What follows belongs to an exercise in optimizing a design on an open flow for small area; a production flow would make more cautious choices. RTL that was checked went through simulation tests only; none was proved equivalent to the original. The series may have gaps, and a smaller design here may also do less where the tests do not look. Only the layout flow was run in runs 2 and 3; the RTL was not checked for function there. Power and IR drop assume default switching activity.

==> flow/design.v <==
module mux(data1,data2,sel,dout
    );
	input [31:0]data1;
	input [31:0]data2;
	input sel;
	output [31:0]dout;
	assign dout = sel ? data1 : data2 ;
endmodule
module cla_4(
    input wire [3:0] p,
    input wire [3:0] g,
    input wire c_in,
    output [4:1] c,
    output gx,
    output px
);
    assign c[1] = p[0] & c_in | g[0];
    assign c[2] = p[1] & p[0] & c_in | p[1] & g[0] | g[1];
    assign c[3] = p[2] & p[1] & p[0] & c_in | p[2] & p[1] & g[0] | p[2] & g[1] | g[2];
    assign c[4] = gx | px & c_in;
    assign px = p[3] & p[2] & p[1] & p[0];
    assign gx = g[3] | p[3] & g[2] | p[3] & p[2] & g[1] | p[3] & p[2] & p[1] & g[0];
endmodule
module cla_adder32(
    input wire [31:0] A,
    input wire [31:0] B,
    input wire cin,
    output wire [31:0] result,
    output wire cout
);
    wire [31:0] TAG = A & B;
    wire [31:0] TAP = A | B;
    wire [32:1] TAC;
    wire [15:0] TAG_0;
    wire [15:0] TAP_0;
    wire [3:0] TAG_1;
    wire [3:0] TAP_1;
    wire [8:1] TAC_1;
    wire [4:1] TAC_2;
    assign result = A ^ B ^ {TAC[31:1], cin};  
    cla_4 cla_0_0(.p(TAP[3:0]), .g(TAG[3:0]), .c_in(cin), .c(TAC[4:1]), .gx(TAG_0[0]), .px(TAP_0[0]));
    cla_4 cla_0_1(.p(TAP[7:4]), .g(TAG[7:4]), .c_in(TAC_1[1]), .c(TAC[8:5]), .gx(TAG_0[1]), .px(TAP_0[1]));
    cla_4 cla_0_2(.p(TAP[11:8]), .g(TAG[11:8]), .c_in(TAC_1[2]), .c(TAC[12:9]), .gx(TAG_0[2]), .px(TAP_0[2]));
    cla_4 cla_0_3(.p(TAP[15:12]), .g(TAG[15:12]), .c_in(TAC_1[3]), .c(TAC[16:13]), .gx(TAG_0[3]), .px(TAP_0[3]));
    cla_4 cla_0_4(.p(TAP[19:16]), .g(TAG[19:16]), .c_in(TAC_1[4]), .c(TAC[20:17]), .gx(TAG_0[4]), .px(TAP_0[4]));
    cla_4 cla_0_5(.p(TAP[23:20]), .g(TAG[23:20]), .c_in(TAC_1[5]), .c(TAC[24:21]), .gx(TAG_0[5]), .px(TAP_0[5]));
    cla_4 cla_0_6(.p(TAP[27:24]), .g(TAG[27:24]), .c_in(TAC_1[6]), .c(TAC[28:25]), .gx(TAG_0[6]), .px(TAP_0[6]));
    cla_4 cla_0_7(.p(TAP[31:28]), .g(TAG[31:28]), .c_in(TAC_1[7]), .c(TAC[32:29]), .gx(TAG_0[7]), .px(TAP_0[7]));
    cla_4 cla_1_0(.p(TAP_0[3:0]), .g(TAG_0[3:0]), .c_in(cin), .c(TAC_1[4:1]), .gx(TAG_1[0]), .px(TAP_1[0]));
    cla_4 cla_1_1(.p(TAP_0[7:4]), .g(TAG_0[7:4]), .c_in(TAC_2[1]), .c(TAC_1[8:5]), .gx(TAG_1[1]), .px(TAP_1[1]));
    cla_4 cla_1_2(.p(TAP_0[11:8]), .g(TAG_0[11:8]), .c_in(TAC_2[2]), .c(), .gx(TAG_1[2]), .px(TAP_1[2]));
    cla_4 cla_1_3(.p(TAP_0[15:12]), .g(TAG_0[15:12]), .c_in(TAC_2[3]), .c(), .gx(TAG_1[3]), .px(TAP_1[3]));
    cla_4 cla_2_0(.p(TAP_1[3:0]), .g(TAG_1[3:0]), .c_in(cin), .c(TAC_2[4:1]), .gx(), .px());
    assign cout = TAC[32];
endmodule
module Adder(
    input wire [31:0] A,
    input wire [31:0] B,
    input wire Cin,
    input wire [3:0] ALU_CTL,
    output wire ADD_carry,
    output wire ADD_OverFlow,
    output wire ADD_zero,
    output wire [31:0] ADD_result
);
    cla_adder32 cla_adder32_inst1(
        .A(A),
        .B(B),
        .cin(Cin),
        .cout(ADD_carry),
        .result(ADD_result)
    );  
    assign ADD_zero = ~(|ADD_result);  
    assign ADD_OverFlow = 
                            ((ALU_CTL == 4'b0001) & ~A[31] & ~B[31] & ADD_result[31])   
                            | ((ALU_CTL == 4'b0001) & A[31] & B[31] & ~ADD_result[31])  
                            | ((ALU_CTL == 4'b0011) & A[31] & ~B[31] & ~ADD_result[31])  
                            | ((ALU_CTL == 4'b0011) & ~A[31] & B[31] & ADD_result[31]);  
endmodule
module logic_unit(
    input wire [31:0] ALU_DA,
    input wire [31:0] ALU_DB,
    input wire [1:0] Logicctr,
    output reg [31:0] logic_result
);
    always @(*) begin
        case(Logicctr)
            2'b00: logic_result = ALU_DA & ALU_DB;   
            2'b01: logic_result = ALU_DA | ALU_DB;   
            2'b10: logic_result = ALU_DA ^ ALU_DB;   
            2'b11: logic_result = ~(ALU_DA | ALU_DB);  
        endcase
    end
endmodule
module Shifter(
    input wire [31:0] ALU_DA,
    input wire [4:0] ALU_SHIFT,
    input wire [1:0] Shiftctr,
    output reg [31:0] shift_result
);
    wire [5:0] shift_n = 6'd32 - ALU_SHIFT;
    always @(*) begin
        case(Shiftctr)
            2'b00: shift_result = ALU_DA << ALU_SHIFT;  
            2'b01: shift_result = ALU_DA >> ALU_SHIFT;  
            2'b10: shift_result = ({32{ALU_DA[31]}} << shift_n) | (ALU_DA >> ALU_SHIFT);  
            default: shift_result = ALU_DA;
        endcase
    end
endmodule
module alu(
    input wire [31:0] ALU_DA,
    input wire [31:0] ALU_DB,
    input wire [3:0] ALU_CTL,
    output wire ALU_ZERO,
    output wire ALU_OverFlow,
    output wire [31:0] ALU_DC
);
    wire SUBctr = (~ALU_CTL[3] & ~ALU_CTL[2] & ALU_CTL[1]) | (ALU_CTL[3] & ~ALU_CTL[2]);
    wire [1:0] Opctr = ALU_CTL[3:2];
    wire Ovctr = ALU_CTL[0] & ~ALU_CTL[3] & ~ALU_CTL[2];
    wire SIGctr = ALU_CTL[0];
    wire [1:0] Logicctr = ALU_CTL[1:0];
    wire [1:0] Shiftctr = ALU_CTL[1:0];
    wire [31:0] logic_result;
    wire [31:0] shift_result;
    wire ADD_carry, ADD_OverFlow;
    wire [31:0] ADD_result;
    logic_unit logic_u (
        .ALU_DA(ALU_DA),
        .ALU_DB(ALU_DB),
        .Logicctr(Logicctr),
        .logic_result(logic_result)
    );
    Shifter shifter (
        .ALU_DA(ALU_DA),
        .ALU_SHIFT(ALU_DB[4:0]),
        .Shiftctr(Shiftctr),
        .shift_result(shift_result)
    );
    Adder adder (
        .A(ALU_DA),
        .B(SUBctr ? ~ALU_DB : ALU_DB),
        .Cin(SUBctr),
        .ALU_CTL(ALU_CTL),
        .ADD_carry(ADD_carry),
        .ADD_OverFlow(ADD_OverFlow),
        .ADD_zero(ALU_ZERO),
        .ADD_result(ADD_result)
    );
    assign ALU_OverFlow = ADD_OverFlow & Ovctr;
    wire LESS_M1 = ADD_carry ^ SUBctr;
    wire LESS_M2 = (ALU_DA[31] ^ ALU_DB[31]) ? ALU_DA[31] : ADD_result[31];
    wire LESS_S = (SIGctr == 1'b0) ? LESS_M1 : LESS_M2;
    wire [31:0] SLT_result = (LESS_S) ? 32'h00000001 : 32'h00000000;
    reg [31:0] ALU_DC_internal;
    always @(*) begin
        case(Opctr)
            2'b00: ALU_DC_internal = ADD_result;
            2'b01: ALU_DC_internal = logic_result;
            2'b10: ALU_DC_internal = SLT_result;
            2'b11: ALU_DC_internal = shift_result; 
        endcase
    end
    assign ALU_DC = ALU_DC_internal;
endmodule
module branch_judge(
  input 	wire	beq,
  input 	wire	bne,
  input 	wire	blt,
  input 	wire	bge,
  input 	wire	bltu,
  input 	wire	bgeu,
  input 	wire	jal,
  input 	wire	jalr,
  input 	wire	zero,
  input 	wire	ALU_result_sig,
  output jump_flag
);
  assign jump_flag = 	jal | jalr |
						(beq && zero)|
						(bne && (!zero))|
						(blt && ALU_result_sig)|
						(bge && (!ALU_result_sig))|
						(bltu && ALU_result_sig)|
						(bgeu && (!ALU_result_sig));
endmodule
module instr_decode(
	input [31:0]instr,
	output [6:0]opcode,
	output [2:0]func3,
	output func7,
	output [4:0]Rs1,
	output [4:0]Rs2,
	output [4:0]Rd,
	output [31:0]imme
	 );
	wire I_type;
	wire U_type;
	wire J_type;
	wire B_type;
	wire S_type;
	wire [31:0]I_imme;
	wire [31:0]U_imme;
	wire [31:0]J_imme;
	wire [31:0]B_imme;
	wire [31:0]S_imme;
	assign opcode=instr[6:0];
	assign func3=instr[14:12];
	assign func7=instr[30];
	assign Rs1=instr[19:15];
	assign Rs2=instr[24:20];
	assign Rd =instr[11:7];
	assign I_type=(instr[6:0]==7'b1100111) | (instr[6:0]==7'b0000011) | (instr[6:0]==7'b0010011);
	assign U_type=(instr[6:0]==7'b0110111) | (instr[6:0]==7'b0010111);
	assign J_type=(instr[6:0]==7'b1101111);
	assign B_type=(instr[6:0]==7'b1100011);
	assign S_type=(instr[6:0]==7'b0100011);
	assign I_imme={{20{instr[31]}},instr[31:20]}; 
	assign U_imme={instr[31:12],{12{1'b0}}};
	assign J_imme={{12{instr[31]}},instr[19:12],instr[20],instr[30:21],1'b0};   
	assign B_imme={{20{instr[31]}},instr[7],instr[30:25],instr[11:8],1'b0};
	assign S_imme={{20{instr[31]}},instr[31:25],instr[11:7]}; 
	assign imme= I_type?I_imme :
				 U_type?U_imme :
				 J_type?J_imme :
				 B_type?B_imme :
				 S_type?S_imme : 32'd0;
endmodule
module registers(
	clk,
	rst_n,
	W_en,
	Rs1,
	Rs2,
	Rd,
	Wr_data,
	Rd_data1,
	Rd_data2
    );
	input clk;
	input rst_n;
	input W_en;
	input [4:0]Rs1;
	input [4:0]Rs2;
	input [4:0]Rd;
	input [31:0]Wr_data;
	output [31:0]Rd_data1;
	output [31:0]Rd_data2;
	reg [31:0] regs [31:0];
	always@(posedge clk )
		begin
			if(!rst_n)
				begin
					regs[0]<=32'd0;
					regs[1]<=32'd0;
					regs[2]<=32'd0;
					regs[3]<=32'd0;
					regs[4]<=32'd0;
					regs[5]<=32'd0;
					regs[6]<=32'd0;
					regs[7]<=32'd0;
					regs[8]<=32'd0;
					regs[9]<=32'd0;
					regs[10]<=32'd0;
					regs[11]<=32'd0;
					regs[12]<=32'd0;
					regs[13]<=32'd0;
					regs[14]<=32'd0;
					regs[15]<=32'd0;
					regs[16]<=32'd0;
					regs[17]<=32'd0;
					regs[18]<=32'd0;
					regs[19]<=32'd0;
					regs[20]<=32'd0;
					regs[21]<=32'd0;
					regs[22]<=32'd0;
					regs[23]<=32'd0;
					regs[24]<=32'd0;
					regs[25]<=32'd0;
					regs[26]<=32'd0;
					regs[27]<=32'd0;
					regs[28]<=32'd0;
					regs[29]<=32'd0;
					regs[30]<=32'd0;
					regs[31]<=32'd0;
				end
			else if(W_en & (Rd!=0))
					regs[Rd]<=Wr_data;	
		end
	assign Rd_data1=(Rs1==5'd0)?32'd0: regs[Rs1];
	assign Rd_data2=(Rs2==5'd0)?32'd0: regs[Rs2];
endmodule
module pc_reg(
	clk,
	rst_n,
	pc_new,
	pc_out
    );
	input clk;
	input rst_n;
	input [31:0]pc_new;
	output reg [31:0]pc_out;
	always@(posedge clk or negedge rst_n)
	begin
		if(!rst_n)
			pc_out<=32'd0;
		else
			pc_out<=pc_new;
	end	
endmodule
module control(
	input 	 wire	[6:0]	opcode,
	input 	 wire	[2:0]	func3,
	input 	 wire	func7,
	output   wire	MemRead,
	output   wire	MemtoReg,
	output   wire	MemWrite,
	output   wire	ALUSrc,
	output   wire	RegWrite,
	output   wire	lui,
	output   wire	U_type,
	output   wire	jal,
	output   wire	jalr,
	output   wire	beq,
	output   wire	bne,
	output   wire	blt,
	output   wire	bge,
	output   wire	bltu,
	output   wire	bgeu,
	output   wire	[2:0]	RW_type,
	output   wire	[3:0]	ALUctl
);
	wire [1:0]ALUop;
	main_control main_control_inst(
	.opcode(opcode),
	.func3(func3),
	.MemRead(MemRead),
	.MemtoReg(MemtoReg),
	.ALUop(ALUop),
	.MemWrite(MemWrite),
	.ALUSrc(ALUSrc),
	.RegWrite(RegWrite),
	.lui(lui),
	.U_type(U_type),
	.jal(jal),
	.jalr(jalr),
	.beq(beq),
	.bne(bne),
	.blt(blt),
	.bge(bge),
	.bltu(bltu),
	.bgeu(bgeu),
	.RW_type(RW_type)
    );
	alu_control alu_control_inst(
	.ALUop(ALUop),
	.func3(func3),
	.func7(func7),
	.ALUctl(ALUctl)
    );
endmodule
module main_control(
	input 	wire	[6:0]	opcode,
	input 	wire	[2:0]	func3,
	output  wire	 		MemRead,
	output  wire 			MemtoReg,
	output  wire 	[1:0]	ALUop,
	output  wire 			MemWrite,
	output  wire 			ALUSrc,
	output  wire 			RegWrite,
	output  wire 			lui,
	output  wire 			U_type,
	output  wire			jal,
	output  wire 			jalr,
	output  wire 			beq,
	output  wire 			bne,
	output  wire 			blt,
	output  wire 			bge,
	output  wire 			bltu,
	output  wire 			bgeu,
	output  wire 	[2:0]	RW_type
);
	wire branch;
	wire R_type;
	wire I_type;
	wire load;
	wire store;
	wire auipc;
	assign branch=(opcode==7'b1100011)?1'b1:1'b0;
	assign R_type=(opcode==7'b0110011)?1'b1:1'b0;
	assign I_type=(opcode==7'b0010011)?1'b1:1'b0;
	assign U_type=(lui | auipc)? 1'b1:1'b0;
	assign load=(opcode==7'b0000011)?1'b1:1'b0;
	assign store=(opcode==7'b0100011)?1'b1:1'b0;
	assign jal=(opcode==7'b1101111)?1'b1:1'b0;
	assign jalr=(opcode==7'b1100111)?1'b1:1'b0;
	assign lui=(opcode==7'b0110111)?1'b1:1'b0;
	assign auipc=(opcode==7'b0010111)?1'b1:1'b0;
	assign beq= branch & (func3==3'b000);
	assign bne= branch & (func3==3'b001);
	assign blt= branch & (func3==3'b100);
	assign bge= branch & (func3==3'b101);
	assign bltu= branch & (func3==3'b110);
	assign bgeu= branch & (func3==3'b111);
	assign RW_type=func3;
	assign MemRead= load;
	assign MemWrite= store;
	assign RegWrite= jal| jalr | load | I_type |R_type | U_type;
	assign ALUSrc=load | store |I_type | jalr;
	assign MemtoReg= load;
	assign ALUop[1]= R_type|branch;
	assign ALUop[0]= I_type|branch;
endmodule
module alu_control(
	input 	wire	[1:0]	ALUop,
	input 	wire	[2:0]	func3,
	input 	wire			func7,
	output 	wire	[3:0]	ALUctl
    );
	wire [3:0]branchop;
	reg  [3:0]RIop;
	assign branchop=(func3[2] & func3[1])? 4'b1000 : (func3[2] ^ func3[1])? 4'b1001 : 4'b0011;
	always@(*)
	begin
		case(func3)
			3'b000: if(ALUop[1] & func7)
					RIop=4'b0011;
					else              
					RIop=4'b0001;
			3'b001: RIop=4'b1100;
			3'b010: RIop=4'b1001;
			3'b011: RIop=4'b1000;
			3'b100: RIop=4'b0110;
			3'b101: if(func7)
					RIop=4'b1110;
					else
					RIop=4'b1101;
			3'b110: RIop=4'b0101;
			3'b111: RIop=4'b0100;
			default:RIop=4'b0001;
		endcase
	end
	assign ALUctl=(ALUop[1]^ALUop[0])? RIop:(ALUop[1]&ALUop[0])?branchop:4'b0001;
endmodule
module datapath(
	input 	clk,
	input   rst_n,
	input   [31:0]instr,
	input   MemtoReg,
	input   ALUSrc,
	input   RegWrite,
	input   lui,
	input   U_type,
	input   jal,
	input   jalr,
	input   beq,
	input   bne,
	input   blt,
	input   bge,
	input   bltu,
	input   bgeu,
	input   [3:0]ALUctl,
	input [31:0]Rd_mem_data,
	output  [7:0]rom_addr,
	output [31:0]Wr_mem_data,
	output [31:0]ALU_result,
	output [6:0]opcode,
	output [2:0]func3,
	output func7
    );
	wire [4:0]Rs1;
	wire [4:0]Rs2;
	wire [4:0]Rd;
	wire [31:0]imme;
	wire [31:0] Wr_reg_data;
	wire [31:0] Rd_data1;
	wire [31:0] Rd_data2;
	wire zero;
	wire [31:0]pc_order;
	wire [31:0]pc_jump;
	wire   [31:0]pc_new;
	wire [31:0]pc_out;
	wire jump_flag;
	wire [31:0]ALU_DB;
	wire [31:0]WB_data;
	wire reg_sel;
	wire [31:0]Wr_reg_data1;
	wire [31:0]Wr_reg_data2;
	wire [31:0]pc_jump_order;
	wire [31:0]pc_jalr;
	wire ALU_result_sig;
	assign reg_sel=jal | jalr ;
	assign Wr_mem_data=Rd_data2;
	assign rom_addr=pc_out[9:2];
	assign pc_jalr={ALU_result[31:1],1'b0};
	assign ALU_result_sig=ALU_result[0];
	pc_reg pc_reg_inst (
    .clk(clk), 
    .rst_n(rst_n), 
    .pc_new(pc_new), 
    .pc_out(pc_out)
    );
	instr_decode instr_decode_inst (
    .instr(instr), 
    .opcode(opcode), 
    .func3(func3), 
    .func7(func7), 
    .Rs1(Rs1), 
    .Rs2(Rs2), 
    .Rd(Rd), 
    .imme(imme)
    );
    registers registers_inst (
    .clk(clk), 
	.rst_n(rst_n), 
    .W_en(RegWrite), 
    .Rs1(Rs1), 
    .Rs2(Rs2), 
    .Rd(Rd), 
    .Wr_data(Wr_reg_data), 
    .Rd_data1(Rd_data1), 
    .Rd_data2(Rd_data2)
    );
	alu alu_inst (
    .ALU_DA(Rd_data1), 
    .ALU_DB(ALU_DB), 
    .ALU_CTL(ALUctl), 
    .ALU_ZERO(zero), 
    .ALU_OverFlow(), 
    .ALU_DC(ALU_result)
    );
	branch_judge branch_judge_inst (
    .beq(beq), 
    .bne(bne), 
    .blt(blt), 
    .bge(bge), 
    .bltu(bltu), 
    .bgeu(bgeu), 
    .jal(jal), 
    .jalr(jalr), 
    .zero(zero), 
    .ALU_result_sig(ALU_result_sig), 
    .jump_flag(jump_flag)
    );
	cla_adder32 pc_adder_4 (
    .A(pc_out), 
    .B(32'd4), 
    .cin(1'd0), 
    .result(pc_order), 
    .cout()
    );
	cla_adder32 pc_adder_imme (
    .A(pc_out), 
    .B(imme), 
    .cin(1'd0), 
    .result(pc_jump), 
    .cout()
    );
	mux pc_mux (
    .data1(pc_jump), 
    .data2(pc_order), 
    .sel(jump_flag), 
    .dout(pc_jump_order)
    );
	mux pc_jalr_mux (
    .data1(pc_jalr), 
    .data2(pc_jump_order), 
    .sel(jalr), 
    .dout(pc_new)
    );
	mux ALU_data_mux (
    .data1(imme), 
    .data2(Rd_data2), 
    .sel(ALUSrc), 
    .dout(ALU_DB)
    );
	mux WB_data_mux (
    .data1(Rd_mem_data), 
    .data2(ALU_result), 
    .sel(MemtoReg), 
    .dout(WB_data)
    );
	mux jalr_mux (
    .data1(pc_order), 
    .data2(WB_data), 
    .sel(reg_sel), 
    .dout(Wr_reg_data2)
    );
	mux lui_mux (
    .data1(imme), 
    .data2(pc_jump), 
    .sel(lui), 
    .dout(Wr_reg_data1)
    );
	mux Wr_reg_mux (
    .data1(Wr_reg_data1), 
    .data2(Wr_reg_data2), 
    .sel(U_type), 
    .dout(Wr_reg_data)
    );
endmodule
module riscv(
	input clk,
	input rst_n,
	input [31:0]instr,
	input [31:0]Rd_mem_data,
	output [7:0]rom_addr,
	output [31:0]Wr_mem_data,
	output W_en,
	output R_en,
	output [31:0]ram_addr,
	output [2:0]RW_type
    );
	wire [6:0]opcode;
	wire [2:0]func3;
	wire func7;
	wire MemtoReg;
	wire ALUSrc;
	wire RegWrite;
	wire lui;
	wire U_type;
	wire jal;
	wire jalr;
	wire beq;
	wire bne;
	wire blt;
	wire bge;
	wire bltu;
	wire bgeu;
	wire [3:0]ALUctl;
	control control_inst (
    .opcode(opcode), 
    .func3(func3), 
    .func7(func7), 
    .MemRead(R_en), 
    .MemtoReg(MemtoReg), 
    .MemWrite(W_en), 
    .ALUSrc(ALUSrc), 
    .RegWrite(RegWrite), 
	.lui(lui),
	.U_type(U_type),
    .jal(jal), 
    .jalr(jalr), 
    .beq(beq), 
    .bne(bne), 
    .blt(blt), 
    .bge(bge), 
    .bltu(bltu), 
    .bgeu(bgeu), 
    .RW_type(RW_type), 
    .ALUctl(ALUctl)
    );
	datapath datapath_inst (
    .clk(clk), 
    .rst_n(rst_n), 
    .instr(instr), 
    .MemtoReg(MemtoReg), 
    .ALUSrc(ALUSrc), 
    .RegWrite(RegWrite), 
	.lui(lui),
	.U_type(U_type),
    .jal(jal), 
    .jalr(jalr), 
    .beq(beq), 
    .bne(bne), 
    .blt(blt), 
    .bge(bge), 
    .bltu(bltu), 
    .bgeu(bgeu), 
    .ALUctl(ALUctl), 
    .Rd_mem_data(Rd_mem_data), 
    .rom_addr(rom_addr), 
    .Wr_mem_data(Wr_mem_data),
	.ALU_result(ram_addr),
	.opcode(opcode),
	.func3(func3),
	.func7(func7)
    );
endmodule
==> flow/run.sh <==
#!/bin/bash
# synth_recipe.tcl (not shown) runs the flow's synth.tcl, then flattens the netlist and writes it again
# the make line also repeats each setting of config.mk as NAME=value (left out here)
make -C /OpenROAD-flow-scripts/flow DESIGN_CONFIG=/design/flow/config.mk WORK_HOME=/design/flow/orfs CLKGATE_MAP_FILE= SYNTH_SCRIPT=/design/flow/synth_recipe.tcl finish
==> flow/config.mk <==
export PLATFORM = sky130hd
export DESIGN_NAME = riscv
export DESIGN_NICKNAME = riscv
export VERILOG_FILES = /design/flow/design.v
export SDC_FILE = /design/flow/constraint.sdc
export NUM_CORES = 4
export LEC_CHECK = 0
export CAP_MARGIN = 20
export CORE_MARGIN = 2
export CORE_UTILIZATION = 40
export SETUP_SLACK_MARGIN = 0.2
export SLEW_MARGIN = 20
==> flow/constraint.sdc <==
create_clock -name core_clock -period 10.0 [get_ports {clk}]
set_input_delay 2.0000 -clock core_clock [delete_from_list [all_inputs] [get_ports {clk}]]
set_output_delay 2.0000 -clock core_clock [all_outputs]
set_load 0.01 [all_outputs]
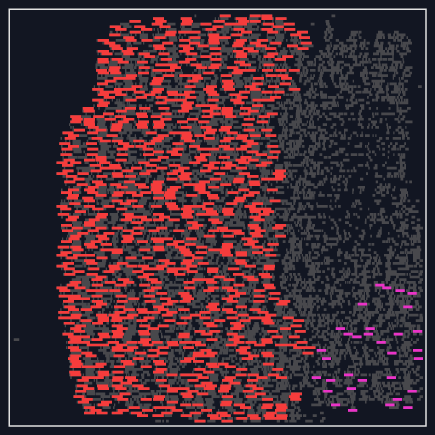
run_1/flops_by_reg.png
Drawn at 1 px/µm. Other cells in gray.
- magenta: datapath_inst.pc_reg_inst.pc_out (sequential cells 32; where south-east)
- red: datapath_inst.registers_inst.regs (sequential cells 1024)

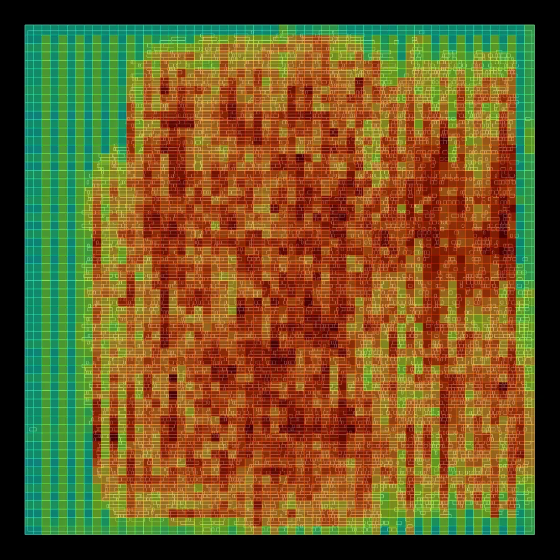
run_1/congestion.png
DR WL/cell: 36.22 µm
met2 usage: 54.94%
gr usage total: 35.77%
met1 Usage GRT: 44.43%

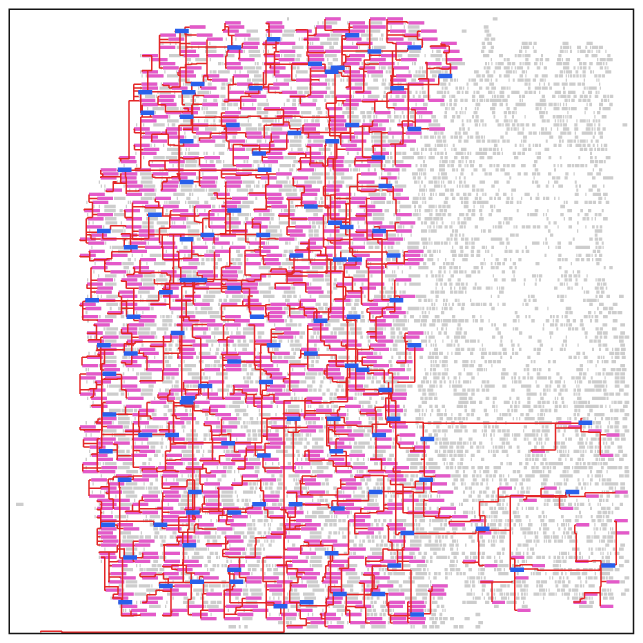
run_1/clk_routes.png
Drawn at 1.5 px/µm.
- magenta: flip-flops (count 1056)
- red: clock wires (length 13800 µm)
- blue: clock drivers (count 112)
- routed clock nets: 113
clk pwr: 0.00408 W
Setup Skew: 59.72 ps

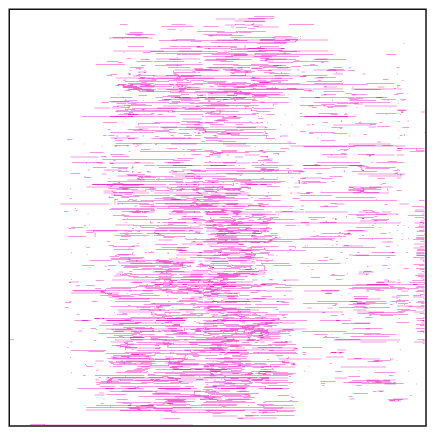
run_1/layer_met3.png
Drawn at 1 px/µm.
- nets with wire on the layer: 932
- share of all routed wire: 13%
- longest straight run: 182 µm

[run 1: per-stage QoR]
| stage | setup WS (ps) | hold slack [ps] | std cells |
|---|---|---|---|
| 5_1_grt | 122.1 | 627.0 | 8726 |
| 3_3_place_gp | -1643 | 541.5 | 8493 |
| 4_1_cts | 194.2 | 566.8 | 8710 |
| 2_1_floorplan | 217.0 | 512.9 | 5954 |
| 6_report | 228.1 | 559.4 | 8731 |
| 3_5_place_dp | -1303 | 551.9 | 8493 |
[run 1: placed cells by master, fill, tap and decap left out, types with 32 or more instances in the layout]
master / n
a211oi_1: 47
a21oi_1: 215
a221oi_1: 50
buf_12: 51
buf_4: 713
clkbuf_16: 117
clkdlybuf4s50_1: 124
clkinv_1: 34
conb_1: 32
dfrtp_1: 32
edfxtp_1: 1024
ha_1: 195
inv_1: 197
mux2_2: 97
mux2i_1: 278
mux4_2: 431
nand2_1: 288
nand2_2: 51
nand3_1: 57
nor2_1: 1086
nor3_1: 183
nor4_1: 34
o211ai_1: 34
o21ai_0: 172
o221ai_1: 52
o22ai_1: 65
xnor2_1: 81
[run 1: tightest hold or removal path, delay by kind of cell, from the launching register on]
| family | cells | cell delay [ps] |
|---|---|---|
| flip-flops | 1 | 370 |
| AND/OR/NAND/NOR | 1 | 80 |
| multiplexers | 1 | 70 |
[run 1: worst paths after layout]
check                           cells past startpoint                                                     from                                         endpoint  slack, ps
max in group asynchronous                           2                                                    rst_n   datapath_inst.pc_reg_inst.pc_out[27]$_DFF_PN0_       7450
worst max register to register                     34  datapath_inst.registers_inst.regs[31][11]$_SDFFCE_PN0P_   datapath_inst.pc_reg_inst.pc_out[29]$_DFF_PN0_       1560
min in group asynchronous                           2                                                    rst_n    datapath_inst.pc_reg_inst.pc_out[3]$_DFF_PN0_       2100
worst min register to register                      2          datapath_inst.pc_reg_inst.pc_out[0]$_DFFE_PN0P_  datapath_inst.pc_reg_inst.pc_out[0]$_DFFE_PN0P_        560
worst min-delay path                                2          datapath_inst.pc_reg_inst.pc_out[0]$_DFFE_PN0P_  datapath_inst.pc_reg_inst.pc_out[0]$_DFFE_PN0P_        560
worst max-delay path                               18                                                instr[15]                                     ram_addr[24]        230
[run 1: sequential cells by signal, indices dropped and copies added, names as in the netlist]
| name | flops |
|---|---|
| datapath_inst.pc_reg_inst.pc_out | 32 |
| datapath_inst.registers_inst.regs | 1024 |
==> impl_metrics.json, run 1 <==
{
  "end_kind": "output port",
  "ys_types": 115,
  "p_seq_share_pct": 36.1,
  "gr-total-overflow": 0,
  "dr_wl_met2_um": 139700,
  "cts_sinks": 1056,
  "netlist_area_um2": 67650,
  "multi_input_area_share_pct": 41.90,
  "status": "finished clean",
  "ys_warn_count": 6,
  "wl_met1_um": 111000,
  "worstSetupStartpointType": "input pin",
  "ctsLongestPathBuffers": 3,
  "fin_nets": 6693,
  "netlist_top_cells_area": "edfxtp_1 (45%), mux4_2 (14%), nor2_1 (6.1%)",
  "seq_share_pct": 39.24,
  "worst-endpoint-arrival_ps": 7770,
  "synth_edf_count": 1024,
  "post_cts_buffers": 5,
  "grt_pass1_wl_um": 435900,
  "rows": 150,
  "clkTransAtPathRegs_ps": 70,
  "crit_family": "buffers and inverters",
  "finalMaxSlewViolations": 0,
  "cts_resized": 41,
  "clockPowerShare_pct": 28.3,
  "critPathRequiredTime_ps": 8000,
  "portBuffers": 142,
  "clk_latency_ps": 790,
  "finalHoldViolCount": 0,
  "cts-buffers-inserted": 112,
  "path_cells": "buf_8, buf_12, buf_12, buf_4, mux4_2, mux2_2, nor4_1, a311oi_1, nand3_1, nand3_1, o21ai_2, mux2i_1, nor2b_1, a2111oi_2, buf_4, a21oi_1, or3_1, clkdlybuf4s50_1",
  "synth_top_cell_area_share_pct": 45.45,
  "yosysMostFrequentCell": "nor2_1",
  "synth_fa_ha_area_share_pct": 3.803,
  "vias": 57702,
  "ys_seq_area_share_pct": 46.64,
  "cpPeakStageDelay_ps": 700,
  "grt_max_degree": 69,
  "antenna_found_initial": 8,
  "wirelength_um": 316200
}
run_1/wires.png
Drawn at 1 px/µm.
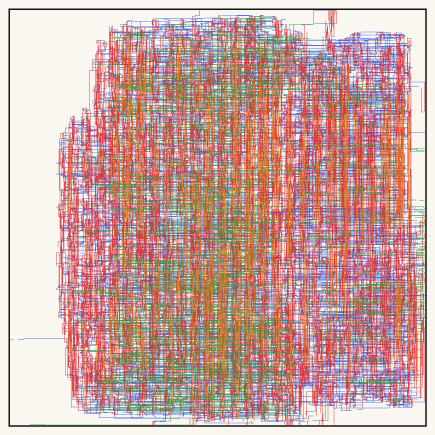

## Run 2: files that changed since run 1, shown whole
==> flow/design.v <==
module riscv(
	input clk,
	input rst_n,
	input [31:0]instr,
	input [31:0]Rd_mem_data,
	output [7:0]rom_addr,
	output [31:0]Wr_mem_data,
	output W_en,
	output R_en,
	output [31:0]ram_addr,
	output [2:0]RW_type
    );
	reg [31:1] pc;
	reg [31:0] r [1:31];
	wire [31:0] s1n, s2n;
	wire [31:1] wr, hold;
	wire [31:0] wdg;
	wire [31:1] pc_next;
	wire [31:0] rs1v, rs2v;
	genvar gb, gr;
	generate for (gb = 0; gb < 32; gb = gb + 1) begin : g_rd
		wire [31:0] col;
		assign col[0] = 1'b0;
		for (gr = 1; gr < 32; gr = gr + 1) begin : g_c
			assign col[gr] = r[gr][gb];
		end
		rf_rdslice u_rd1 (.d(col), .sn(s1n), .o(rs1v[gb]));
		rf_rdslice u_rd2 (.d(col), .sn(s2n), .o(rs2v[gb]));
	end endgenerate
	riscv_core u_core (
		.rst_n(rst_n), .instr(instr), .Rd_mem_data(Rd_mem_data), .pc(pc), .rs1v(rs1v), .rs2v(rs2v),
		.s1n(s1n), .s2n(s2n), .wr(wr), .hold(hold), .wdg(wdg), .pc_next(pc_next),
		.Wr_mem_data(Wr_mem_data), .W_en(W_en), .R_en(R_en), .ram_addr(ram_addr), .RW_type(RW_type));
	assign rom_addr = pc[9:2];
	always @(posedge clk or negedge rst_n)
		if (!rst_n) pc <= 31'd0;
		else pc <= pc_next;
	generate for (gr = 1; gr < 32; gr = gr + 1) begin : g_wr
		wire [31:0] dnext;
		rf_wcell u_w (.q(r[gr]), .hold(hold[gr]), .wr(wr[gr]), .wd(wdg), .d(dnext));
		always @(posedge clk) r[gr] <= dnext;
	end endgenerate
endmodule
module riscv_core(
	input rst_n,
	input [31:0] instr,
	input [31:0] Rd_mem_data,
	input [31:1] pc,
	input [31:0] rs1v,
	input [31:0] rs2v,
	output reg [31:0] s1n,
	output reg [31:0] s2n,
	output reg [31:1] wr,
	output reg [31:1] hold,
	output [31:0] wdg,
	output [31:1] pc_next,
	output [31:0] Wr_mem_data,
	output W_en,
	output R_en,
	output [31:0] ram_addr,
	output [2:0] RW_type
    );
	wire b6 = instr[6], b5 = instr[5], b4 = instr[4], b3 = instr[3], b2 = instr[2];
	wire [2:0] f3 = instr[14:12];
	wire i30 = instr[30];
	wire i31 = instr[31];
	wire is_load  = ~b6 & ~b5 & ~b4;
	wire is_store = ~b6 &  b5 & ~b4;
	wire is_br    =  b6 & ~b2;
	wire is_jal   =  b3;
	wire is_jump  =  b6 & b2;           
	wire is_lui   = ~b6 & b5 & b2;
	wire is_auipc = ~b6 & ~b5 & b2;
	wire is_alu   = ~b6 & b4 & ~b2;     
	wire is_op    = is_alu & b5;
	wire reg_wr   = ~is_br & ~is_store;
	wire use_pc   = is_auipc | is_jal;
	wire use_rs1  = ~(b2 & (~b6 | b3));  
	wire use_imm  = ~(is_op | is_br);
	wire [4:0] rs1 = instr[19:15];
	wire [4:0] rs2 = instr[24:20];
	wire [4:0] rd  = instr[11:7];
	integer k;
	always @(*) begin
		for (k = 0; k < 32; k = k + 1) begin
			s1n[k] = ~(use_rs1 & (rs1 == k));
			s2n[k] = ~(rs2 == k);
		end
		s1n[0] = use_rs1 & (rs1 != 5'd0);   
	end
	genvar gi;
	wire isS = is_store;
	wire isU = ~b6 & b2;
	wire isJ = is_jal;
	wire [31:0] imm_a;
	assign imm_a[0]     = isU | isJ ? 1'b0 : (isS ? instr[7] : instr[20]);
	assign imm_a[4:1]   = isU ? 4'd0 : (isS ? instr[11:8] : instr[24:21]);
	assign imm_a[10:5]  = isU ? 6'd0 : instr[30:25];
	assign imm_a[11]    = isU ? 1'b0 : (isJ ? instr[20] : i31);
	assign imm_a[19:12] = (isU | isJ) ? instr[19:12] : {8{i31}};
	assign imm_a[30:20] = isU ? instr[30:20] : {11{i31}};
	assign imm_a[31]    = i31;
	wire [31:0] immB = {{19{i31}}, i31, instr[7], instr[30:25], instr[11:8], 1'b0};
	wire [31:0] A = rs1v | ({pc, 1'b0} & {32{use_pc}});
	wire [31:0] B = use_imm ? imm_a : rs2v;
	wire sub = is_br | (is_alu & ~f3[2] & f3[1]) | (is_op & ~f3[2] & ~f3[1] & ~f3[0] & i30);
	wire [31:0] Bx = B ^ {32{sub}};
	wire [31:0] p = A ^ Bx;
	wire [31:0] g = A & Bx;
	wire [32:0] s33 = {1'b0, A} + {1'b0, Bx} + {32'd0, sub};
	wire [31:0] sum = s33[31:0];
	wire cout = s33[32];
	wire signed_cmp = is_br ? ~f3[1] : ~f3[0];
	wire lt = signed_cmp ? (p[31] ^ cout) : ~cout;
	wire eq = &p;
	wire taken = is_br & ((f3[2] ? lt : eq) ^ f3[0]);
	wire [31:0] Arev;
	generate for (gi = 0; gi < 32; gi = gi + 1) begin : g_rev
		assign Arev[gi] = A[31-gi];
	end endgenerate
	wire [31:0] shin = f3[2] ? A : Arev;
	wire fill = i30 & A[31] & f3[2];
	wire [4:0] sh = B[4:0];
	wire [31:0] s1 = sh[0] ? {fill, shin[31:1]} : shin;
	wire [31:0] s2 = sh[1] ? {{2{fill}}, s1[31:2]} : s1;
	wire [31:0] s4 = sh[2] ? {{4{fill}}, s2[31:4]} : s2;
	wire [31:0] s8 = sh[3] ? {{8{fill}}, s4[31:8]} : s4;
	wire [31:0] shr = sh[4] ? {{16{fill}}, s8[31:16]} : s8;
	wire [31:0] shl;
	generate for (gi = 0; gi < 32; gi = gi + 1) begin : g_rev2
		assign shl[gi] = shr[31-gi];
	end endgenerate
	reg [31:0] res;
	always @(*) begin
		if (is_alu) begin
			case (f3)
				3'b000: res = sum;
				3'b001: res = shl;
				3'b010: res = {31'd0, lt};
				3'b011: res = {31'd0, lt};
				3'b100: res = p;
				3'b101: res = shr;
				3'b110: res = p | g;
				default: res = g;
			endcase
		end else
			res = sum;
	end
	wire [31:1] badd = taken ? immB[31:1] : 31'd2;
	wire [31:1] pcadd = pc + badd;
	assign pc_next = is_jump ? sum[31:1] : pcadd;
	wire [31:0] wd = is_load ? Rd_mem_data : (is_jump ? {pcadd, 1'b0} : res);
	assign wdg = wd & {32{rst_n}};
	wire we = reg_wr & rst_n;
	integer j;
	always @(*)
		for (j = 1; j < 32; j = j + 1) begin
			wr[j]   = ~rst_n | (we & (rd == j));
			hold[j] = ~wr[j];
		end
	assign Wr_mem_data = rs2v;
	assign W_en        = is_store;
	assign R_en        = is_load;
	assign ram_addr    = sum;
	assign RW_type     = f3;
endmodule
module rf_rdslice(input [31:0] d, input [31:0] sn, output o);
	assign o = &(d | sn);
endmodule
module rf_wcell(input [31:0] q, input hold, input wr, input [31:0] wd, output [31:0] d);
	assign d = (q & {32{hold}}) | (wd & {32{wr}});
endmodule
==> flow/config.mk <==
export PLATFORM = sky130hd
export DESIGN_NAME = riscv
export DESIGN_NICKNAME = riscv
export VERILOG_FILES = /design/flow/design.v
export SDC_FILE = /design/flow/constraint.sdc
export NUM_CORES = 4
export LEC_CHECK = 0
export CAP_MARGIN = 20
export CORE_MARGIN = 2
export CORE_UTILIZATION = 40
export SETUP_SLACK_MARGIN = 0.2
export SLEW_MARGIN = 20
export SYNTH_HIERARCHICAL = 1
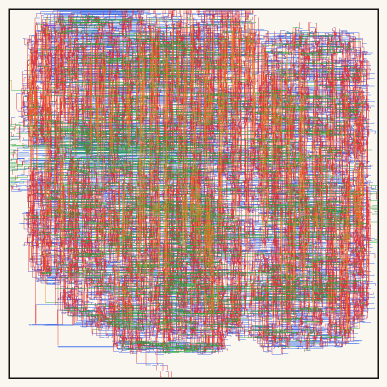
run_2/wires.png
Drawn at 1 px/µm.
- purple: metal 5 (wire length 14.7 µm)
- blue: metal 1 (wire length 108 mm)
- red: metal 2 (wire length 114 mm)
- green: metal 3 (wire length 40.3 mm)
- orange: metal 4 (wire length 21.7 mm)

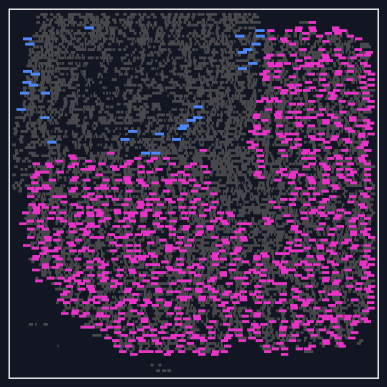
run_2/flops_by_reg.png
Drawn at 1 px/µm. Other cells in gray.
- magenta: r (sequential cells 992; where spread over the die)
- blue: pc (sequential cells 31)
sequential cell area share: 30.21%
Register Area: 20630 µm²
Final Util: 52.03%

==> run 2 against run 1 <==
  * Still clean
  * Clock-buffer cell count rose by 8
  * Via count increased by 2.4%
  * Sequential power up 34%
  * Critical path depth grew 26
  * Synthesized area fell by 22%
  * Critical endpoint is now r[14][27]$_DFF_P_
  * Largest cell class unchanged
==> impl_metrics.json, run 2 <==
{
  "layout_common_cells": "o22ai_1 (1035), dfxtp_1 (992), a22o_1 (932)",
  "rows": 133,
  "crit_type": "in2reg",
  "finalHoldViolCount": 0,
  "netlist_area_um2": 52830,
  "track_usage_pct": 39.55,
  "grt_pass1_wl_um": 393300,
  "ys_types": 104,
  "worst-endpoint-arrival_ps": 10370,
  "clock_skew_ps": 57.66,
  "cpPeakStageDelay_ps": 510,
  "cts_sinks": 1023,
  "clk_latency_ps": 770,
  "holdBufCountCts": 0,
  "remaining_drc_errors": 0,
  "hold-worst-slack_ps": 511.0,
  "worstSetupStartpointType": "input pin",
  "instances_no_fill": 8622,
  "hpwl_um": 198300,
  "ctsLongestPathBuffers": 3,
  "portBuffers": 140,
  "clockPowerShare_pct": 21.1,
  "gr-total-overflow": 0,
  "synth_top_cell_area_share_pct": 37.59,
  "finalMaxSlewViolations": 0,
  "clkTransAtPathRegs_ps": 60,
  "combinationalPower_w": 0.00891,
  "synth_top_cell_by_area": "dfxtp_1",
  "crit_fanout": 11,
  "reg.largest.list": "r (992), pc (31)",
  "powerClk_w": 0.00426,
  "largest_register_ffs": 992,
  "antenna_found_initial": 8,
  "setup_viol": 0,
  "max_slew.worst_pin.slew_ps": 1230,
  "netlist_top_cells_area": "dfxtp_1 (38%), a22o_1 (15%), o22ai_1 (12%)",
  "drive_above_1_share_pct": 22.17,
  "critPathRequiredTime_ps": 10670,
  "power.switching_w": 0.008048,
  "wirelength_um": 284000,
  "final_common_cell": "o22ai_1",
  "status": "finished clean",
  "fin_nets": 6911,
  "ys_warn_count": 10,
  "p_seq_w": 0.00696,
  "cts-buffers-inserted": 106,
  "ys_seq_area_share_pct": 39.06,
  "grt_max_degree": 66,
  "vias": 59102,
  "end_kind": "flip-flop",
  "avgRoutedWirePerCell_um": 32.94,
  "yosysMostFrequentCell": "o22ai_1",
  "synth_edf_count": 0,
  "crit_slowest_cell": "clkdlybuf4s50_1",
  "p_per_area_nw_per_um2": 294.6,
  "p_seq_share_pct": 34.6,
  "dp_cells": 8377,
  "regMostFlops": "r"
}
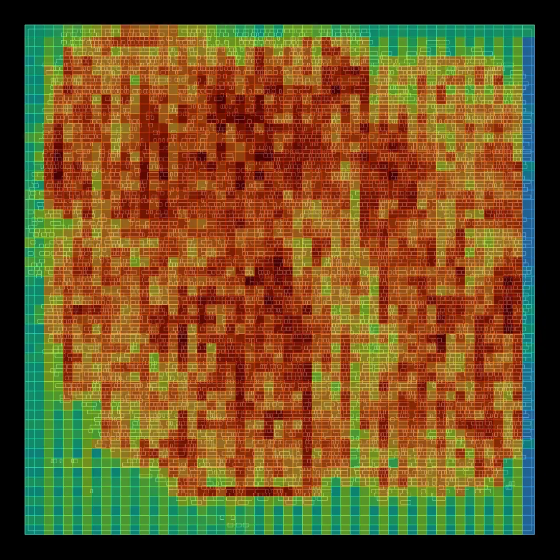
run_2/congestion.png
met1 Usage GRT: 51.73%
met2 usage: 56.49%

## run 2: worst paths after layout
check | start | end | slack (ps) | depth (start not counted)
setup / recovery | instr[22] | r[14][27]$_DFF_P_ | 290 | 44
hold / removal | r[19][10]$_DFF_P_ | r[19][10]$_DFF_P_ | 510 | 1
setup reg to reg | r[30][0]$_DFF_P_ | r[14][27]$_DFF_P_ | 2530 | 35
hold reg to reg | r[19][10]$_DFF_P_ | r[19][10]$_DFF_P_ | 510 | 1
max in group asynchronous | rst_n | pc[21]$_DFF_PN0_ | 8200 | 1
min in group asynchronous | rst_n | pc[2]$_DFF_PN0_ | 1290 | 1
## run 2: final cells by class
cell class	instances	share of cell area (%)
Antenna cell	10	0.03663
Clock inverter	48	0.8645
Timing Repair Buffer	1165	16.35
Multi-Input combinational cell	4346	44.11
Tap cell	1755	3.215
Clock buffer	149	4.519
Sequential cell	1023	30.21
Inverter	126	0.6924
## run 2: worst max-delay path: cells and delay by family
kind	cells	cell delay [ps]
xor+xnor	3	570
buf+inv	14	2600
mux	1	210
fa+ha+maj	3	720
simple gates	10	1780
compound gates	13	2440
## run 2: kinds of logic after synthesis
family / Yosys count / synth area share (%)
compound gates: 2658 / 36.72
xor+xnor: 93 / 1.542
fa+ha+maj: 77 / 1.852
buf+inv: 502 / 6.714
flops: 1023 / 39.06
mux: 118 / 2.863
other cells: 1 / 0.007098
simple gates: 1336 / 11.25
## run 2: metal layers
metal	part of all wire [%]	wire [µm]	up-vias	global-route usage, %
li1	-	-	24824	-
met1	38	108300	28641	51.73
met2	40	113700	4589	56.49
met3	14	40320	1044	12.76
met4	7.6	21700	4	23.47
met5	0.0049	14	-	0
## run 2: through the flow
step | setup TNS (ps) | setup WS [ps]
floorplan | 0 | 218.9
global placement | -443350 | -907.8
detailed placement | -544300 | -1028
CTS | 0 | 202.9
global route | 0 | 174.6
finish | 0 | 294.6
## run 2: modules after synthesis (local to each module, per instance)
module | cells | cell area (µm²) | copies in the design | flops+latches
riscv | 1032 | 20700 | 1 | 1023
rf_rdslice | 27 | 146.4 | 64 | 0
riscv_core | 1870 | 11910 | 1 | 0
rf_wcell | 38 | 350.3 | 31 | 0
## run 2: timing repair
action | CTS | global route
cloned | 0 | 10
gates resized for setup | 27 | 128
pin swaps | 7 | 55
buffers inserted | 2 | 26
setup endpoints to repair | 604 | 670
run_2/clk_routes.png
Drawn at 1.5 px/µm.
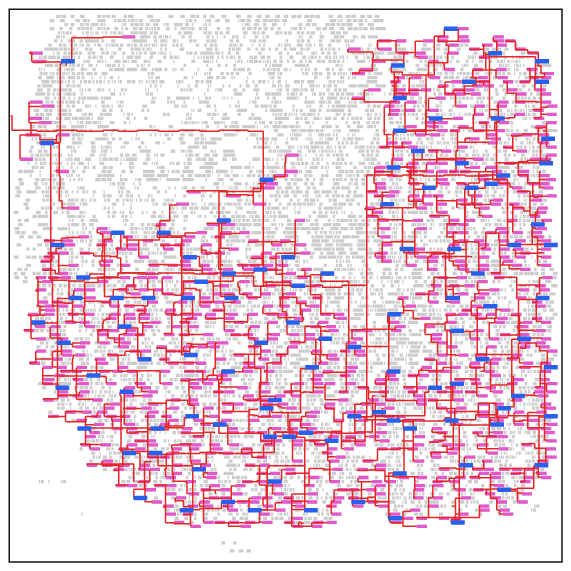

--- run 3 (changed files replaced; the others as in run 2) ---
==> flow/design.v <==
module riscv(
	input clk,
	input rst_n,
	input [31:0]instr,
	input [31:0]Rd_mem_data,
	output [7:0]rom_addr,
	output [31:0]Wr_mem_data,
	output W_en,
	output R_en,
	output [31:0]ram_addr,
	output [2:0]RW_type
    );
	reg [31:1] pc;           
	reg [31:0] r [1:31];     
	wire [31:1] s1, s2;      
	wire [31:1] wr, hold;    
	wire use_imm, sub, use_pc, is_jump, is_br, is_load, is_store;
	wire [31:0] imm_a;
	wire [12:1] immB;
	wire [7:0] wsel;         
	wire signed_cmp;
	rv_dec u_dec (
		.instr(instr), .rst_n(rst_n),
		.s1(s1), .s2(s2), .wr(wr), .hold(hold),
		.use_imm(use_imm), .sub(sub), .use_pc(use_pc), .is_jump(is_jump), .is_br(is_br),
		.is_load(is_load), .is_store(is_store), .imm_a(imm_a), .immB(immB), .wsel(wsel),
		.signed_cmp(signed_cmp));
	wire [31:0] rs1v, rs2v;
	genvar gb, gr;
	generate for (gb = 0; gb < 32; gb = gb + 1) begin : g_rd
		wire [31:1] col;
		for (gr = 1; gr < 32; gr = gr + 1) begin : g_c
			assign col[gr] = r[gr][gb];
		end
		rf_rdslice u_rd1 (.d(col), .s(s1), .o(rs1v[gb]));
		rf_rdslice u_rd2 (.d(col), .s(s2), .o(rs2v[gb]));
	end endgenerate
	wire [31:0] A;
	rv_opa u_opa (.rs1v(rs1v), .pc(pc), .use_pc(use_pc), .a(A));
	wire [31:0] Bx;
	rv_opb u_opb (.rs2v(rs2v), .imm(imm_a), .use_imm(use_imm), .sub(sub), .bx(Bx));
	wire [31:0] sum, p, g;
	wire cout;
	rv_add32 u_add (.a(A), .b(Bx), .cin(sub), .s(sum), .cout(cout), .p(p), .g(g));
	wire [31:0] shr, shl;
	rv_shift u_sh (.a(A), .sh(Bx[4:0]), .right(instr[14]), .arith(instr[30]), .shr(shr), .shl(shl));
	wire lt, taken;
	rv_cmp u_cmp (.p(p), .cout(cout), .signed_cmp(signed_cmp), .is_br(is_br), .f3(instr[14:12]), .lt(lt), .taken(taken));
	wire [31:2] inc;         
	rv_inc u_inc (.pc(pc[31:2]), .s(inc));
	wire [31:1] tgt;         
	rv_tgt u_tgt (.pc(pc), .immB(immB), .s(tgt));
	wire [31:1] pc_next;
	rv_pcmux u_pcm (.inc({inc, pc[1]}), .tgt(tgt), .sum(sum[31:1]), .taken(taken), .jump(is_jump), .y(pc_next));
	always @(posedge clk or negedge rst_n)
		if (!rst_n) pc <= 31'd0;
		else pc <= pc_next;
	wire [31:0] wd;
	rv_wb u_wb (.mem(Rd_mem_data), .pc4({inc, pc[1], 1'b0}), .sum(sum), .p(p), .g(g), .shl(shl), .shr(shr), .lt(lt),
		.sel(wsel), .wd(wd));
	generate for (gr = 1; gr < 32; gr = gr + 1) begin : g_wr
		wire [31:0] dnext;
		rf_wcell u_w (.q(r[gr]), .hold(hold[gr]), .wr(wr[gr]), .wd(wd), .d(dnext));
		always @(posedge clk) r[gr] <= dnext;
	end endgenerate
	assign rom_addr    = pc[9:2];
	assign Wr_mem_data = rs2v;
	assign W_en        = is_store;
	assign R_en        = is_load;
	assign ram_addr    = sum;
	assign RW_type     = instr[14:12];
endmodule
module rv_dec(
	input [31:0] instr,
	input rst_n,
	output [31:1] s1,
	output [31:1] s2,
	output [31:1] wr,
	output [31:1] hold,
	output use_imm,
	output sub,
	output use_pc,
	output is_jump,
	output is_br,
	output is_load,
	output is_store,
	output [31:0] imm_a,
	output [12:1] immB,
	output [7:0] wsel,
	output signed_cmp
    );
	wire b6 = instr[6], b5 = instr[5], b4 = instr[4], b3 = instr[3], b2 = instr[2];
	wire [2:0] f3 = instr[14:12];
	wire i30 = instr[30];
	wire i31 = instr[31];
	assign is_load  = ~b6 & ~b5 & ~b4;
	assign is_store = ~b6 &  b5 & ~b4;
	assign is_br    =  b6 & ~b2;
	assign is_jump  =  b6 & b2;            
	wire is_jal     =  b3;
	wire is_alu     = ~b6 & b4 & ~b2;      
	wire is_op      = is_alu & b5;
	wire reg_wr     = ~is_br & ~is_store;
	wire isU        = ~b6 & b2;            
	assign use_pc   = (isU & ~b5) | is_jal;  
	wire use_rs1    = ~(b2 & (~b6 | b3));  
	assign use_imm  = ~(is_op | is_br);
	assign sub = is_br | (is_alu & ~f3[2] & f3[1]) | (is_op & ~f3[2] & ~f3[1] & ~f3[0] & i30);
	assign signed_cmp = is_br ? ~f3[1] : ~f3[0];
	rv_dec5 u_d1 (.a(instr[19:15]), .en(use_rs1), .y(s1));
	rv_dec5 u_d2 (.a(instr[24:20]), .en(1'b1), .y(s2));
	rv_dec5w u_dw (.a(instr[11:7]), .en(reg_wr), .rst_n(rst_n), .wr(wr), .hold(hold));
	wire isS = is_store;
	wire isJ = is_jal;
	assign imm_a[0]     = isU | isJ ? 1'b0 : (isS ? instr[7] : instr[20]);
	assign imm_a[4:1]   = isU ? 4'd0 : (isS ? instr[11:8] : instr[24:21]);
	assign imm_a[10:5]  = isU ? 6'd0 : instr[30:25];
	assign imm_a[11]    = isU ? 1'b0 : (isJ ? instr[20] : i31);
	assign imm_a[19:12] = (isU | isJ) ? instr[19:12] : {8{i31}};
	assign imm_a[30:20] = isU ? instr[30:20] : {11{i31}};
	assign imm_a[31]    = i31;
	assign immB = {i31, instr[7], instr[30:25], instr[11:8]};
	wire ok = rst_n;
	wire alu_add = ~is_alu | (f3 == 3'b000);
	assign wsel[0] = ok & is_load;
	assign wsel[1] = ok & is_jump;
	assign wsel[2] = ok & ~is_load & ~is_jump & alu_add;
	assign wsel[3] = ok & is_alu & f3[2] & ~f3[0];             
	assign wsel[4] = ok & is_alu & f3[2] & f3[1];              
	assign wsel[5] = ok & is_alu & (f3 == 3'b001);
	assign wsel[6] = ok & is_alu & (f3 == 3'b101);
	assign wsel[7] = ok & is_alu & ~f3[2] & f3[1];            
endmodule
module rv_dec5(input [4:0] a, input en, output [31:1] y);
	wire [3:0] hin;
	wire [7:0] lon;
	genvar i;
	generate for (i = 0; i < 4; i = i + 1) begin : g_h
		assign hin[i] = ~(en & (a[4:3] == i));
	end
	for (i = 0; i < 8; i = i + 1) begin : g_l
		assign lon[i] = ~(a[2:0] == i);
	end
	for (i = 1; i < 32; i = i + 1) begin : g_y
		g_nor2 u_n (.a(hin[i/8]), .b(lon[i%8]), .y(y[i]));
	end endgenerate
endmodule
module rv_dec5w(input [4:0] a, input en, input rst_n, output [31:1] wr, output [31:1] hold);
	wire [3:0] hin;
	wire [7:0] lon;
	genvar i;
	generate for (i = 0; i < 4; i = i + 1) begin : g_h
		assign hin[i] = ~(en & (a[4:3] == i));
	end
	for (i = 0; i < 8; i = i + 1) begin : g_l
		assign lon[i] = ~(a[2:0] == i);
	end
	for (i = 1; i < 32; i = i + 1) begin : g_y
		g_o21ai u_w (.a1(hin[i/8]), .a2(lon[i%8]), .b1(rst_n), .y(wr[i]));
		g_inv u_h (.a(wr[i]), .y(hold[i]));
	end endgenerate
endmodule
module rf_rdslice(input [31:1] d, input [31:1] s, output o);
	wire [10:0] n;
	genvar i;
	generate for (i = 0; i < 10; i = i + 1) begin : g_p
		g_a222oi u_p (.a1(d[3*i+1]), .a2(s[3*i+1]), .b1(d[3*i+2]), .b2(s[3*i+2]), .c1(d[3*i+3]), .c2(s[3*i+3]), .y(n[i]));
	end endgenerate
	g_nand2 u_l (.a(d[31]), .b(s[31]), .y(n[10]));
	wire [2:0] m;
	g_nand4 u_m0 (.a(n[0]), .b(n[1]), .c(n[2]), .d(n[3]), .y(m[0]));
	g_nand4 u_m1 (.a(n[4]), .b(n[5]), .c(n[6]), .d(n[7]), .y(m[1]));
	g_nand3 u_m2 (.a(n[8]), .b(n[9]), .c(n[10]), .y(m[2]));
	g_or3 u_o (.a(m[0]), .b(m[1]), .c(m[2]), .y(o));
endmodule
module rf_wcell(input [31:0] q, input hold, input wr, input [31:0] wd, output [31:0] d);
	assign d = (q & {32{hold}}) | (wd & {32{wr}});
endmodule
module rv_opa(input [31:0] rs1v, input [31:1] pc, input use_pc, output [31:0] a);
	assign a = rs1v | ({pc, 1'b0} & {32{use_pc}});
endmodule
module rv_opb(input [31:0] rs2v, input [31:0] imm, input use_imm, input sub, output [31:0] bx);
	assign bx = (use_imm ? imm : rs2v) ^ {32{sub}};
endmodule
module rv_add32(input [31:0] a, input [31:0] b, input cin, output [31:0] s, output cout,
	output [31:0] p, output [31:0] g);
	assign p = a ^ b;
	assign g = a & b;
	wire [32:0] c;
	rv_bk #(.N(32)) u_bk (.g(g), .p(p), .cin(cin), .c(c));
	assign s = p ^ c[31:0];
	assign cout = c[32];
endmodule
module rv_bk #(parameter N = 32) (input [N-1:0] g, input [N-1:0] p, input cin, output [N:0] c);
	localparam D0 = (1 << $clog2(N)) / 4;
	reg [N-1:0] G, P;
	integer d, i;
	always @(*) begin
		G = g;
		P = p;
		G[0] = g[0] | (p[0] & cin);
		for (d = 1; d < N; d = d * 2)
			for (i = 2 * d - 1; i < N; i = i + 2 * d) begin
				G[i] = G[i] | (P[i] & G[i - d]);
				P[i] = P[i] & P[i - d];
			end
		for (d = D0; d >= 1; d = d / 2)
			for (i = 3 * d - 1; i < N; i = i + 2 * d)
				G[i] = G[i] | (P[i] & G[i - d]);
	end
	assign c = {G, cin};
endmodule
module rv_cmp(input [31:0] p, input cout, input signed_cmp, input is_br, input [2:0] f3,
	output lt, output taken);
	assign lt = signed_cmp ? (p[31] ^ cout) : ~cout;
	wire eq = &p;
	assign taken = is_br & ((f3[2] ? lt : eq) ^ f3[0]);
endmodule
module rv_shift(input [31:0] a, input [4:0] sh, input right, input arith, output [31:0] shr, output [31:0] shl);
	wire fill = arith & a[31] & right;
	wire filln = ~fill;
	wire [31:0] x0, x1, x2, x3, x4, x5;
	genvar i;
	generate for (i = 0; i < 32; i = i + 1) begin : g_s
		g_mux2i u0 (.a0(a[31-i]), .a1(a[i]), .s(right), .y(x0[i]));
		g_mux2i u1 (.a0(x0[i]), .a1(i + 1  < 32 ? x0[(i + 1)  % 32] : filln), .s(sh[0]), .y(x1[i]));
		g_mux2i u2 (.a0(x1[i]), .a1(i + 2  < 32 ? x1[(i + 2)  % 32] : fill),  .s(sh[1]), .y(x2[i]));
		g_mux2i u3 (.a0(x2[i]), .a1(i + 4  < 32 ? x2[(i + 4)  % 32] : filln), .s(sh[2]), .y(x3[i]));
		g_mux2i u4 (.a0(x3[i]), .a1(i + 8  < 32 ? x3[(i + 8)  % 32] : fill),  .s(sh[3]), .y(x4[i]));
		g_mux2i u5 (.a0(x4[i]), .a1(i + 16 < 32 ? x4[(i + 16) % 32] : filln), .s(sh[4]), .y(x5[i]));
		assign shr[i] = x5[i];
		assign shl[i] = x5[31-i];
	end endgenerate
endmodule
module rv_inc(input [31:2] pc, output [31:2] s);
	wire [31:3] c;
	assign s[2] = ~pc[2];
	assign c[3] = pc[2];
	genvar i;
	generate for (i = 3; i < 31; i = i + 1) begin : g_i
		g_ha u_h (.a(pc[i]), .b(c[i]), .s(s[i]), .c(c[i+1]));
	end endgenerate
	assign s[31] = pc[31] ^ c[31];
endmodule
module rv_tgt(input [31:1] pc, input [12:1] immB, output [31:1] s);
	wire [13:1] c;
	assign c[1] = 1'b0;
	genvar i;
	generate for (i = 1; i < 13; i = i + 1) begin : g_lo
		g_fa u_f (.a(pc[i]), .b(immB[i]), .ci(c[i]), .s(s[i]), .co(c[i+1]));
	end endgenerate
	wire neg = immB[12];
	wire up = c[13] & ~neg;      
	wire dn = ~c[13] & neg;      
	wire [31:13] ti, td;         
	assign ti[13] = 1'b1;
	assign td[13] = 1'b1;
	generate for (i = 14; i < 32; i = i + 1) begin : g_hi
		assign ti[i] = ti[i-1] & pc[i-1];
		assign td[i] = td[i-1] & ~pc[i-1];
	end endgenerate
	assign s[31:13] = pc[31:13] ^ (({19{up}} & ti) | ({19{dn}} & td));
endmodule
module rv_pcmux(input [31:1] inc, input [31:1] tgt, input [31:1] sum, input taken, input jump, output [31:1] y);
	wire e_s = jump;
	wire e_t = taken & ~jump;
	wire e_i = ~taken & ~jump;
	assign y = (sum & {31{e_s}}) | (tgt & {31{e_t}}) | (inc & {31{e_i}});
endmodule
module rv_wb(input [31:0] mem, input [31:0] pc4, input [31:0] sum, input [31:0] p, input [31:0] g,
	input [31:0] shl, input [31:0] shr, input lt, input [7:0] sel, output [31:0] wd);
	assign wd = (mem & {32{sel[0]}}) | (pc4 & {32{sel[1]}}) | (sum & {32{sel[2]}}) |
	            (p & {32{sel[3]}}) | (g & {32{sel[4]}}) | (shl & {32{sel[5]}}) | (shr & {32{sel[6]}}) |
	            {31'd0, lt & sel[7]};
endmodule
module g_nand2(input a, input b, output y);
	assign y = ~(a & b);
endmodule
module g_o21ai(input a1, input a2, input b1, output y);
	assign y = ~((a1 | a2) & b1);
endmodule
module g_o22ai(input a1, input a2, input b1, input b2, output y);
	assign y = ~((a1 | a2) & (b1 | b2));
endmodule
module g_nor4(input a, input b, input c, input d, output y);
	assign y = ~(a | b | c | d);
endmodule
module g_and4(input a, input b, input c, input d, output y);
	assign y = a & b & c & d;
endmodule
module g_mux2i(input a0, input a1, input s, output y);
	assign y = ~(s ? a1 : a0);
endmodule
module g_nor2(input a, input b, output y);
	assign y = ~(a | b);
endmodule
module g_nand3(input a, input b, input c, output y);
	assign y = ~(a & b & c);
endmodule
module g_nand4(input a, input b, input c, input d, output y);
	assign y = ~(a & b & c & d);
endmodule
module g_or3(input a, input b, input c, output y);
	assign y = a | b | c;
endmodule
module g_inv(input a, output y);
	assign y = ~a;
endmodule
module g_a222oi(input a1, input a2, input b1, input b2, input c1, input c2, output y);
	assign y = ~((a1 & a2) | (b1 & b2) | (c1 & c2));
endmodule
module g_ha(input a, input b, output s, output c);
	assign s = a ^ b;
	assign c = a & b;
endmodule
module g_fa(input a, input b, input ci, output s, output co);
	assign s = a ^ b ^ ci;
	assign co = (a & b) | (ci & (a ^ b));
endmodule
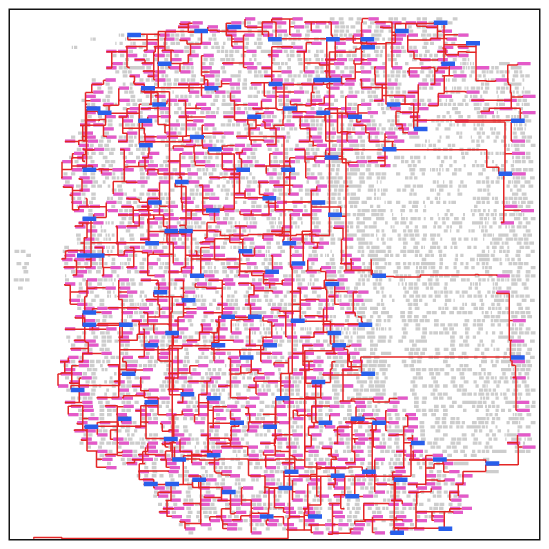
run_3/clk_routes.png
Drawn at 1.5 px/µm.
- red: clock wires (length 13200 µm)
- magenta: flip-flops (count 1023)
- blue: clock drivers (count 108)
- routed clock nets: 109
clock power share: 23.4%
clk pwr: 0.00439 W
clock latency (worst-skew pair): 760 ps
Setup Skew: 47.26 ps

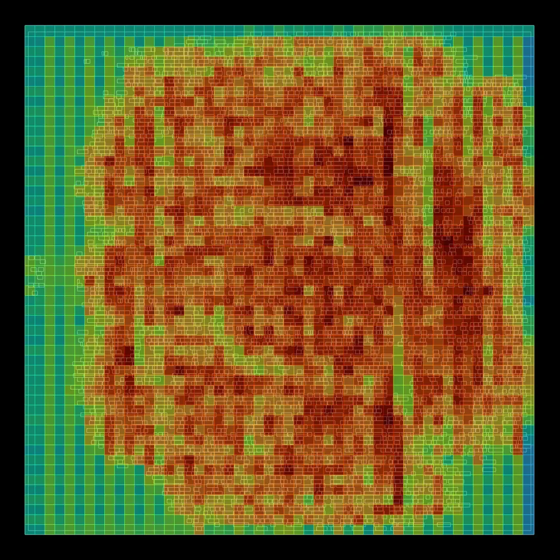
run_3/congestion.png
DR WL/cell: 34.58 µm
gr usage total: 34.94%
GRT Max-Usage Layer: met2
met2 usage: 52.41%
Final Util: 49.40%

==> run 3 against run 2 <==
  * Via count fell by 20%
  * Utilization fell by 2.6 points
  * Sequential share of layout area rose by 4.5 points
  * Wire length fell by 19%
  * Combinational power fell by 24%
  * First-iteration DRC count fell by 3.4%
  * Largest cell class unchanged
  * Largest power group is now registers
  * Highest routed layer unchanged
==> impl_metrics.json, run 3 <==
{
  "gr-total-overflow": 0,
  "dp_cells": 6413,
  "yosysMostFrequentCell": "dfxtp_1",
  "end_kind": "output port",
  "finalMaxSlewViolations": 0,
  "cts_resized": 16,
  "cp_num_buf_inv": 7,
  "routed.top_layer": "met5",
  "register_area_um2": 20630,
  "remaining_drc_errors": 0,
  "regMostFlops": "r",
  "cts-buffers-inserted": 108,
  "largest_register_ffs": 992,
  "crit_fanout": 13,
  "setup_viol": 0,
  "rows": 127,
  "start_util_pct": 40.42,
  "dpl_worst_slack_ps": -177.8,
  "finalHoldViolCount": 0,
  "power.switching_w": 0.007128,
  "p_leak_nw": 24.52,
  "clkTransAtPathRegs_ps": 60,
  "layout_common_cells": "dfxtp_1 (992), a22o_1 (930), a222oi_1 (671)",
  "routed-wl-met3_um": 26590,
  "critPathRequiredTime_ps": 8000,
  "synth_seq_cells": 1023,
  "instances_no_fill": 6632,
  "synth_top_cell_area_share_pct": 40.84,
  "fin_nets": 5064,
  "cts_sinks": 1023,
  "setup_ws_ps": 198.6,
  "hpwl_um": 159100,
  "wl_met1_um": 87720,
  "area_growth_pct": 22.21,
  "grt_setup_unrepaired": "true",
  "status": "finished clean",
  "max_slew.worst_pin.slew_ps": 979.4,
  "drive_above_1_share_pct": 20.93,
  "ys_types": 74,
  "grt_pass1_wl_um": 323500,
  "worst-endpoint-arrival_ps": 7800,
  "cap_violations": 0,
  "ys_warn_count": 10,
  "netlist_area_um2": 48630,
  "worstSetupStartpointType": "input pin",
  "netlist_top_cells_area": "dfxtp_1 (41%), a22o_1 (17%), a222oi_1 (14%)",
  "p_seq_share_pct": 40.2,
  "final_common_cell": "dfxtp_1",
  "crit_type": "in2out",
  "reg.largest.list": "r (992), pc (31)",
  "cpPeakStageDelay_ps": 630,
  "crit_slowest_cell": "clkdlybuf4s50_1",
  "ys_seq_area_share_pct": 42.44,
  "grt_max_degree": 64,
  "synth_edf_count": 0,
  "path_cells": "clkdlybuf4s50_1, nand3b_1, buf_12, nor2_4, buf_4, a222oi_1, nand4_1, buf_4, or3_1, ha_1, a21o_4, a31o_1, a211o_4, nand4_4, a21oi_2, a221o_1, a31oi_4, inv_1, xor2_1, buf_4, clkdlybuf4s50_1",
  "portBuffers": 140,
  "tns_ps": 0,
  "synth_cells": 4311
}
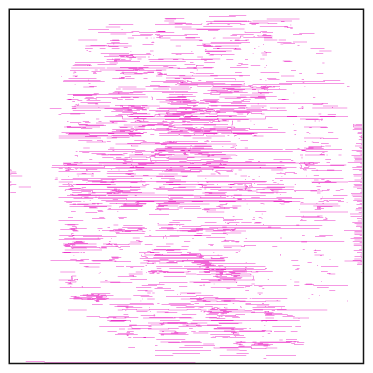
run_3/layer_met3.png
Drawn at 1 px/µm.
- main direction: horizontal
- nets with wire on the layer: 971
- longest straight run: 216 µm
via count: 47463
final wirelength: 229300 µm
grt met3 use: 8.445%

## run 3: cell types whose count changed after synthesis, moves of 93 or more
cell / previous run / this run
o21ai_0: 113 / 20
nor2_1: 719 / 77
clkbuf_1: 98 / 4
o22ai_1: 1036 / 0
a21oi_1: 202 / 18
nand2_1: 256 / 122
mux2i_1: 78 / 259
a222oi_1: 2 / 671
## run 3: cell families after synthesis
group / after synthesis / synth area share (%)
other: 3 / 0.02316
XOR/XNOR: 85 / 1.531
adder cells (fa/ha/maj): 74 / 2.089
multiplexers: 259 / 5.332
flip-flops: 1023 / 42.44
AO/OA/AOI/OAI: 1923 / 35.47
AND/OR/NAND/NOR: 602 / 6.708
buffers and inverters: 342 / 6.415
## run 3: area by class of cell
| type | instances | share of cell area (%) |
|---|---|---|
| Multi-Input combinational cell | 2949 | 43.60 |
| Sequential cell | 1023 | 34.72 |
| Timing Repair Buffer | 799 | 11.46 |
| Clock buffer | 165 | 5.592 |
| Tap cell | 1612 | 3.394 |
| Clock inverter | 37 | 0.9370 |
| Inverter | 43 | 0.2716 |
| Antenna cell | 4 | 0.01684 |
## run 3: through the flow
step	cell area (µm²)	hold slack (ps)	utilization (%)
detailed placement	55230	492.4	45.91
finish	59420	510.7	49.40
floorplan	48710	476.9	-
CTS	59270	509.6	49.27
global route	59420	521.1	49.40
global placement	55230	487.7	45.91
## run 3: worst paths after layout
kind,startpoint,end,slack (ps),cells after the start
max,instr[18],ram_addr[30],200,21
min,r[31][31]$_DFF_P_,r[31][31]$_DFF_P_,510,1
max reg2reg,pc[1]$_DFF_PN0_,pc[22]$_DFF_PN0_,2410,20
min reg2reg,r[31][31]$_DFF_P_,r[31][31]$_DFF_P_,510,1
max in group asynchronous,rst_n,pc[24]$_DFF_PN0_,8370,1
min in group asynchronous,rst_n,pc[5]$_DFF_PN0_,1220,1
## run 3: power groups by stage
| stage | clock network (W) | registers, W | logic, W |
|---|---|---|---|
| 5_1_grt | 0.00457 | 0.00773 | 0.00710 |
| 6_report | 0.00439 | 0.00752 | 0.00681 |
| 2_1_floorplan | 0 | 0.00705 | 0.00394 |
| 3_5_place_dp | 0 | 0.00751 | 0.00661 |
| 3_3_place_gp | 0 | 0.00744 | 0.00654 |
| 4_1_cts | 0.00440 | 0.00745 | 0.00664 |
run_3/wires.png
Drawn at 1.5 px/µm.
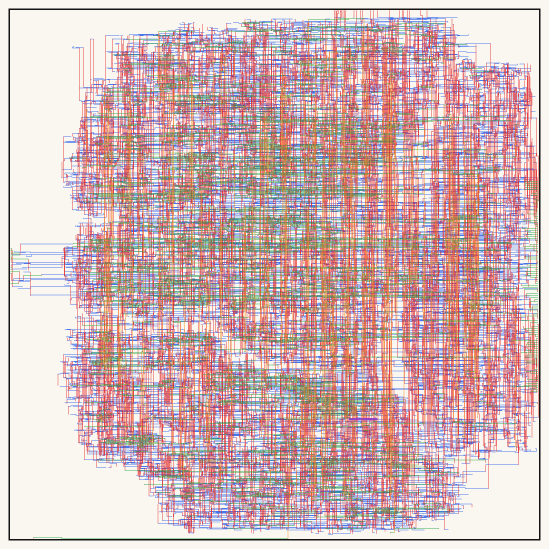

==> run 4, diff against run 3 <==
--- a/flow/design.v
+++ b/flow/design.v
@@ -53,6 +53,5 @@
 	wire [31:1] pc_next;
-	rv_pcmux u_pcm (.inc({inc, pc[1]}), .tgt(tgt), .sum(sum[31:1]), .taken(taken), .jump(is_jump), .y(pc_next));
-	always @(posedge clk or negedge rst_n)
-		if (!rst_n) pc <= 31'd0;
-		else pc <= pc_next;
+	rv_pcmux u_pcm (.inc({inc, pc[1]}), .tgt(tgt), .sum(sum[31:1]), .taken(taken), .jump(is_jump), .rst_n(rst_n), .y(pc_next));
+	always @(posedge clk)
+		pc <= pc_next;
 	wire [31:0] wd;
@@ -176,3 +175,6 @@
 module rf_wcell(input [31:0] q, input hold, input wr, input [31:0] wd, output [31:0] d);
-	assign d = (q & {32{hold}}) | (wd & {32{wr}});
+	genvar i;
+	generate for (i = 0; i < 32; i = i + 1) begin : g_b
+		g_a22o u_b (.a1(q[i]), .a2(hold), .b1(wd[i]), .b2(wr), .y(d[i]));
+	end endgenerate
 endmodule
@@ -194,3 +196,3 @@
 module rv_bk #(parameter N = 32) (input [N-1:0] g, input [N-1:0] p, input cin, output [N:0] c);
-	localparam D0 = (1 << $clog2(N)) / 4;
+	localparam D0 = N > 16 ? 8 : (N > 8 ? 4 : (N > 4 ? 2 : 1));   
 	reg [N-1:0] G, P;
@@ -263,7 +265,13 @@
 endmodule
-module rv_pcmux(input [31:1] inc, input [31:1] tgt, input [31:1] sum, input taken, input jump, output [31:1] y);
-	wire e_s = jump;
-	wire e_t = taken & ~jump;
-	wire e_i = ~taken & ~jump;
-	assign y = (sum & {31{e_s}}) | (tgt & {31{e_t}}) | (inc & {31{e_i}});
+module rv_pcmux(input [31:1] inc, input [31:1] tgt, input [31:1] sum, input taken, input jump, input rst_n,
+	output [31:1] y);
+	wire e_s = rst_n & jump;
+	wire e_t = rst_n & taken & ~jump;
+	wire e_i = rst_n & ~taken & ~jump;
+	wire [31:1] yn;
+	genvar i;
+	generate for (i = 1; i < 32; i = i + 1) begin : g_m
+		g_a222oi u_m (.a1(sum[i]), .a2(e_s), .b1(tgt[i]), .b2(e_t), .c1(inc[i]), .c2(e_i), .y(yn[i]));
+		g_inv u_i (.a(yn[i]), .y(y[i]));
+	end endgenerate
 endmodule
@@ -319 +327,4 @@
 endmodule
+module g_a22o(input a1, input a2, input b1, input b2, output y);
+	assign y = (a1 & a2) | (b1 & b2);
+endmodule
==> flow/flow/run.sh (new file) <==
#!/bin/bash
# Own layout flow: the standard flow (standard.sh, all steps, standard synthesis),
# with one change: the input and output ports are buffered with sky130_fd_sc_hd__buf_1
# instead of the default port buffer cell chosen by buffer_ports.
set -euo pipefail
export BUFFER_PORTS_ARGS="-buffer_cell sky130_fd_sc_hd__buf_1"
bash standard.sh > standard_flow.log 2>&1
==> flow/standard.sh (new file) <==
#!/bin/bash
# synth_recipe.tcl (not shown) runs the flow's synth.tcl, then flattens the netlist and writes it again
# the make line also repeats each setting of config.mk as NAME=value (left out here)
make -C /OpenROAD-flow-scripts/flow DESIGN_CONFIG=/design/flow/config.mk WORK_HOME=/design/flow/orfs CLKGATE_MAP_FILE= SYNTH_SCRIPT=/design/flow/synth_recipe.tcl "${@:-finish}"
--- a/flow/config.mk
+++ b/flow/config.mk
@@ -9,3 +9,6 @@
 export CORE_MARGIN = 2
-export CORE_UTILIZATION = 40
+export CORE_UTILIZATION = 60
+export CTS_BUF_LIST = sky130_fd_sc_hd__clkbuf_16
+export CTS_CLUSTER_DIAMETER = 100
+export CTS_CLUSTER_SIZE = 30
 export SETUP_SLACK_MARGIN = 0.2
removed: flow/run.sh
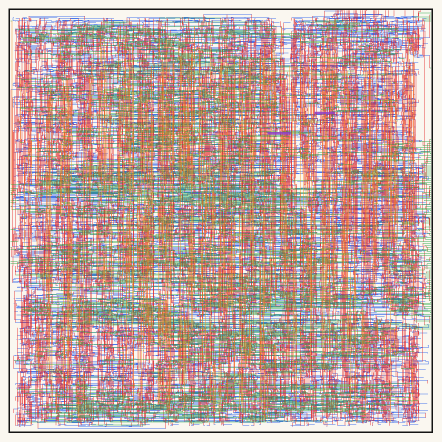
run_4/wires.png
Drawn at 1.5 px/µm.
gr usage total: 50.82%
final wirelength: 211800 µm
via count: 47207

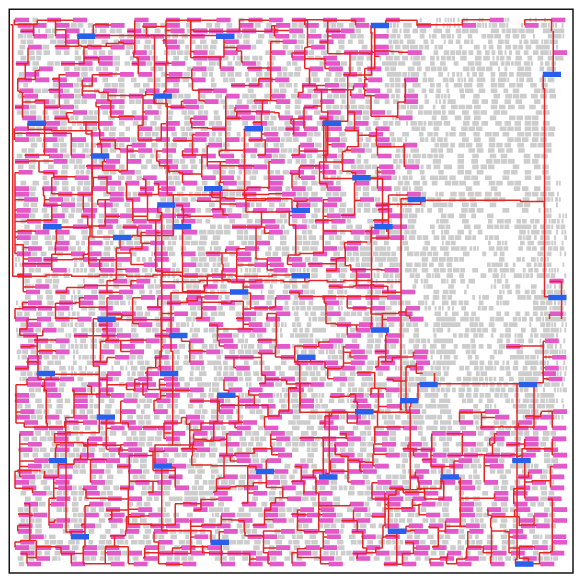
run_4/clk_routes.png
Drawn at 2 px/µm.
- red: clock wires (length 10300 µm)
- blue: clock drivers (count 43)
- magenta: flip-flops (count 1023)
- routed clock nets: 44
- flops lie: spread over the die

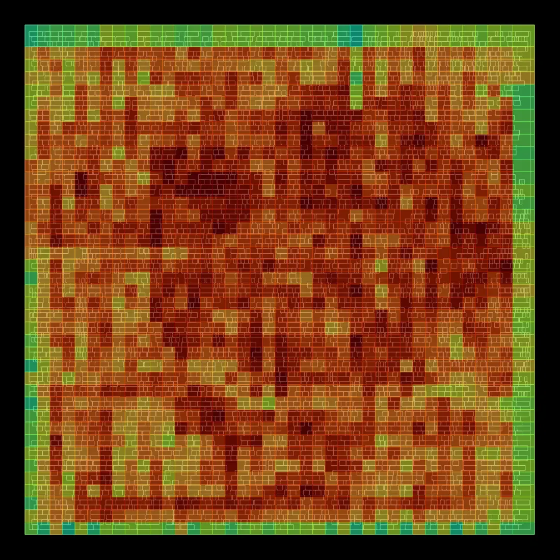
run_4/congestion.png
met2 usage: 69.26%
grt met3 use: 19.69%
DR WL/cell: 38.06 µm
met1 Usage GRT: 64.52%

==> run 4 against run 3 <==
  * Hold slack better by 10 ps
  * Synthesized area down 5.3%
  * Clock-buffer cell count is 122 lower
==> impl_metrics.json, run 4 <==
{
  "dpl_worst_slack_ps": 187.2,
  "ys_types": 72,
  "ctsLongestPathBuffers": 3,
  "cts_sinks": 1023,
  "crit_type": "in2out",
  "wl_met1_um": 74430,
  "start_util_pct": 60.65,
  "netlist_area_um2": 46060,
  "area_growth_pct": 13.17,
  "timing.rr.start": "pc[1]$_DFF_P_",
  "clock_buffers": 43,
  "setup_ws_ps": 115.0,
  "dr_wl_met2_um": 82210,
  "inverters_excl_clock": 74,
  "status": "finished clean",
  "regMostFlops": "r",
  "clock_skew_ps": 63.84,
  "yosysMostFrequentCell": "dfxtp_1",
  "dp_cells": 5495,
  "p_per_area_nw_per_um2": 255.8,
  "finalMaxSlewViolations": 0,
  "reg.largest.list": "r (992), pc (31)",
  "diodes": 11,
  "worstSetupStartpointType": "input pin",
  "largest_class": "multi-input gates",
  "endpoint": "ram_addr[31]",
  "clkTransAtPathRegs_ps": 110,
  "register_area_um2": 20480,
  "seq_share_pct": 39.29,
  "routed-wl-met3_um": 35860,
  "holdBufCountCts": 0
}
-- run 4: worst max-delay path, stage by stage --
cell      delay (ps)
buf_1            470
nand3b_1         520
nor2_4           340
buf_4            310
a222oi_1         600
nand4_1          360
or3_1            640
a21o_1           270
ha_1             360
a21oi_1          200
nand2_1           70
a21o_1           180
a21oi_1          180
a21oi_2           80
a221o_1          420
a31oi_4          240
o21bai_1          90
xor2_1           340
buf_1            200
-- run 4: how the worst min path moves through the flow --
stage                            startpoint           endpoint  slack, ps  cells after the start
after floorplan            r[10][0]$_DFF_P_   r[10][0]$_DFF_P_        480                      1
after global placement    r[25][15]$_DFF_P_  r[25][15]$_DFF_P_        490                      1
after detailed placement  r[25][27]$_DFF_P_  r[25][27]$_DFF_P_        490                      1
after CTS                 r[31][29]$_DFF_P_  r[31][29]$_DFF_P_        520                      1
after global routing      r[26][12]$_DFF_P_  r[26][12]$_DFF_P_        530                      1
final                      r[31][3]$_DFF_P_   r[31][3]$_DFF_P_        520                      1
-- run 4: modules after synthesis, one instance, submodules excluded, a selection --
module | copies in the design | cell area, µm² | cells inside | flip-flops and latches
rv_shift | 1 | 251.5 | 34 | 0
g_a222oi | 671 | 10.01 | 1 | 0
g_inv | 62 | 3.754 | 1 | 0
g_fa | 12 | 20.02 | 1 | 0
rv_wb | 1 | 1091 | 150 | 0
g_nand3 | 64 | 5.005 | 1 | 0
rv_cmp | 1 | 112.6 | 19 | 0
g_o21ai | 31 | 5.005 | 1 | 0
rv_opa | 1 | 275.3 | 35 | 0
g_nor2 | 62 | 3.754 | 1 | 0
rv_dec | 1 | 660.6 | 105 | 0
g_nand2 | 64 | 3.754 | 1 | 0
rv_dec5 | 2 | 88.84 | 12 | 0
rv_pcmux | 1 | 28.78 | 3 | 0
-- run 4: power by group --
group,leakage (nW),total (W),switching [W],internal (W)
registers,8.45,0.00656,0.00112,0.00544
logic,12.1,0.00455,0.00264,0.00191
clock network,0.612,0.00222,0.00138,0.000839
-- run 4: cells by family after synthesis --
kind of cell    Yosys count  share of synthesized area, %
compound gates         1923                         37.60
xor+xnor                 85                         1.616
fa+ha+maj                74                         2.206
buf+inv                 176                         2.244
flops                  1023                         44.46
mux                     228                         4.955
other cells               3                       0.02445
simple gates            574                         6.892
run_4/flops_by_reg.png
Drawn at 1.5 px/µm. Other cells in gray.
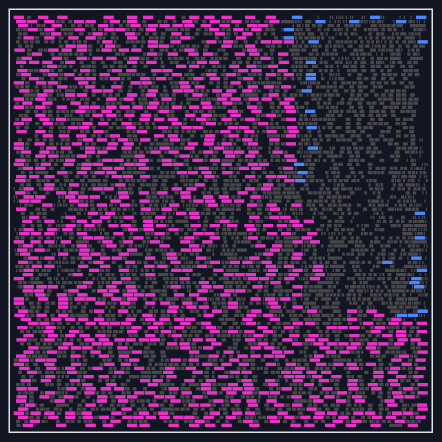

==> run 5, diff against run 4 <==
--- a/flow/design.v
+++ b/flow/design.v
@@ -45,3 +45,4 @@
 	wire [31:0] shr, shl;
-	rv_shift u_sh (.a(A), .sh(Bx[4:0]), .right(instr[14]), .arith(instr[30]), .shr(shr), .shl(shl));
+	wire [4:0] shamt = use_imm ? instr[24:20] : rs2v[4:0];
+	rv_shift u_sh (.a(A), .sh(shamt), .right(instr[14]), .arith(instr[30]), .shr(shr), .shl(shl));
 	wire lt, taken;
@@ -109,3 +110,3 @@
 	rv_dec5 u_d1 (.a(instr[19:15]), .en(use_rs1), .y(s1));
-	rv_dec5 u_d2 (.a(instr[24:20]), .en(1'b1), .y(s2));
+	rv_dec5 u_d2 (.a(instr[24:20]), .en(~b2), .y(s2));       
 	rv_dec5w u_dw (.a(instr[11:7]), .en(reg_wr), .rst_n(rst_n), .wr(wr), .hold(hold));
@@ -135,10 +136,5 @@
 	wire [7:0] lon;
+	rv_pre u_p (.a(a), .en(en), .hin(hin), .lon(lon));
 	genvar i;
-	generate for (i = 0; i < 4; i = i + 1) begin : g_h
-		assign hin[i] = ~(en & (a[4:3] == i));
-	end
-	for (i = 0; i < 8; i = i + 1) begin : g_l
-		assign lon[i] = ~(a[2:0] == i);
-	end
-	for (i = 1; i < 32; i = i + 1) begin : g_y
+	generate for (i = 1; i < 32; i = i + 1) begin : g_y
 		g_nor2 u_n (.a(hin[i/8]), .b(lon[i%8]), .y(y[i]));
@@ -149,12 +145,20 @@
 	wire [7:0] lon;
+	rv_pre u_p (.a(a), .en(en), .hin(hin), .lon(lon));
+	genvar i;
+	generate for (i = 1; i < 32; i = i + 1) begin : g_y
+		g_o21ai u_w (.a1(hin[i/8]), .a2(lon[i%8]), .b1(rst_n), .y(wr[i]));
+		g_inv u_h (.a(wr[i]), .y(hold[i]));
+	end endgenerate
+endmodule
+module rv_pre(input [4:0] a, input en, output [3:0] hin, output [7:0] lon);
+	wire [4:0] an;
 	genvar i;
-	generate for (i = 0; i < 4; i = i + 1) begin : g_h
-		assign hin[i] = ~(en & (a[4:3] == i));
+	generate for (i = 0; i < 5; i = i + 1) begin : g_i
+		g_inv u_i (.a(a[i]), .y(an[i]));
 	end
 	for (i = 0; i < 8; i = i + 1) begin : g_l
-		assign lon[i] = ~(a[2:0] == i);
+		g_nand3 u_l (.a(i % 2 ? a[0] : an[0]), .b((i / 2) % 2 ? a[1] : an[1]), .c(i / 4 ? a[2] : an[2]), .y(lon[i]));
 	end
-	for (i = 1; i < 32; i = i + 1) begin : g_y
-		g_o21ai u_w (.a1(hin[i/8]), .a2(lon[i%8]), .b1(rst_n), .y(wr[i]));
-		g_inv u_h (.a(wr[i]), .y(hold[i]));
+	for (i = 0; i < 4; i = i + 1) begin : g_h
+		g_nand3 u_h (.a(en), .b(i % 2 ? a[3] : an[3]), .c(i / 2 ? a[4] : an[4]), .y(hin[i]));
 	end endgenerate
==> flow/flow/run.sh (replaced) <==
#!/bin/bash
# Own layout flow: the standard flow (standard.sh, all steps, standard synthesis),
# with two changes:
#  - the input and output ports are buffered with sky130_fd_sc_hd__buf_2 instead of the
#    default port buffer cell chosen by buffer_ports;
#  - timing repair does not clone gates (a clone once ended up right at its max-capacitance
#    limit after routing).
set -euo pipefail
export BUFFER_PORTS_ARGS="-buffer_cell sky130_fd_sc_hd__buf_2"
export SKIP_GATE_CLONING=1
bash standard.sh > standard_flow.log 2>&1
--- a/flow/config.mk
+++ b/flow/config.mk
@@ -11,4 +11,4 @@
 export CTS_BUF_LIST = sky130_fd_sc_hd__clkbuf_16
-export CTS_CLUSTER_DIAMETER = 100
-export CTS_CLUSTER_SIZE = 30
+export CTS_CLUSTER_DIAMETER = 80
+export CTS_CLUSTER_SIZE = 25
 export SETUP_SLACK_MARGIN = 0.2
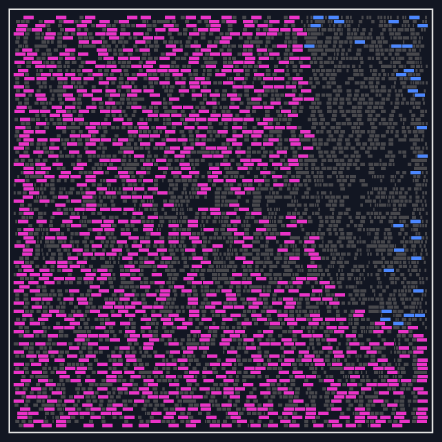
run_5/flops_by_reg.png
Drawn at 1.5 px/µm. Other cells in gray.
- blue: pc (sequential cells 31; where a vertical strip on the right)
- magenta: r (sequential cells 992; where spread over the die)

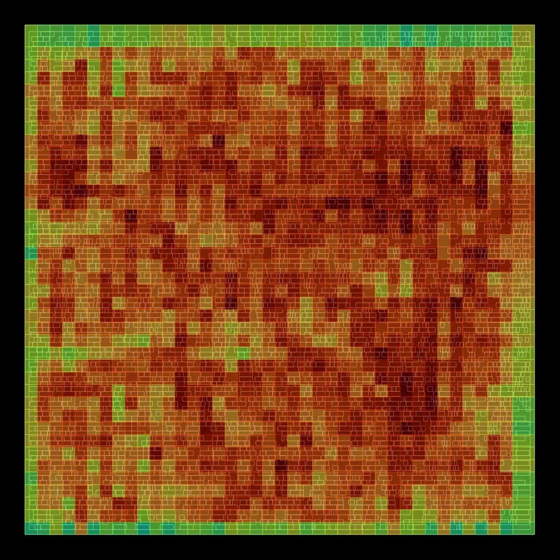
run_5/congestion.png
met2 usage: 72.71%
Final Util: 67.63%

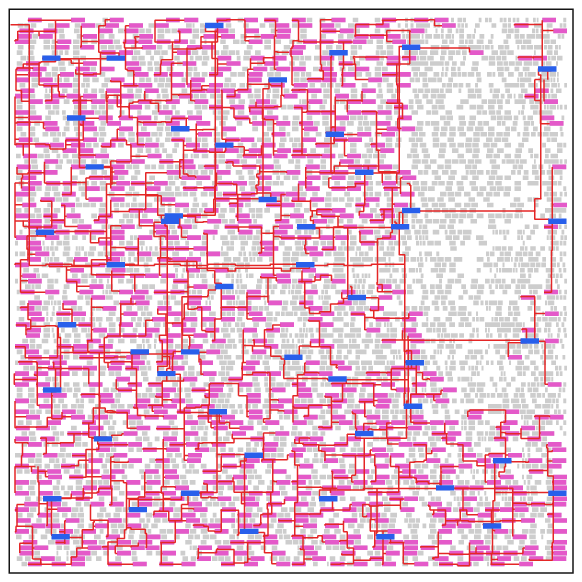
run_5/clk_routes.png
Drawn at 2 px/µm.
Setup Skew: 33.61 ps
clock latency (worst-skew pair): 680 ps
clock power share: 18.0%

==> run 5 against run 4 <==
  * Still clean on timing, DRC and antenna
  * Fmax hardly changed
  * First-iteration DRC count decreased by 5.1%
  * Die area about the same
  * Via count down 0.78%
  * Combinational power is 5.3% lower
  * Clock-buffer cell count rose by 8
  * Wire length hardly changed
  * Critical path depth rose by 2
==> impl_metrics.json, run 5 <==
{
  "ff2ff_setup_slack_ps": 1990,
  "synth_mux_area_share_pct": 5.076,
  "max_slew.worst_pin.slew_ps": 1203,
  "regMostFlops": "r",
  "crit_slowest_cell": "nor2_2",
  "final_common_cell": "dfxtp_1",
  "reg2reg_depth": 20,
  "cts-buffers-inserted": 50,
  "setup.worst_path.start": "instr[2]",
  "clkTransAtPathRegs_ps": 90,
  "timing.rr.start": "pc[1]$_DFF_P_",
  "gr-total-overflow": 0,
  "placed_area_um2": 49800,
  "area_growth_pct": 11.49,
  "crit_fanout": 17,
  "status": "finished clean",
  "synth_seq_cells": 1023,
  "finalHoldViolCount": 0,
  "yosysMostFrequentCell": "dfxtp_1",
  "largest_register_ffs": 992,
  "crit_family": "simple AND/OR/NAND/NOR gates",
  "p_leak_nw": 21.05,
  "cts_sinks": 1023,
  "rows": 101,
  "synth_compound_area_share_pct": 37.58,
  "tns_ps": 0,
  "setup_viol": 0,
  "timing.rr.end": "pc[27]$_DFF_P_",
  "cp_num_buf_inv": 5,
  "antenna_found_initial": 28,
  "drive_above_1_share_pct": 12.44,
  "synth_top_cell_area_share_pct": 44.46
}
[run 5: changes by cell type in the layout (fill, tap and decap cells not counted), sizes merged, moves of 3 or more]
cell    before  now
buf        473  360
conb         6    2
diode       11   19
inv         78   97
mux2         0    5
nand2       91   94
nand3      111  141
nand3b      15    0
nor2        81   78
or3         67   64
or3b        12    0
[run 5: power by group]
part / internal, W / leakage (nW) / switching, W / total, W
Clock: 0.000973 / 0.715 / 0.00141 / 0.00239
Combinational: 0.00177 / 11.9 / 0.00255 / 0.00431
Sequential: 0.00543 / 8.45 / 0.00114 / 0.00657
[run 5: repair_timing]
| action | 4_1_cts | 5_1_grt |
|---|---|---|
| setup buffers | 0 | 1 |
| hold buffers | 0 | 0 |
| setup endpoints to repair | 0 | 6 |
| resized for setup | 0 | 6 |
[run 5: worst min path at each step]
stage                             end  slack [ps]  depth (start not counted)
floorplan            r[10][0]$_DFF_P_         480                          1
global placement    r[25][27]$_DFF_P_         490                          1
detailed placement   r[4][28]$_DFF_P_         490                          1
CTS                  r[31][7]$_DFF_P_         520                          1
global route        r[25][13]$_DFF_P_         530                          1
finish              r[20][23]$_DFF_P_         520                          1
[run 5: area by class of cell]
class | count | area (µm²) | share of cell area [%]
multi-input cells | 2892 | 25300 | 49.27
flip-flops and latches | 1023 | 20480 | 39.87
repair buffers | 360 | 2444 | 4.757
well taps | 1030 | 1289 | 2.509
clock buffers | 51 | 1276 | 2.485
inverters | 90 | 337.8 | 0.6577
clock inverters | 14 | 185.2 | 0.3605
diodes | 19 | 47.55 | 0.09257
[run 5: per-module statistics from Yosys, one instance, submodules excluded, excerpt]
module	flops+latches	times used	cells inside	area [µm²]
g_a22o	0	992	1	8.758
g_ha	0	28	1	12.51
g_inv	0	77	1	3.754
g_nor2	0	62	1	3.754
g_o21ai	0	31	1	5.005
g_or3	0	64	1	6.256
riscv	1023	1	1040	20620
rv_add32	0	1	64	680.7
rv_cmp	0	1	19	112.6
rv_dec	0	1	105	641.9
rv_opb	0	1	72	676.9
rv_tgt	0	1	79	599.3
rv_wb	0	1	150	1091
[run 5: layer usage]
metal / routed length [µm] / part of all wire [%] / vias to the layer above / track usage, %
li1: - / - / 18875 / -
met1: 74430 / 35 / 22543 / 64.04
met2: 85460 / 40 / 4381 / 72.71
met3: 33110 / 16 / 1014 / 17.52
met4: 18580 / 8.8 / 24 / 37.23
met5: 162 / 0.077 / - / 0.1251
run_5/layer_met3.png
Drawn at 1.5 px/µm.
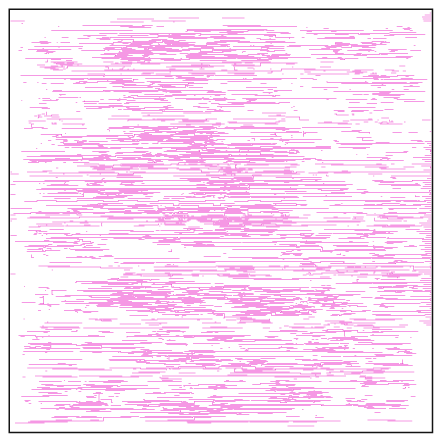

==> run 6, diff against run 5 <==
--- a/flow/design.v
+++ b/flow/design.v
@@ -16,3 +16,3 @@
 	wire [31:1] wr, hold;    
-	wire use_imm, sub, use_pc, is_jump, is_br, is_load, is_store;
+	wire use_imm, sub, use_pc, use_rs1, is_jump, is_br, is_load, is_store;
 	wire [31:0] imm_a;
@@ -24,3 +24,3 @@
 		.s1(s1), .s2(s2), .wr(wr), .hold(hold),
-		.use_imm(use_imm), .sub(sub), .use_pc(use_pc), .is_jump(is_jump), .is_br(is_br),
+		.use_imm(use_imm), .sub(sub), .use_pc(use_pc), .use_rs1(use_rs1), .is_jump(is_jump), .is_br(is_br),
 		.is_load(is_load), .is_store(is_store), .imm_a(imm_a), .immB(immB), .wsel(wsel),
@@ -38,3 +38,3 @@
 	wire [31:0] A;
-	rv_opa u_opa (.rs1v(rs1v), .pc(pc), .use_pc(use_pc), .a(A));
+	rv_opa u_opa (.rs1v(rs1v), .pc(pc), .use_rs1(use_rs1), .use_pc(use_pc), .a(A));
 	wire [31:0] Bx;
@@ -82,2 +82,3 @@
 	output use_pc,
+	output use_rs1,
 	output is_jump,
@@ -105,3 +106,3 @@
 	assign use_pc   = (isU & ~b5) | is_jal;  
-	wire use_rs1    = ~(b2 & (~b6 | b3));  
+	assign use_rs1  = ~(b2 & (~b6 | b3));  
 	assign use_imm  = ~(is_op | is_br);
@@ -109,4 +110,4 @@
 	assign signed_cmp = is_br ? ~f3[1] : ~f3[0];
-	rv_dec5 u_d1 (.a(instr[19:15]), .en(use_rs1), .y(s1));
-	rv_dec5 u_d2 (.a(instr[24:20]), .en(~b2), .y(s2));       
+	rv_dec5 u_d1 (.a(instr[19:15]), .y(s1));
+	rv_dec5 u_d2 (.a(instr[24:20]), .y(s2));
 	rv_dec5w u_dw (.a(instr[11:7]), .en(reg_wr), .rst_n(rst_n), .wr(wr), .hold(hold));
@@ -133,6 +134,6 @@
 endmodule
-module rv_dec5(input [4:0] a, input en, output [31:1] y);
+module rv_dec5(input [4:0] a, output [31:1] y);
 	wire [3:0] hin;
 	wire [7:0] lon;
-	rv_pre u_p (.a(a), .en(en), .hin(hin), .lon(lon));
+	rv_pre2 u_p (.a(a), .hin(hin), .lon(lon));
 	genvar i;
@@ -165,2 +166,15 @@
 endmodule
+module rv_pre2(input [4:0] a, output [3:0] hin, output [7:0] lon);
+	wire [4:0] an;
+	genvar i;
+	generate for (i = 0; i < 5; i = i + 1) begin : g_i
+		g_inv u_i (.a(a[i]), .y(an[i]));
+	end
+	for (i = 0; i < 8; i = i + 1) begin : g_l
+		g_nand3 u_l (.a(i % 2 ? a[0] : an[0]), .b((i / 2) % 2 ? a[1] : an[1]), .c(i / 4 ? a[2] : an[2]), .y(lon[i]));
+	end
+	for (i = 0; i < 4; i = i + 1) begin : g_h
+		g_nand2 u_h (.a(i % 2 ? a[3] : an[3]), .b(i / 2 ? a[4] : an[4]), .y(hin[i]));
+	end endgenerate
+endmodule
 module rf_rdslice(input [31:1] d, input [31:1] s, output o);
@@ -184,4 +198,4 @@
 endmodule
-module rv_opa(input [31:0] rs1v, input [31:1] pc, input use_pc, output [31:0] a);
-	assign a = rs1v | ({pc, 1'b0} & {32{use_pc}});
+module rv_opa(input [31:0] rs1v, input [31:1] pc, input use_rs1, input use_pc, output [31:0] a);
+	assign a = (rs1v & {32{use_rs1}}) | ({pc, 1'b0} & {32{use_pc}});
 endmodule
--- a/flow/config.mk
+++ b/flow/config.mk
@@ -13,3 +13,3 @@
 export CTS_CLUSTER_SIZE = 25
-export SETUP_SLACK_MARGIN = 0.2
+export SETUP_SLACK_MARGIN = 0.45
 export SLEW_MARGIN = 20
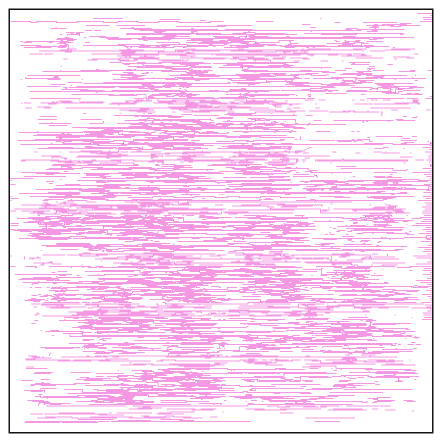
run_6/layer_met3.png
Drawn at 1.5 px/µm.
- wire length on this layer: 40.3 mm
- nets with wire on the layer: 1084
- share of all routed wire: 18%
- main direction: horizontal
- longest straight run: 176 µm
final wirelength: 224800 µm
grt met3 use: 24.57%
via count: 48150

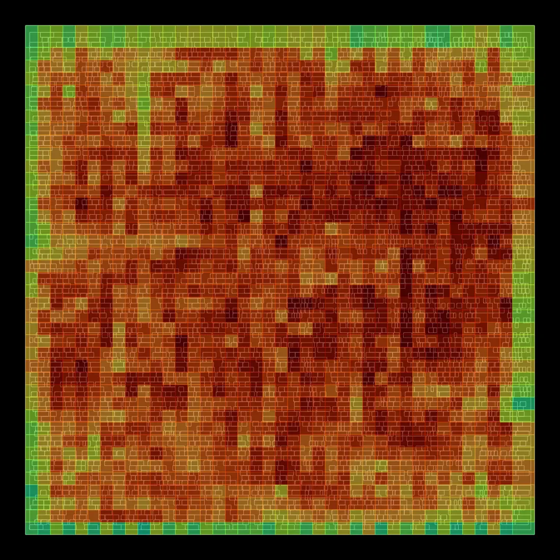
run_6/congestion.png
Final Util: 68.31%
DR WL/cell: 40.77 µm
gr usage total: 54.19%
met2 usage: 74.23%
met1 Usage GRT: 65.78%

==> run 6 against run 5 <==
  * Utilization up 0.68 points
  * Clock power about the same
  * Synthesized cell count about the same
  * Highest routed layer unchanged
  * Cell count up 0.62%
  * Still clean on timing, DRC and antenna
  * Combinational power up 22%
  * First-iteration DRC count up 6.2%
  * Synthesized area up 0.12%
  * Sequential share of layout area down 0.46 points
==> impl_metrics.json, run 6 <==
{
  "status": "finished clean",
  "ys_types": 70,
  "crit_slowest_cell": "nor2_4",
  "antenna_found_initial": 43,
  "timing.rr.end": "pc[27]$_DFF_P_",
  "cpMostUsedCell": "a21o_1",
  "reg.largest.list": "r (992), pc (31)",
  "setup.worst_path.start": "instr[16]",
  "p_seq_share_pct": 47.1,
  "rows": 101,
  "fin_nets": 4587,
  "end_kind": "output port",
  "grt_setup_unrepaired": "false",
  "gr-total-overflow": 0,
  "cp_num_buf_inv": 3,
  "synth_edf_count": 0,
  "instances_no_fill": 5513,
  "clkTransAtPathRegs_ps": 100,
  "start_util_pct": 60.63,
  "dp_cells": 5421,
  "hpwl_um": 146300,
  "ff2ff_setup_slack_ps": 2100,
  "cts_resized": 1,
  "crit_family": "simple AND/OR/NAND/NOR gates",
  "timing.rr.start": "pc[1]$_DFF_P_",
  "endpoint": "ram_addr[19]",
  "stdcell_area_um2": 51970,
  "worstSetupStartpointType": "input pin",
  "comb_power_share_pct": 36.2,
  "synth_top_cell_area_share_pct": 44.40,
  "synth_seq_cells": 1023
}
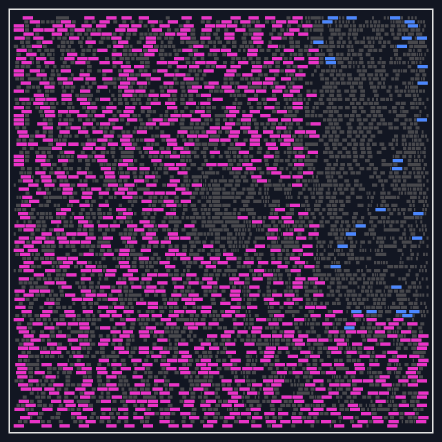
run_6/flops_by_reg.png
Drawn at 1.5 px/µm. Other cells in gray.
- magenta: r (sequential cells 992; where spread over the die)
- blue: pc (sequential cells 31; where a vertical strip on the right)

run 6: cell count changes after synthesis:
cell     delta
a21o_1     -30
a21o_2      -1
a21oi_1     +1
a22o_1     +31
and2_1      +2
buf_2       +2
buf_4       +1
inv_1       -1
nand2_1     +5
nand3_1     -8
nor2_1      -1
nor4b_1     -1
nor4b_2     +1
or2_2       +1
run 6: worst min-delay path by stage:
| stage | from | to | slack (ps) | cells past startpoint |
|---|---|---|---|---|
| global route | r[14][7]$_DFF_P_ | r[14][7]$_DFF_P_ | 530 | 1 |
| global placement | r[19][9]$_DFF_P_ | r[19][9]$_DFF_P_ | 490 | 1 |
| CTS | r[31][13]$_DFF_P_ | r[31][13]$_DFF_P_ | 520 | 1 |
| floorplan | r[10][0]$_DFF_P_ | r[10][0]$_DFF_P_ | 480 | 1 |
| finish | r[31][4]$_DFF_P_ | r[31][4]$_DFF_P_ | 520 | 1 |
| detailed placement | r[1][9]$_DFF_P_ | r[1][9]$_DFF_P_ | 490 | 1 |
run 6: cell families after synthesis:
family | share of synthesized area, %
AOI/OAI and AO/OA | 37.63
DFF | 44.40
and+or+nand+nor | 6.687
muxes | 5.070
buffers and inverters | 2.379
xor gates and xnor gates | 1.614
adders and majority gates | 2.203
other | 0.01628
run 6: per-layer routing:
metal	wire (µm)	vias to the layer above	track usage, %
li1	-	18957	-
met1	75140	22988	65.78
met2	87260	4897	74.23
met3	40300	1260	24.57
met4	21560	48	41.34
met5	529	-	1.126
run 6: layout make-up:
| cell class | count | area, µm² | area share [%] |
|---|---|---|---|
| inverter | 89 | 334.1 | 0.6429 |
| timing repair buffer | 391 | 2845 | 5.475 |
| antenna | 19 | 47.55 | 0.09149 |
| clock inverter | 18 | 206.4 | 0.3973 |
| multi-input combinational | 2892 | 25490 | 49.05 |
| sequential | 1023 | 20480 | 39.41 |
| clock buffer | 51 | 1276 | 2.456 |
| tap | 1030 | 1289 | 2.480 |
run 6: worst reg2reg max path: stages (launching register included):
cell and delay, ps:
dfxtp_1 370, fa_1 530, fa_1 450, fa_1 410, fa_1 410, fa_1 420
fa_1 400, fa_1 570, fa_1 480, fa_1 450, fa_1 420, fa_1 390
fa_1 400, inv_1 70, ha_1 170, or4b_1 640, or4_4 630, a2bb2oi_1 170
xnor2_1 130, a222oi_1 250, inv_1 70
run_6/wires.png
Drawn at 1.5 px/µm.
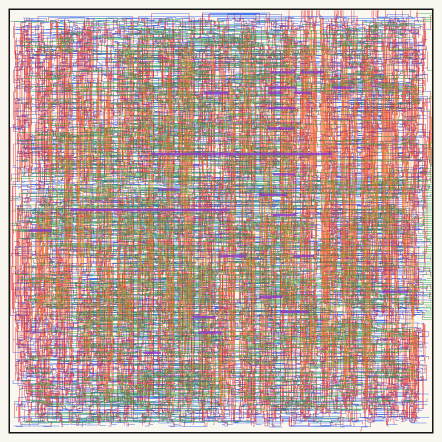

==> run 7, diff against run 6 <==
--- a/flow/design.v
+++ b/flow/design.v
@@ -297,5 +297,14 @@
 	input [31:0] shl, input [31:0] shr, input lt, input [7:0] sel, output [31:0] wd);
-	assign wd = (mem & {32{sel[0]}}) | (pc4 & {32{sel[1]}}) | (sum & {32{sel[2]}}) |
-	            (p & {32{sel[3]}}) | (g & {32{sel[4]}}) | (shl & {32{sel[5]}}) | (shr & {32{sel[6]}}) |
-	            {31'd0, lt & sel[7]};
+	genvar i;
+	generate for (i = 0; i < 32; i = i + 1) begin : g_w
+		wire n0, n1, n2;
+		g_a222oi u_0 (.a1(mem[i]), .a2(sel[0]), .b1(pc4[i]), .b2(sel[1]), .c1(sum[i]), .c2(sel[2]), .y(n0));
+		g_a222oi u_1 (.a1(p[i]), .a2(sel[3]), .b1(g[i]), .b2(sel[4]), .c1(shl[i]), .c2(sel[5]), .y(n1));
+		if (i == 0) begin : g_0
+			g_a22oi u_2 (.a1(shr[i]), .a2(sel[6]), .b1(lt), .b2(sel[7]), .y(n2));
+		end else begin : g_n
+			g_nand2 u_2 (.a(shr[i]), .b(sel[6]), .y(n2));
+		end
+		g_nand3 u_o (.a(n0), .b(n1), .c(n2), .y(wd[i]));
+	end endgenerate
 endmodule
@@ -348 +357,4 @@
 endmodule
+module g_a22oi(input a1, input a2, input b1, input b2, output y);
+	assign y = ~((a1 & a2) | (b1 & b2));
+endmodule
--- a/flow/config.mk
+++ b/flow/config.mk
@@ -13,3 +13,3 @@
 export CTS_CLUSTER_SIZE = 25
-export SETUP_SLACK_MARGIN = 0.45
+export SETUP_SLACK_MARGIN = 0.4
 export SLEW_MARGIN = 20
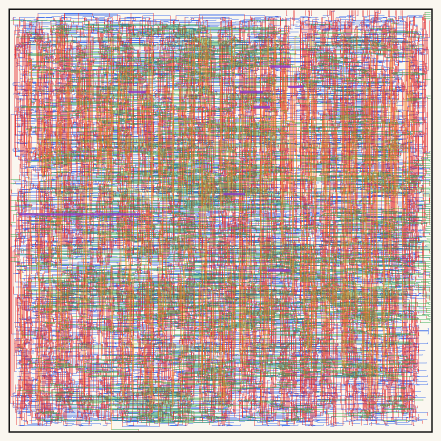
run_7/wires.png
Drawn at 1.5 px/µm.
- orange: metal 4 (wire length 20.1 mm)
- blue: metal 1 (wire length 73.6 mm)
- red: metal 2 (wire length 85.8 mm)
- green: metal 3 (wire length 36.1 mm)
- purple: metal 5 (wire length 159 µm)
DR WL/cell: 39.31 µm
final wirelength: 215800 µm

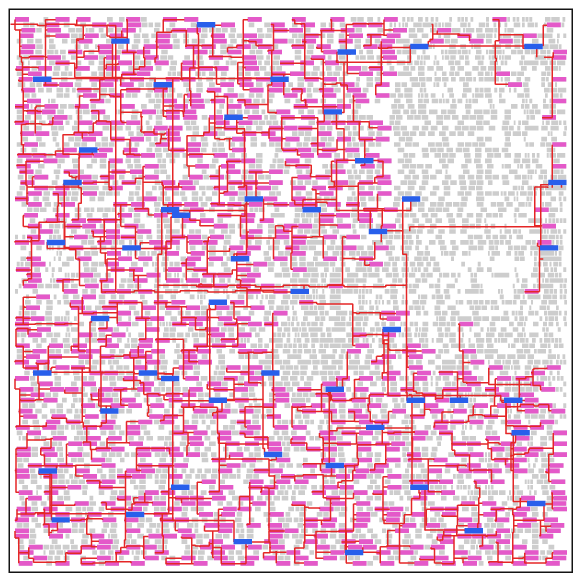
run_7/clk_routes.png
Drawn at 2 px/µm.
- blue: clock drivers (count 51)
- red: clock wires (length 10500 µm)
- magenta: flip-flops (count 1023)
- routed clock nets: 52

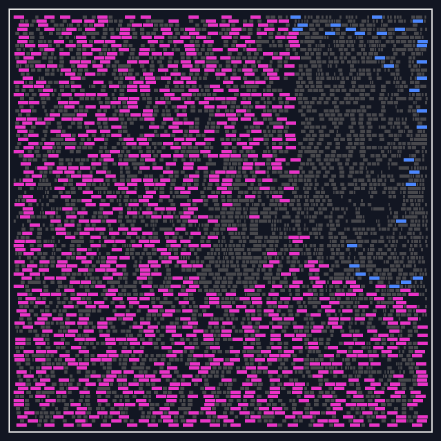
run_7/flops_by_reg.png
Drawn at 1.5 px/µm. Other cells in gray.
- magenta: r (sequential cells 992; where spread over the die)
- blue: pc (sequential cells 31; where a vertical strip on the right)
Final Util: 68.21%
Register Area: 20480 µm²

==> run 7 against run 6 <==
  * Still clean
  * Sequential share of layout area is 0.12 points higher
  * First-iteration DRC count is 0.54% higher
  * Die area is 0.34% lower
==> impl_metrics.json, run 7 <==
{
  "netlist_top_cells_area": "dfxtp_1 (45%), a22o_1 (19%), a222oi_1 (16%)",
  "start_util_pct": 60.52,
  "grt_setup_unrepaired": "false",
  "synth_fa_ha_area_share_pct": 2.210,
  "finalHoldViolCount": 0,
  "synth_compound_area_share_pct": 37.43,
  "synth_seq_cells": 1023,
  "dp_cells": 5414,
  "ys_warn_count": 10,
  "portBuffers": 140,
  "timing.rr.end": "pc[27]$_DFF_P_",
  "ff2ff_setup_slack_ps": 1860,
  "crit_type": "in2out",
  "grt_pass1_wl_um": 299900,
  "gr-total-overflow": 0,
  "largest_register_ffs": 992,
  "synth_top_cell_by_area": "dfxtp_1",
  "netlist_area_um2": 45960,
  "cts-buffers-inserted": 51,
  "path_cells": "buf_2, inv_1, nand3_1, nor2_4, a222oi_1, nand4_1, or3_4, a22o_1, ha_1, a21oi_1, o21a_1, o21ai_0, buf_4, a211oi_1, a21oi_2, a221o_1, a31oi_4, inv_1, xor2_1, buf_2",
  "regMostFlops": "r",
  "crit_slowest_cell": "or3_4",
  "instances_no_fill": 5489,
  "antenna_found_initial": 13,
  "fin_nets": 4583,
  "crit_fanout": 24,
  "area_growth_pct": 12.71,
  "remaining_drc_errors": 0,
  "vias": 47274,
  "routed.top_layer": "met5",
  "crit_family": "compound AO/OA/AOI/OAI gates",
  "synth_top_cell_area_share_pct": 44.56,
  "grtUsageMet2_pct": 73.60,
  "critPathRequiredTime_ps": 8000,
  "grt_max_degree": 43,
  "clkTransAtPathRegs_ps": 100,
  "reg2reg_depth": 20,
  "synthSimpleGateAreaFrac_pct": 6.961,
  "setup_viol": 0,
  "whs_path_depth": 1,
  "status": "finished clean",
  "synth_top_family_by_area": "compound AO/OA/AOI/OAI gates",
  "synth_mux_area_share_pct": 5.088,
  "p_per_area_nw_per_um2": 276.8,
  "yosys.area_share.xor_xnor_pct": 1.620,
  "rows": 101,
  "end_kind": "output port",
  "cp_num_buf_inv": 5,
  "globalRouteMet1Util_pct": 64.38,
  "min_to": "r[31][15]$_DFF_P_",
  "hp-start": "r[31][15]$_DFF_P_",
  "wl_met1_um": 73650,
  "routed-wl-met3_um": 36090,
  "cpPeakStageDelay_ps": 610,
  "worst-endpoint-arrival_ps": 7680,
  "cap_violations": 0,
  "use_met3_pct": 18.65,
  "worstSetupStartpointType": "input pin",
  "synth_edf_count": 0,
  "drive_above_1_share_pct": 13.43
}
-- run 7: cell count changes after synthesis, sizes merged --
cell,before,now
nand2,99,130
buf,100,79
nand4,140,139
nand3,133,134
a222oi,702,735
a22oi,67,2
-- run 7: metrics by stage --
stage	cell area (µm²)	utilization [%]	worst slack (ps)	total power, W	hold WS, ps
after floorplan	45960	-	1327	0.009675	476.9
after global placement	50110	65.98	426.9	0.01149	487.4
after detailed placement	50110	65.98	279.1	0.01164	492.4
after CTS	51600	67.94	455.5	0.01397	517.8
after global routing	51790	68.19	396.2	0.01475	530.4
final	51810	68.21	323.6	0.01434	517.1
-- run 7: Yosys stat by module, one instance, submodules excluded, a selection --
| module | flip-flops and latches | copies in the design | area (µm²) |
|---|---|---|---|
| g_fa | 0 | 12 | 20.02 |
| g_ha | 0 | 28 | 12.51 |
| g_inv | 0 | 77 | 3.754 |
| g_mux2i | 0 | 192 | 10.01 |
| g_nor2 | 0 | 62 | 3.754 |
| g_o21ai | 0 | 31 | 5.005 |
| riscv | 1023 | 1 | 20620 |
| rv_dec | 0 | 1 | 656.9 |
| rv_shift | 0 | 1 | 251.5 |
-- run 7: how the worst max path moves through the flow --
stage / startpoint / end / slack (ps) / depth (start not counted)
4_1_cts: instr[20] / ram_addr[30] / 460 / 20
3_3_place_gp: instr[8] / pc[27]$_DFF_P_ / 430 / 21
6_report: instr[16] / ram_addr[30] / 320 / 20
3_5_place_dp: instr[8] / pc[27]$_DFF_P_ / 280 / 21
5_1_grt: instr[16] / ram_addr[30] / 400 / 20
2_1_floorplan: instr[8] / pc[27]$_DFF_P_ / 1330 / 22
-- run 7: final cells by class --
type	count	area, µm²
fill	6059	24140
tap	1030	1289
antenna	5	12.51
multi-input combinational	2891	25380
sequential	1023	20480
clock inverter	13	216.5
inverter	89	334.1
clock buffer	51	1276
timing repair buffer	387	2823
-- run 7: logic make-up after synthesis --
family	count (synthesis)
AO/OA/AOI/OAI	1891
XOR/XNOR	85
adder cells (fa/ha/maj)	74
buffers and inverters	172
flip-flops	1023
multiplexers	233
other	2
AND/OR/NAND/NOR	606
-- run 7: report_power, final --
group,internal [W],switching (W)
combinational,0.00205,0.00306
clock,0.000981,0.00143
sequential,0.00556,0.00125
-- run 7: timing repair --
item | in CTS | in global routing
buffers inserted | 0 | 6
hold buffers | 0 | 0
endpoints found under the hold margin | 0 | 0
resized for setup | 0 | 20
setup endpoints to repair | 0 | 6

==> gallery <==
The metal 3 layer.
panel A
Drawn at 1.5 px/µm.
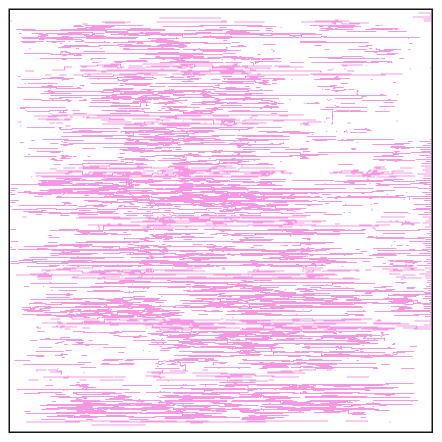
panel B
Drawn at 1 px/µm.
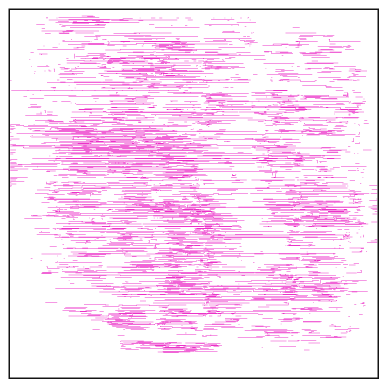
panel C
Drawn at 1.5 px/µm.
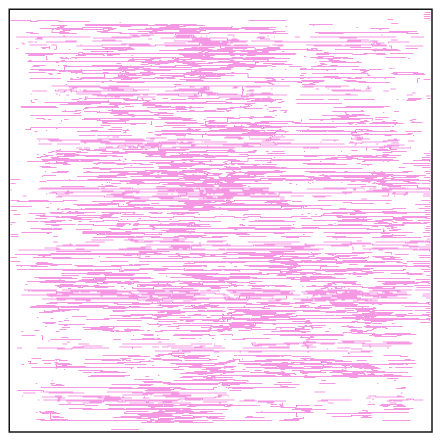
- largest die: panel B
- run 7 = panel C
- run 4 = panel A
- run 2 = panel B

[static timing again, ports no longer ideal]
No port has a modelled driver above. Below, the same layouts with a new extraction and two added sets of constraints. Step 1 assumes that a clkbuf_16 drives the clock port and a buf_2 every other input. Step 2 also shifts input and output timing later by t, the mid clock arrival at the registers, as if the neighbouring blocks saw the same clock. Three values: ideal, step 1, step 2; two values: the first two.
run | shift t [ns] | setup slack, ns | latest minus earliest clock arrival (ns) | cell pins on the clock port's net
run 1 | 0.851 | 0.228 / 0.088 / -0.589 | 0.060 / 0.060 | 1
run 2 | 0.826 | 0.295 / 0.282 / -0.472 | 0.058 / 0.057 | 1
run 3 | 0.812 | 0.199 / 0.171 / 0.171 | 0.048 / 0.047 | 1
run 4 | 0.720 | 0.115 / 0.089 / 0.089 | 0.064 / 0.064 | 1
run 5 | 0.737 | 0.117 / 0.098 / 0.098 | 0.033 / 0.034 | 1
run 6 | 0.745 | 0.327 / 0.265 / 0.241 | 0.040 / 0.040 | 1
run 7 | 0.743 | 0.324 / 0.302 / 0.056 | 0.034 / 0.034 | 1
With both steps, setup timing fails in run 1 and run 2, where it was met with ideal ports. The setup slack of run 1, which loses most, moves by -0.140 ns with the drivers and by -0.817 ns with both steps.
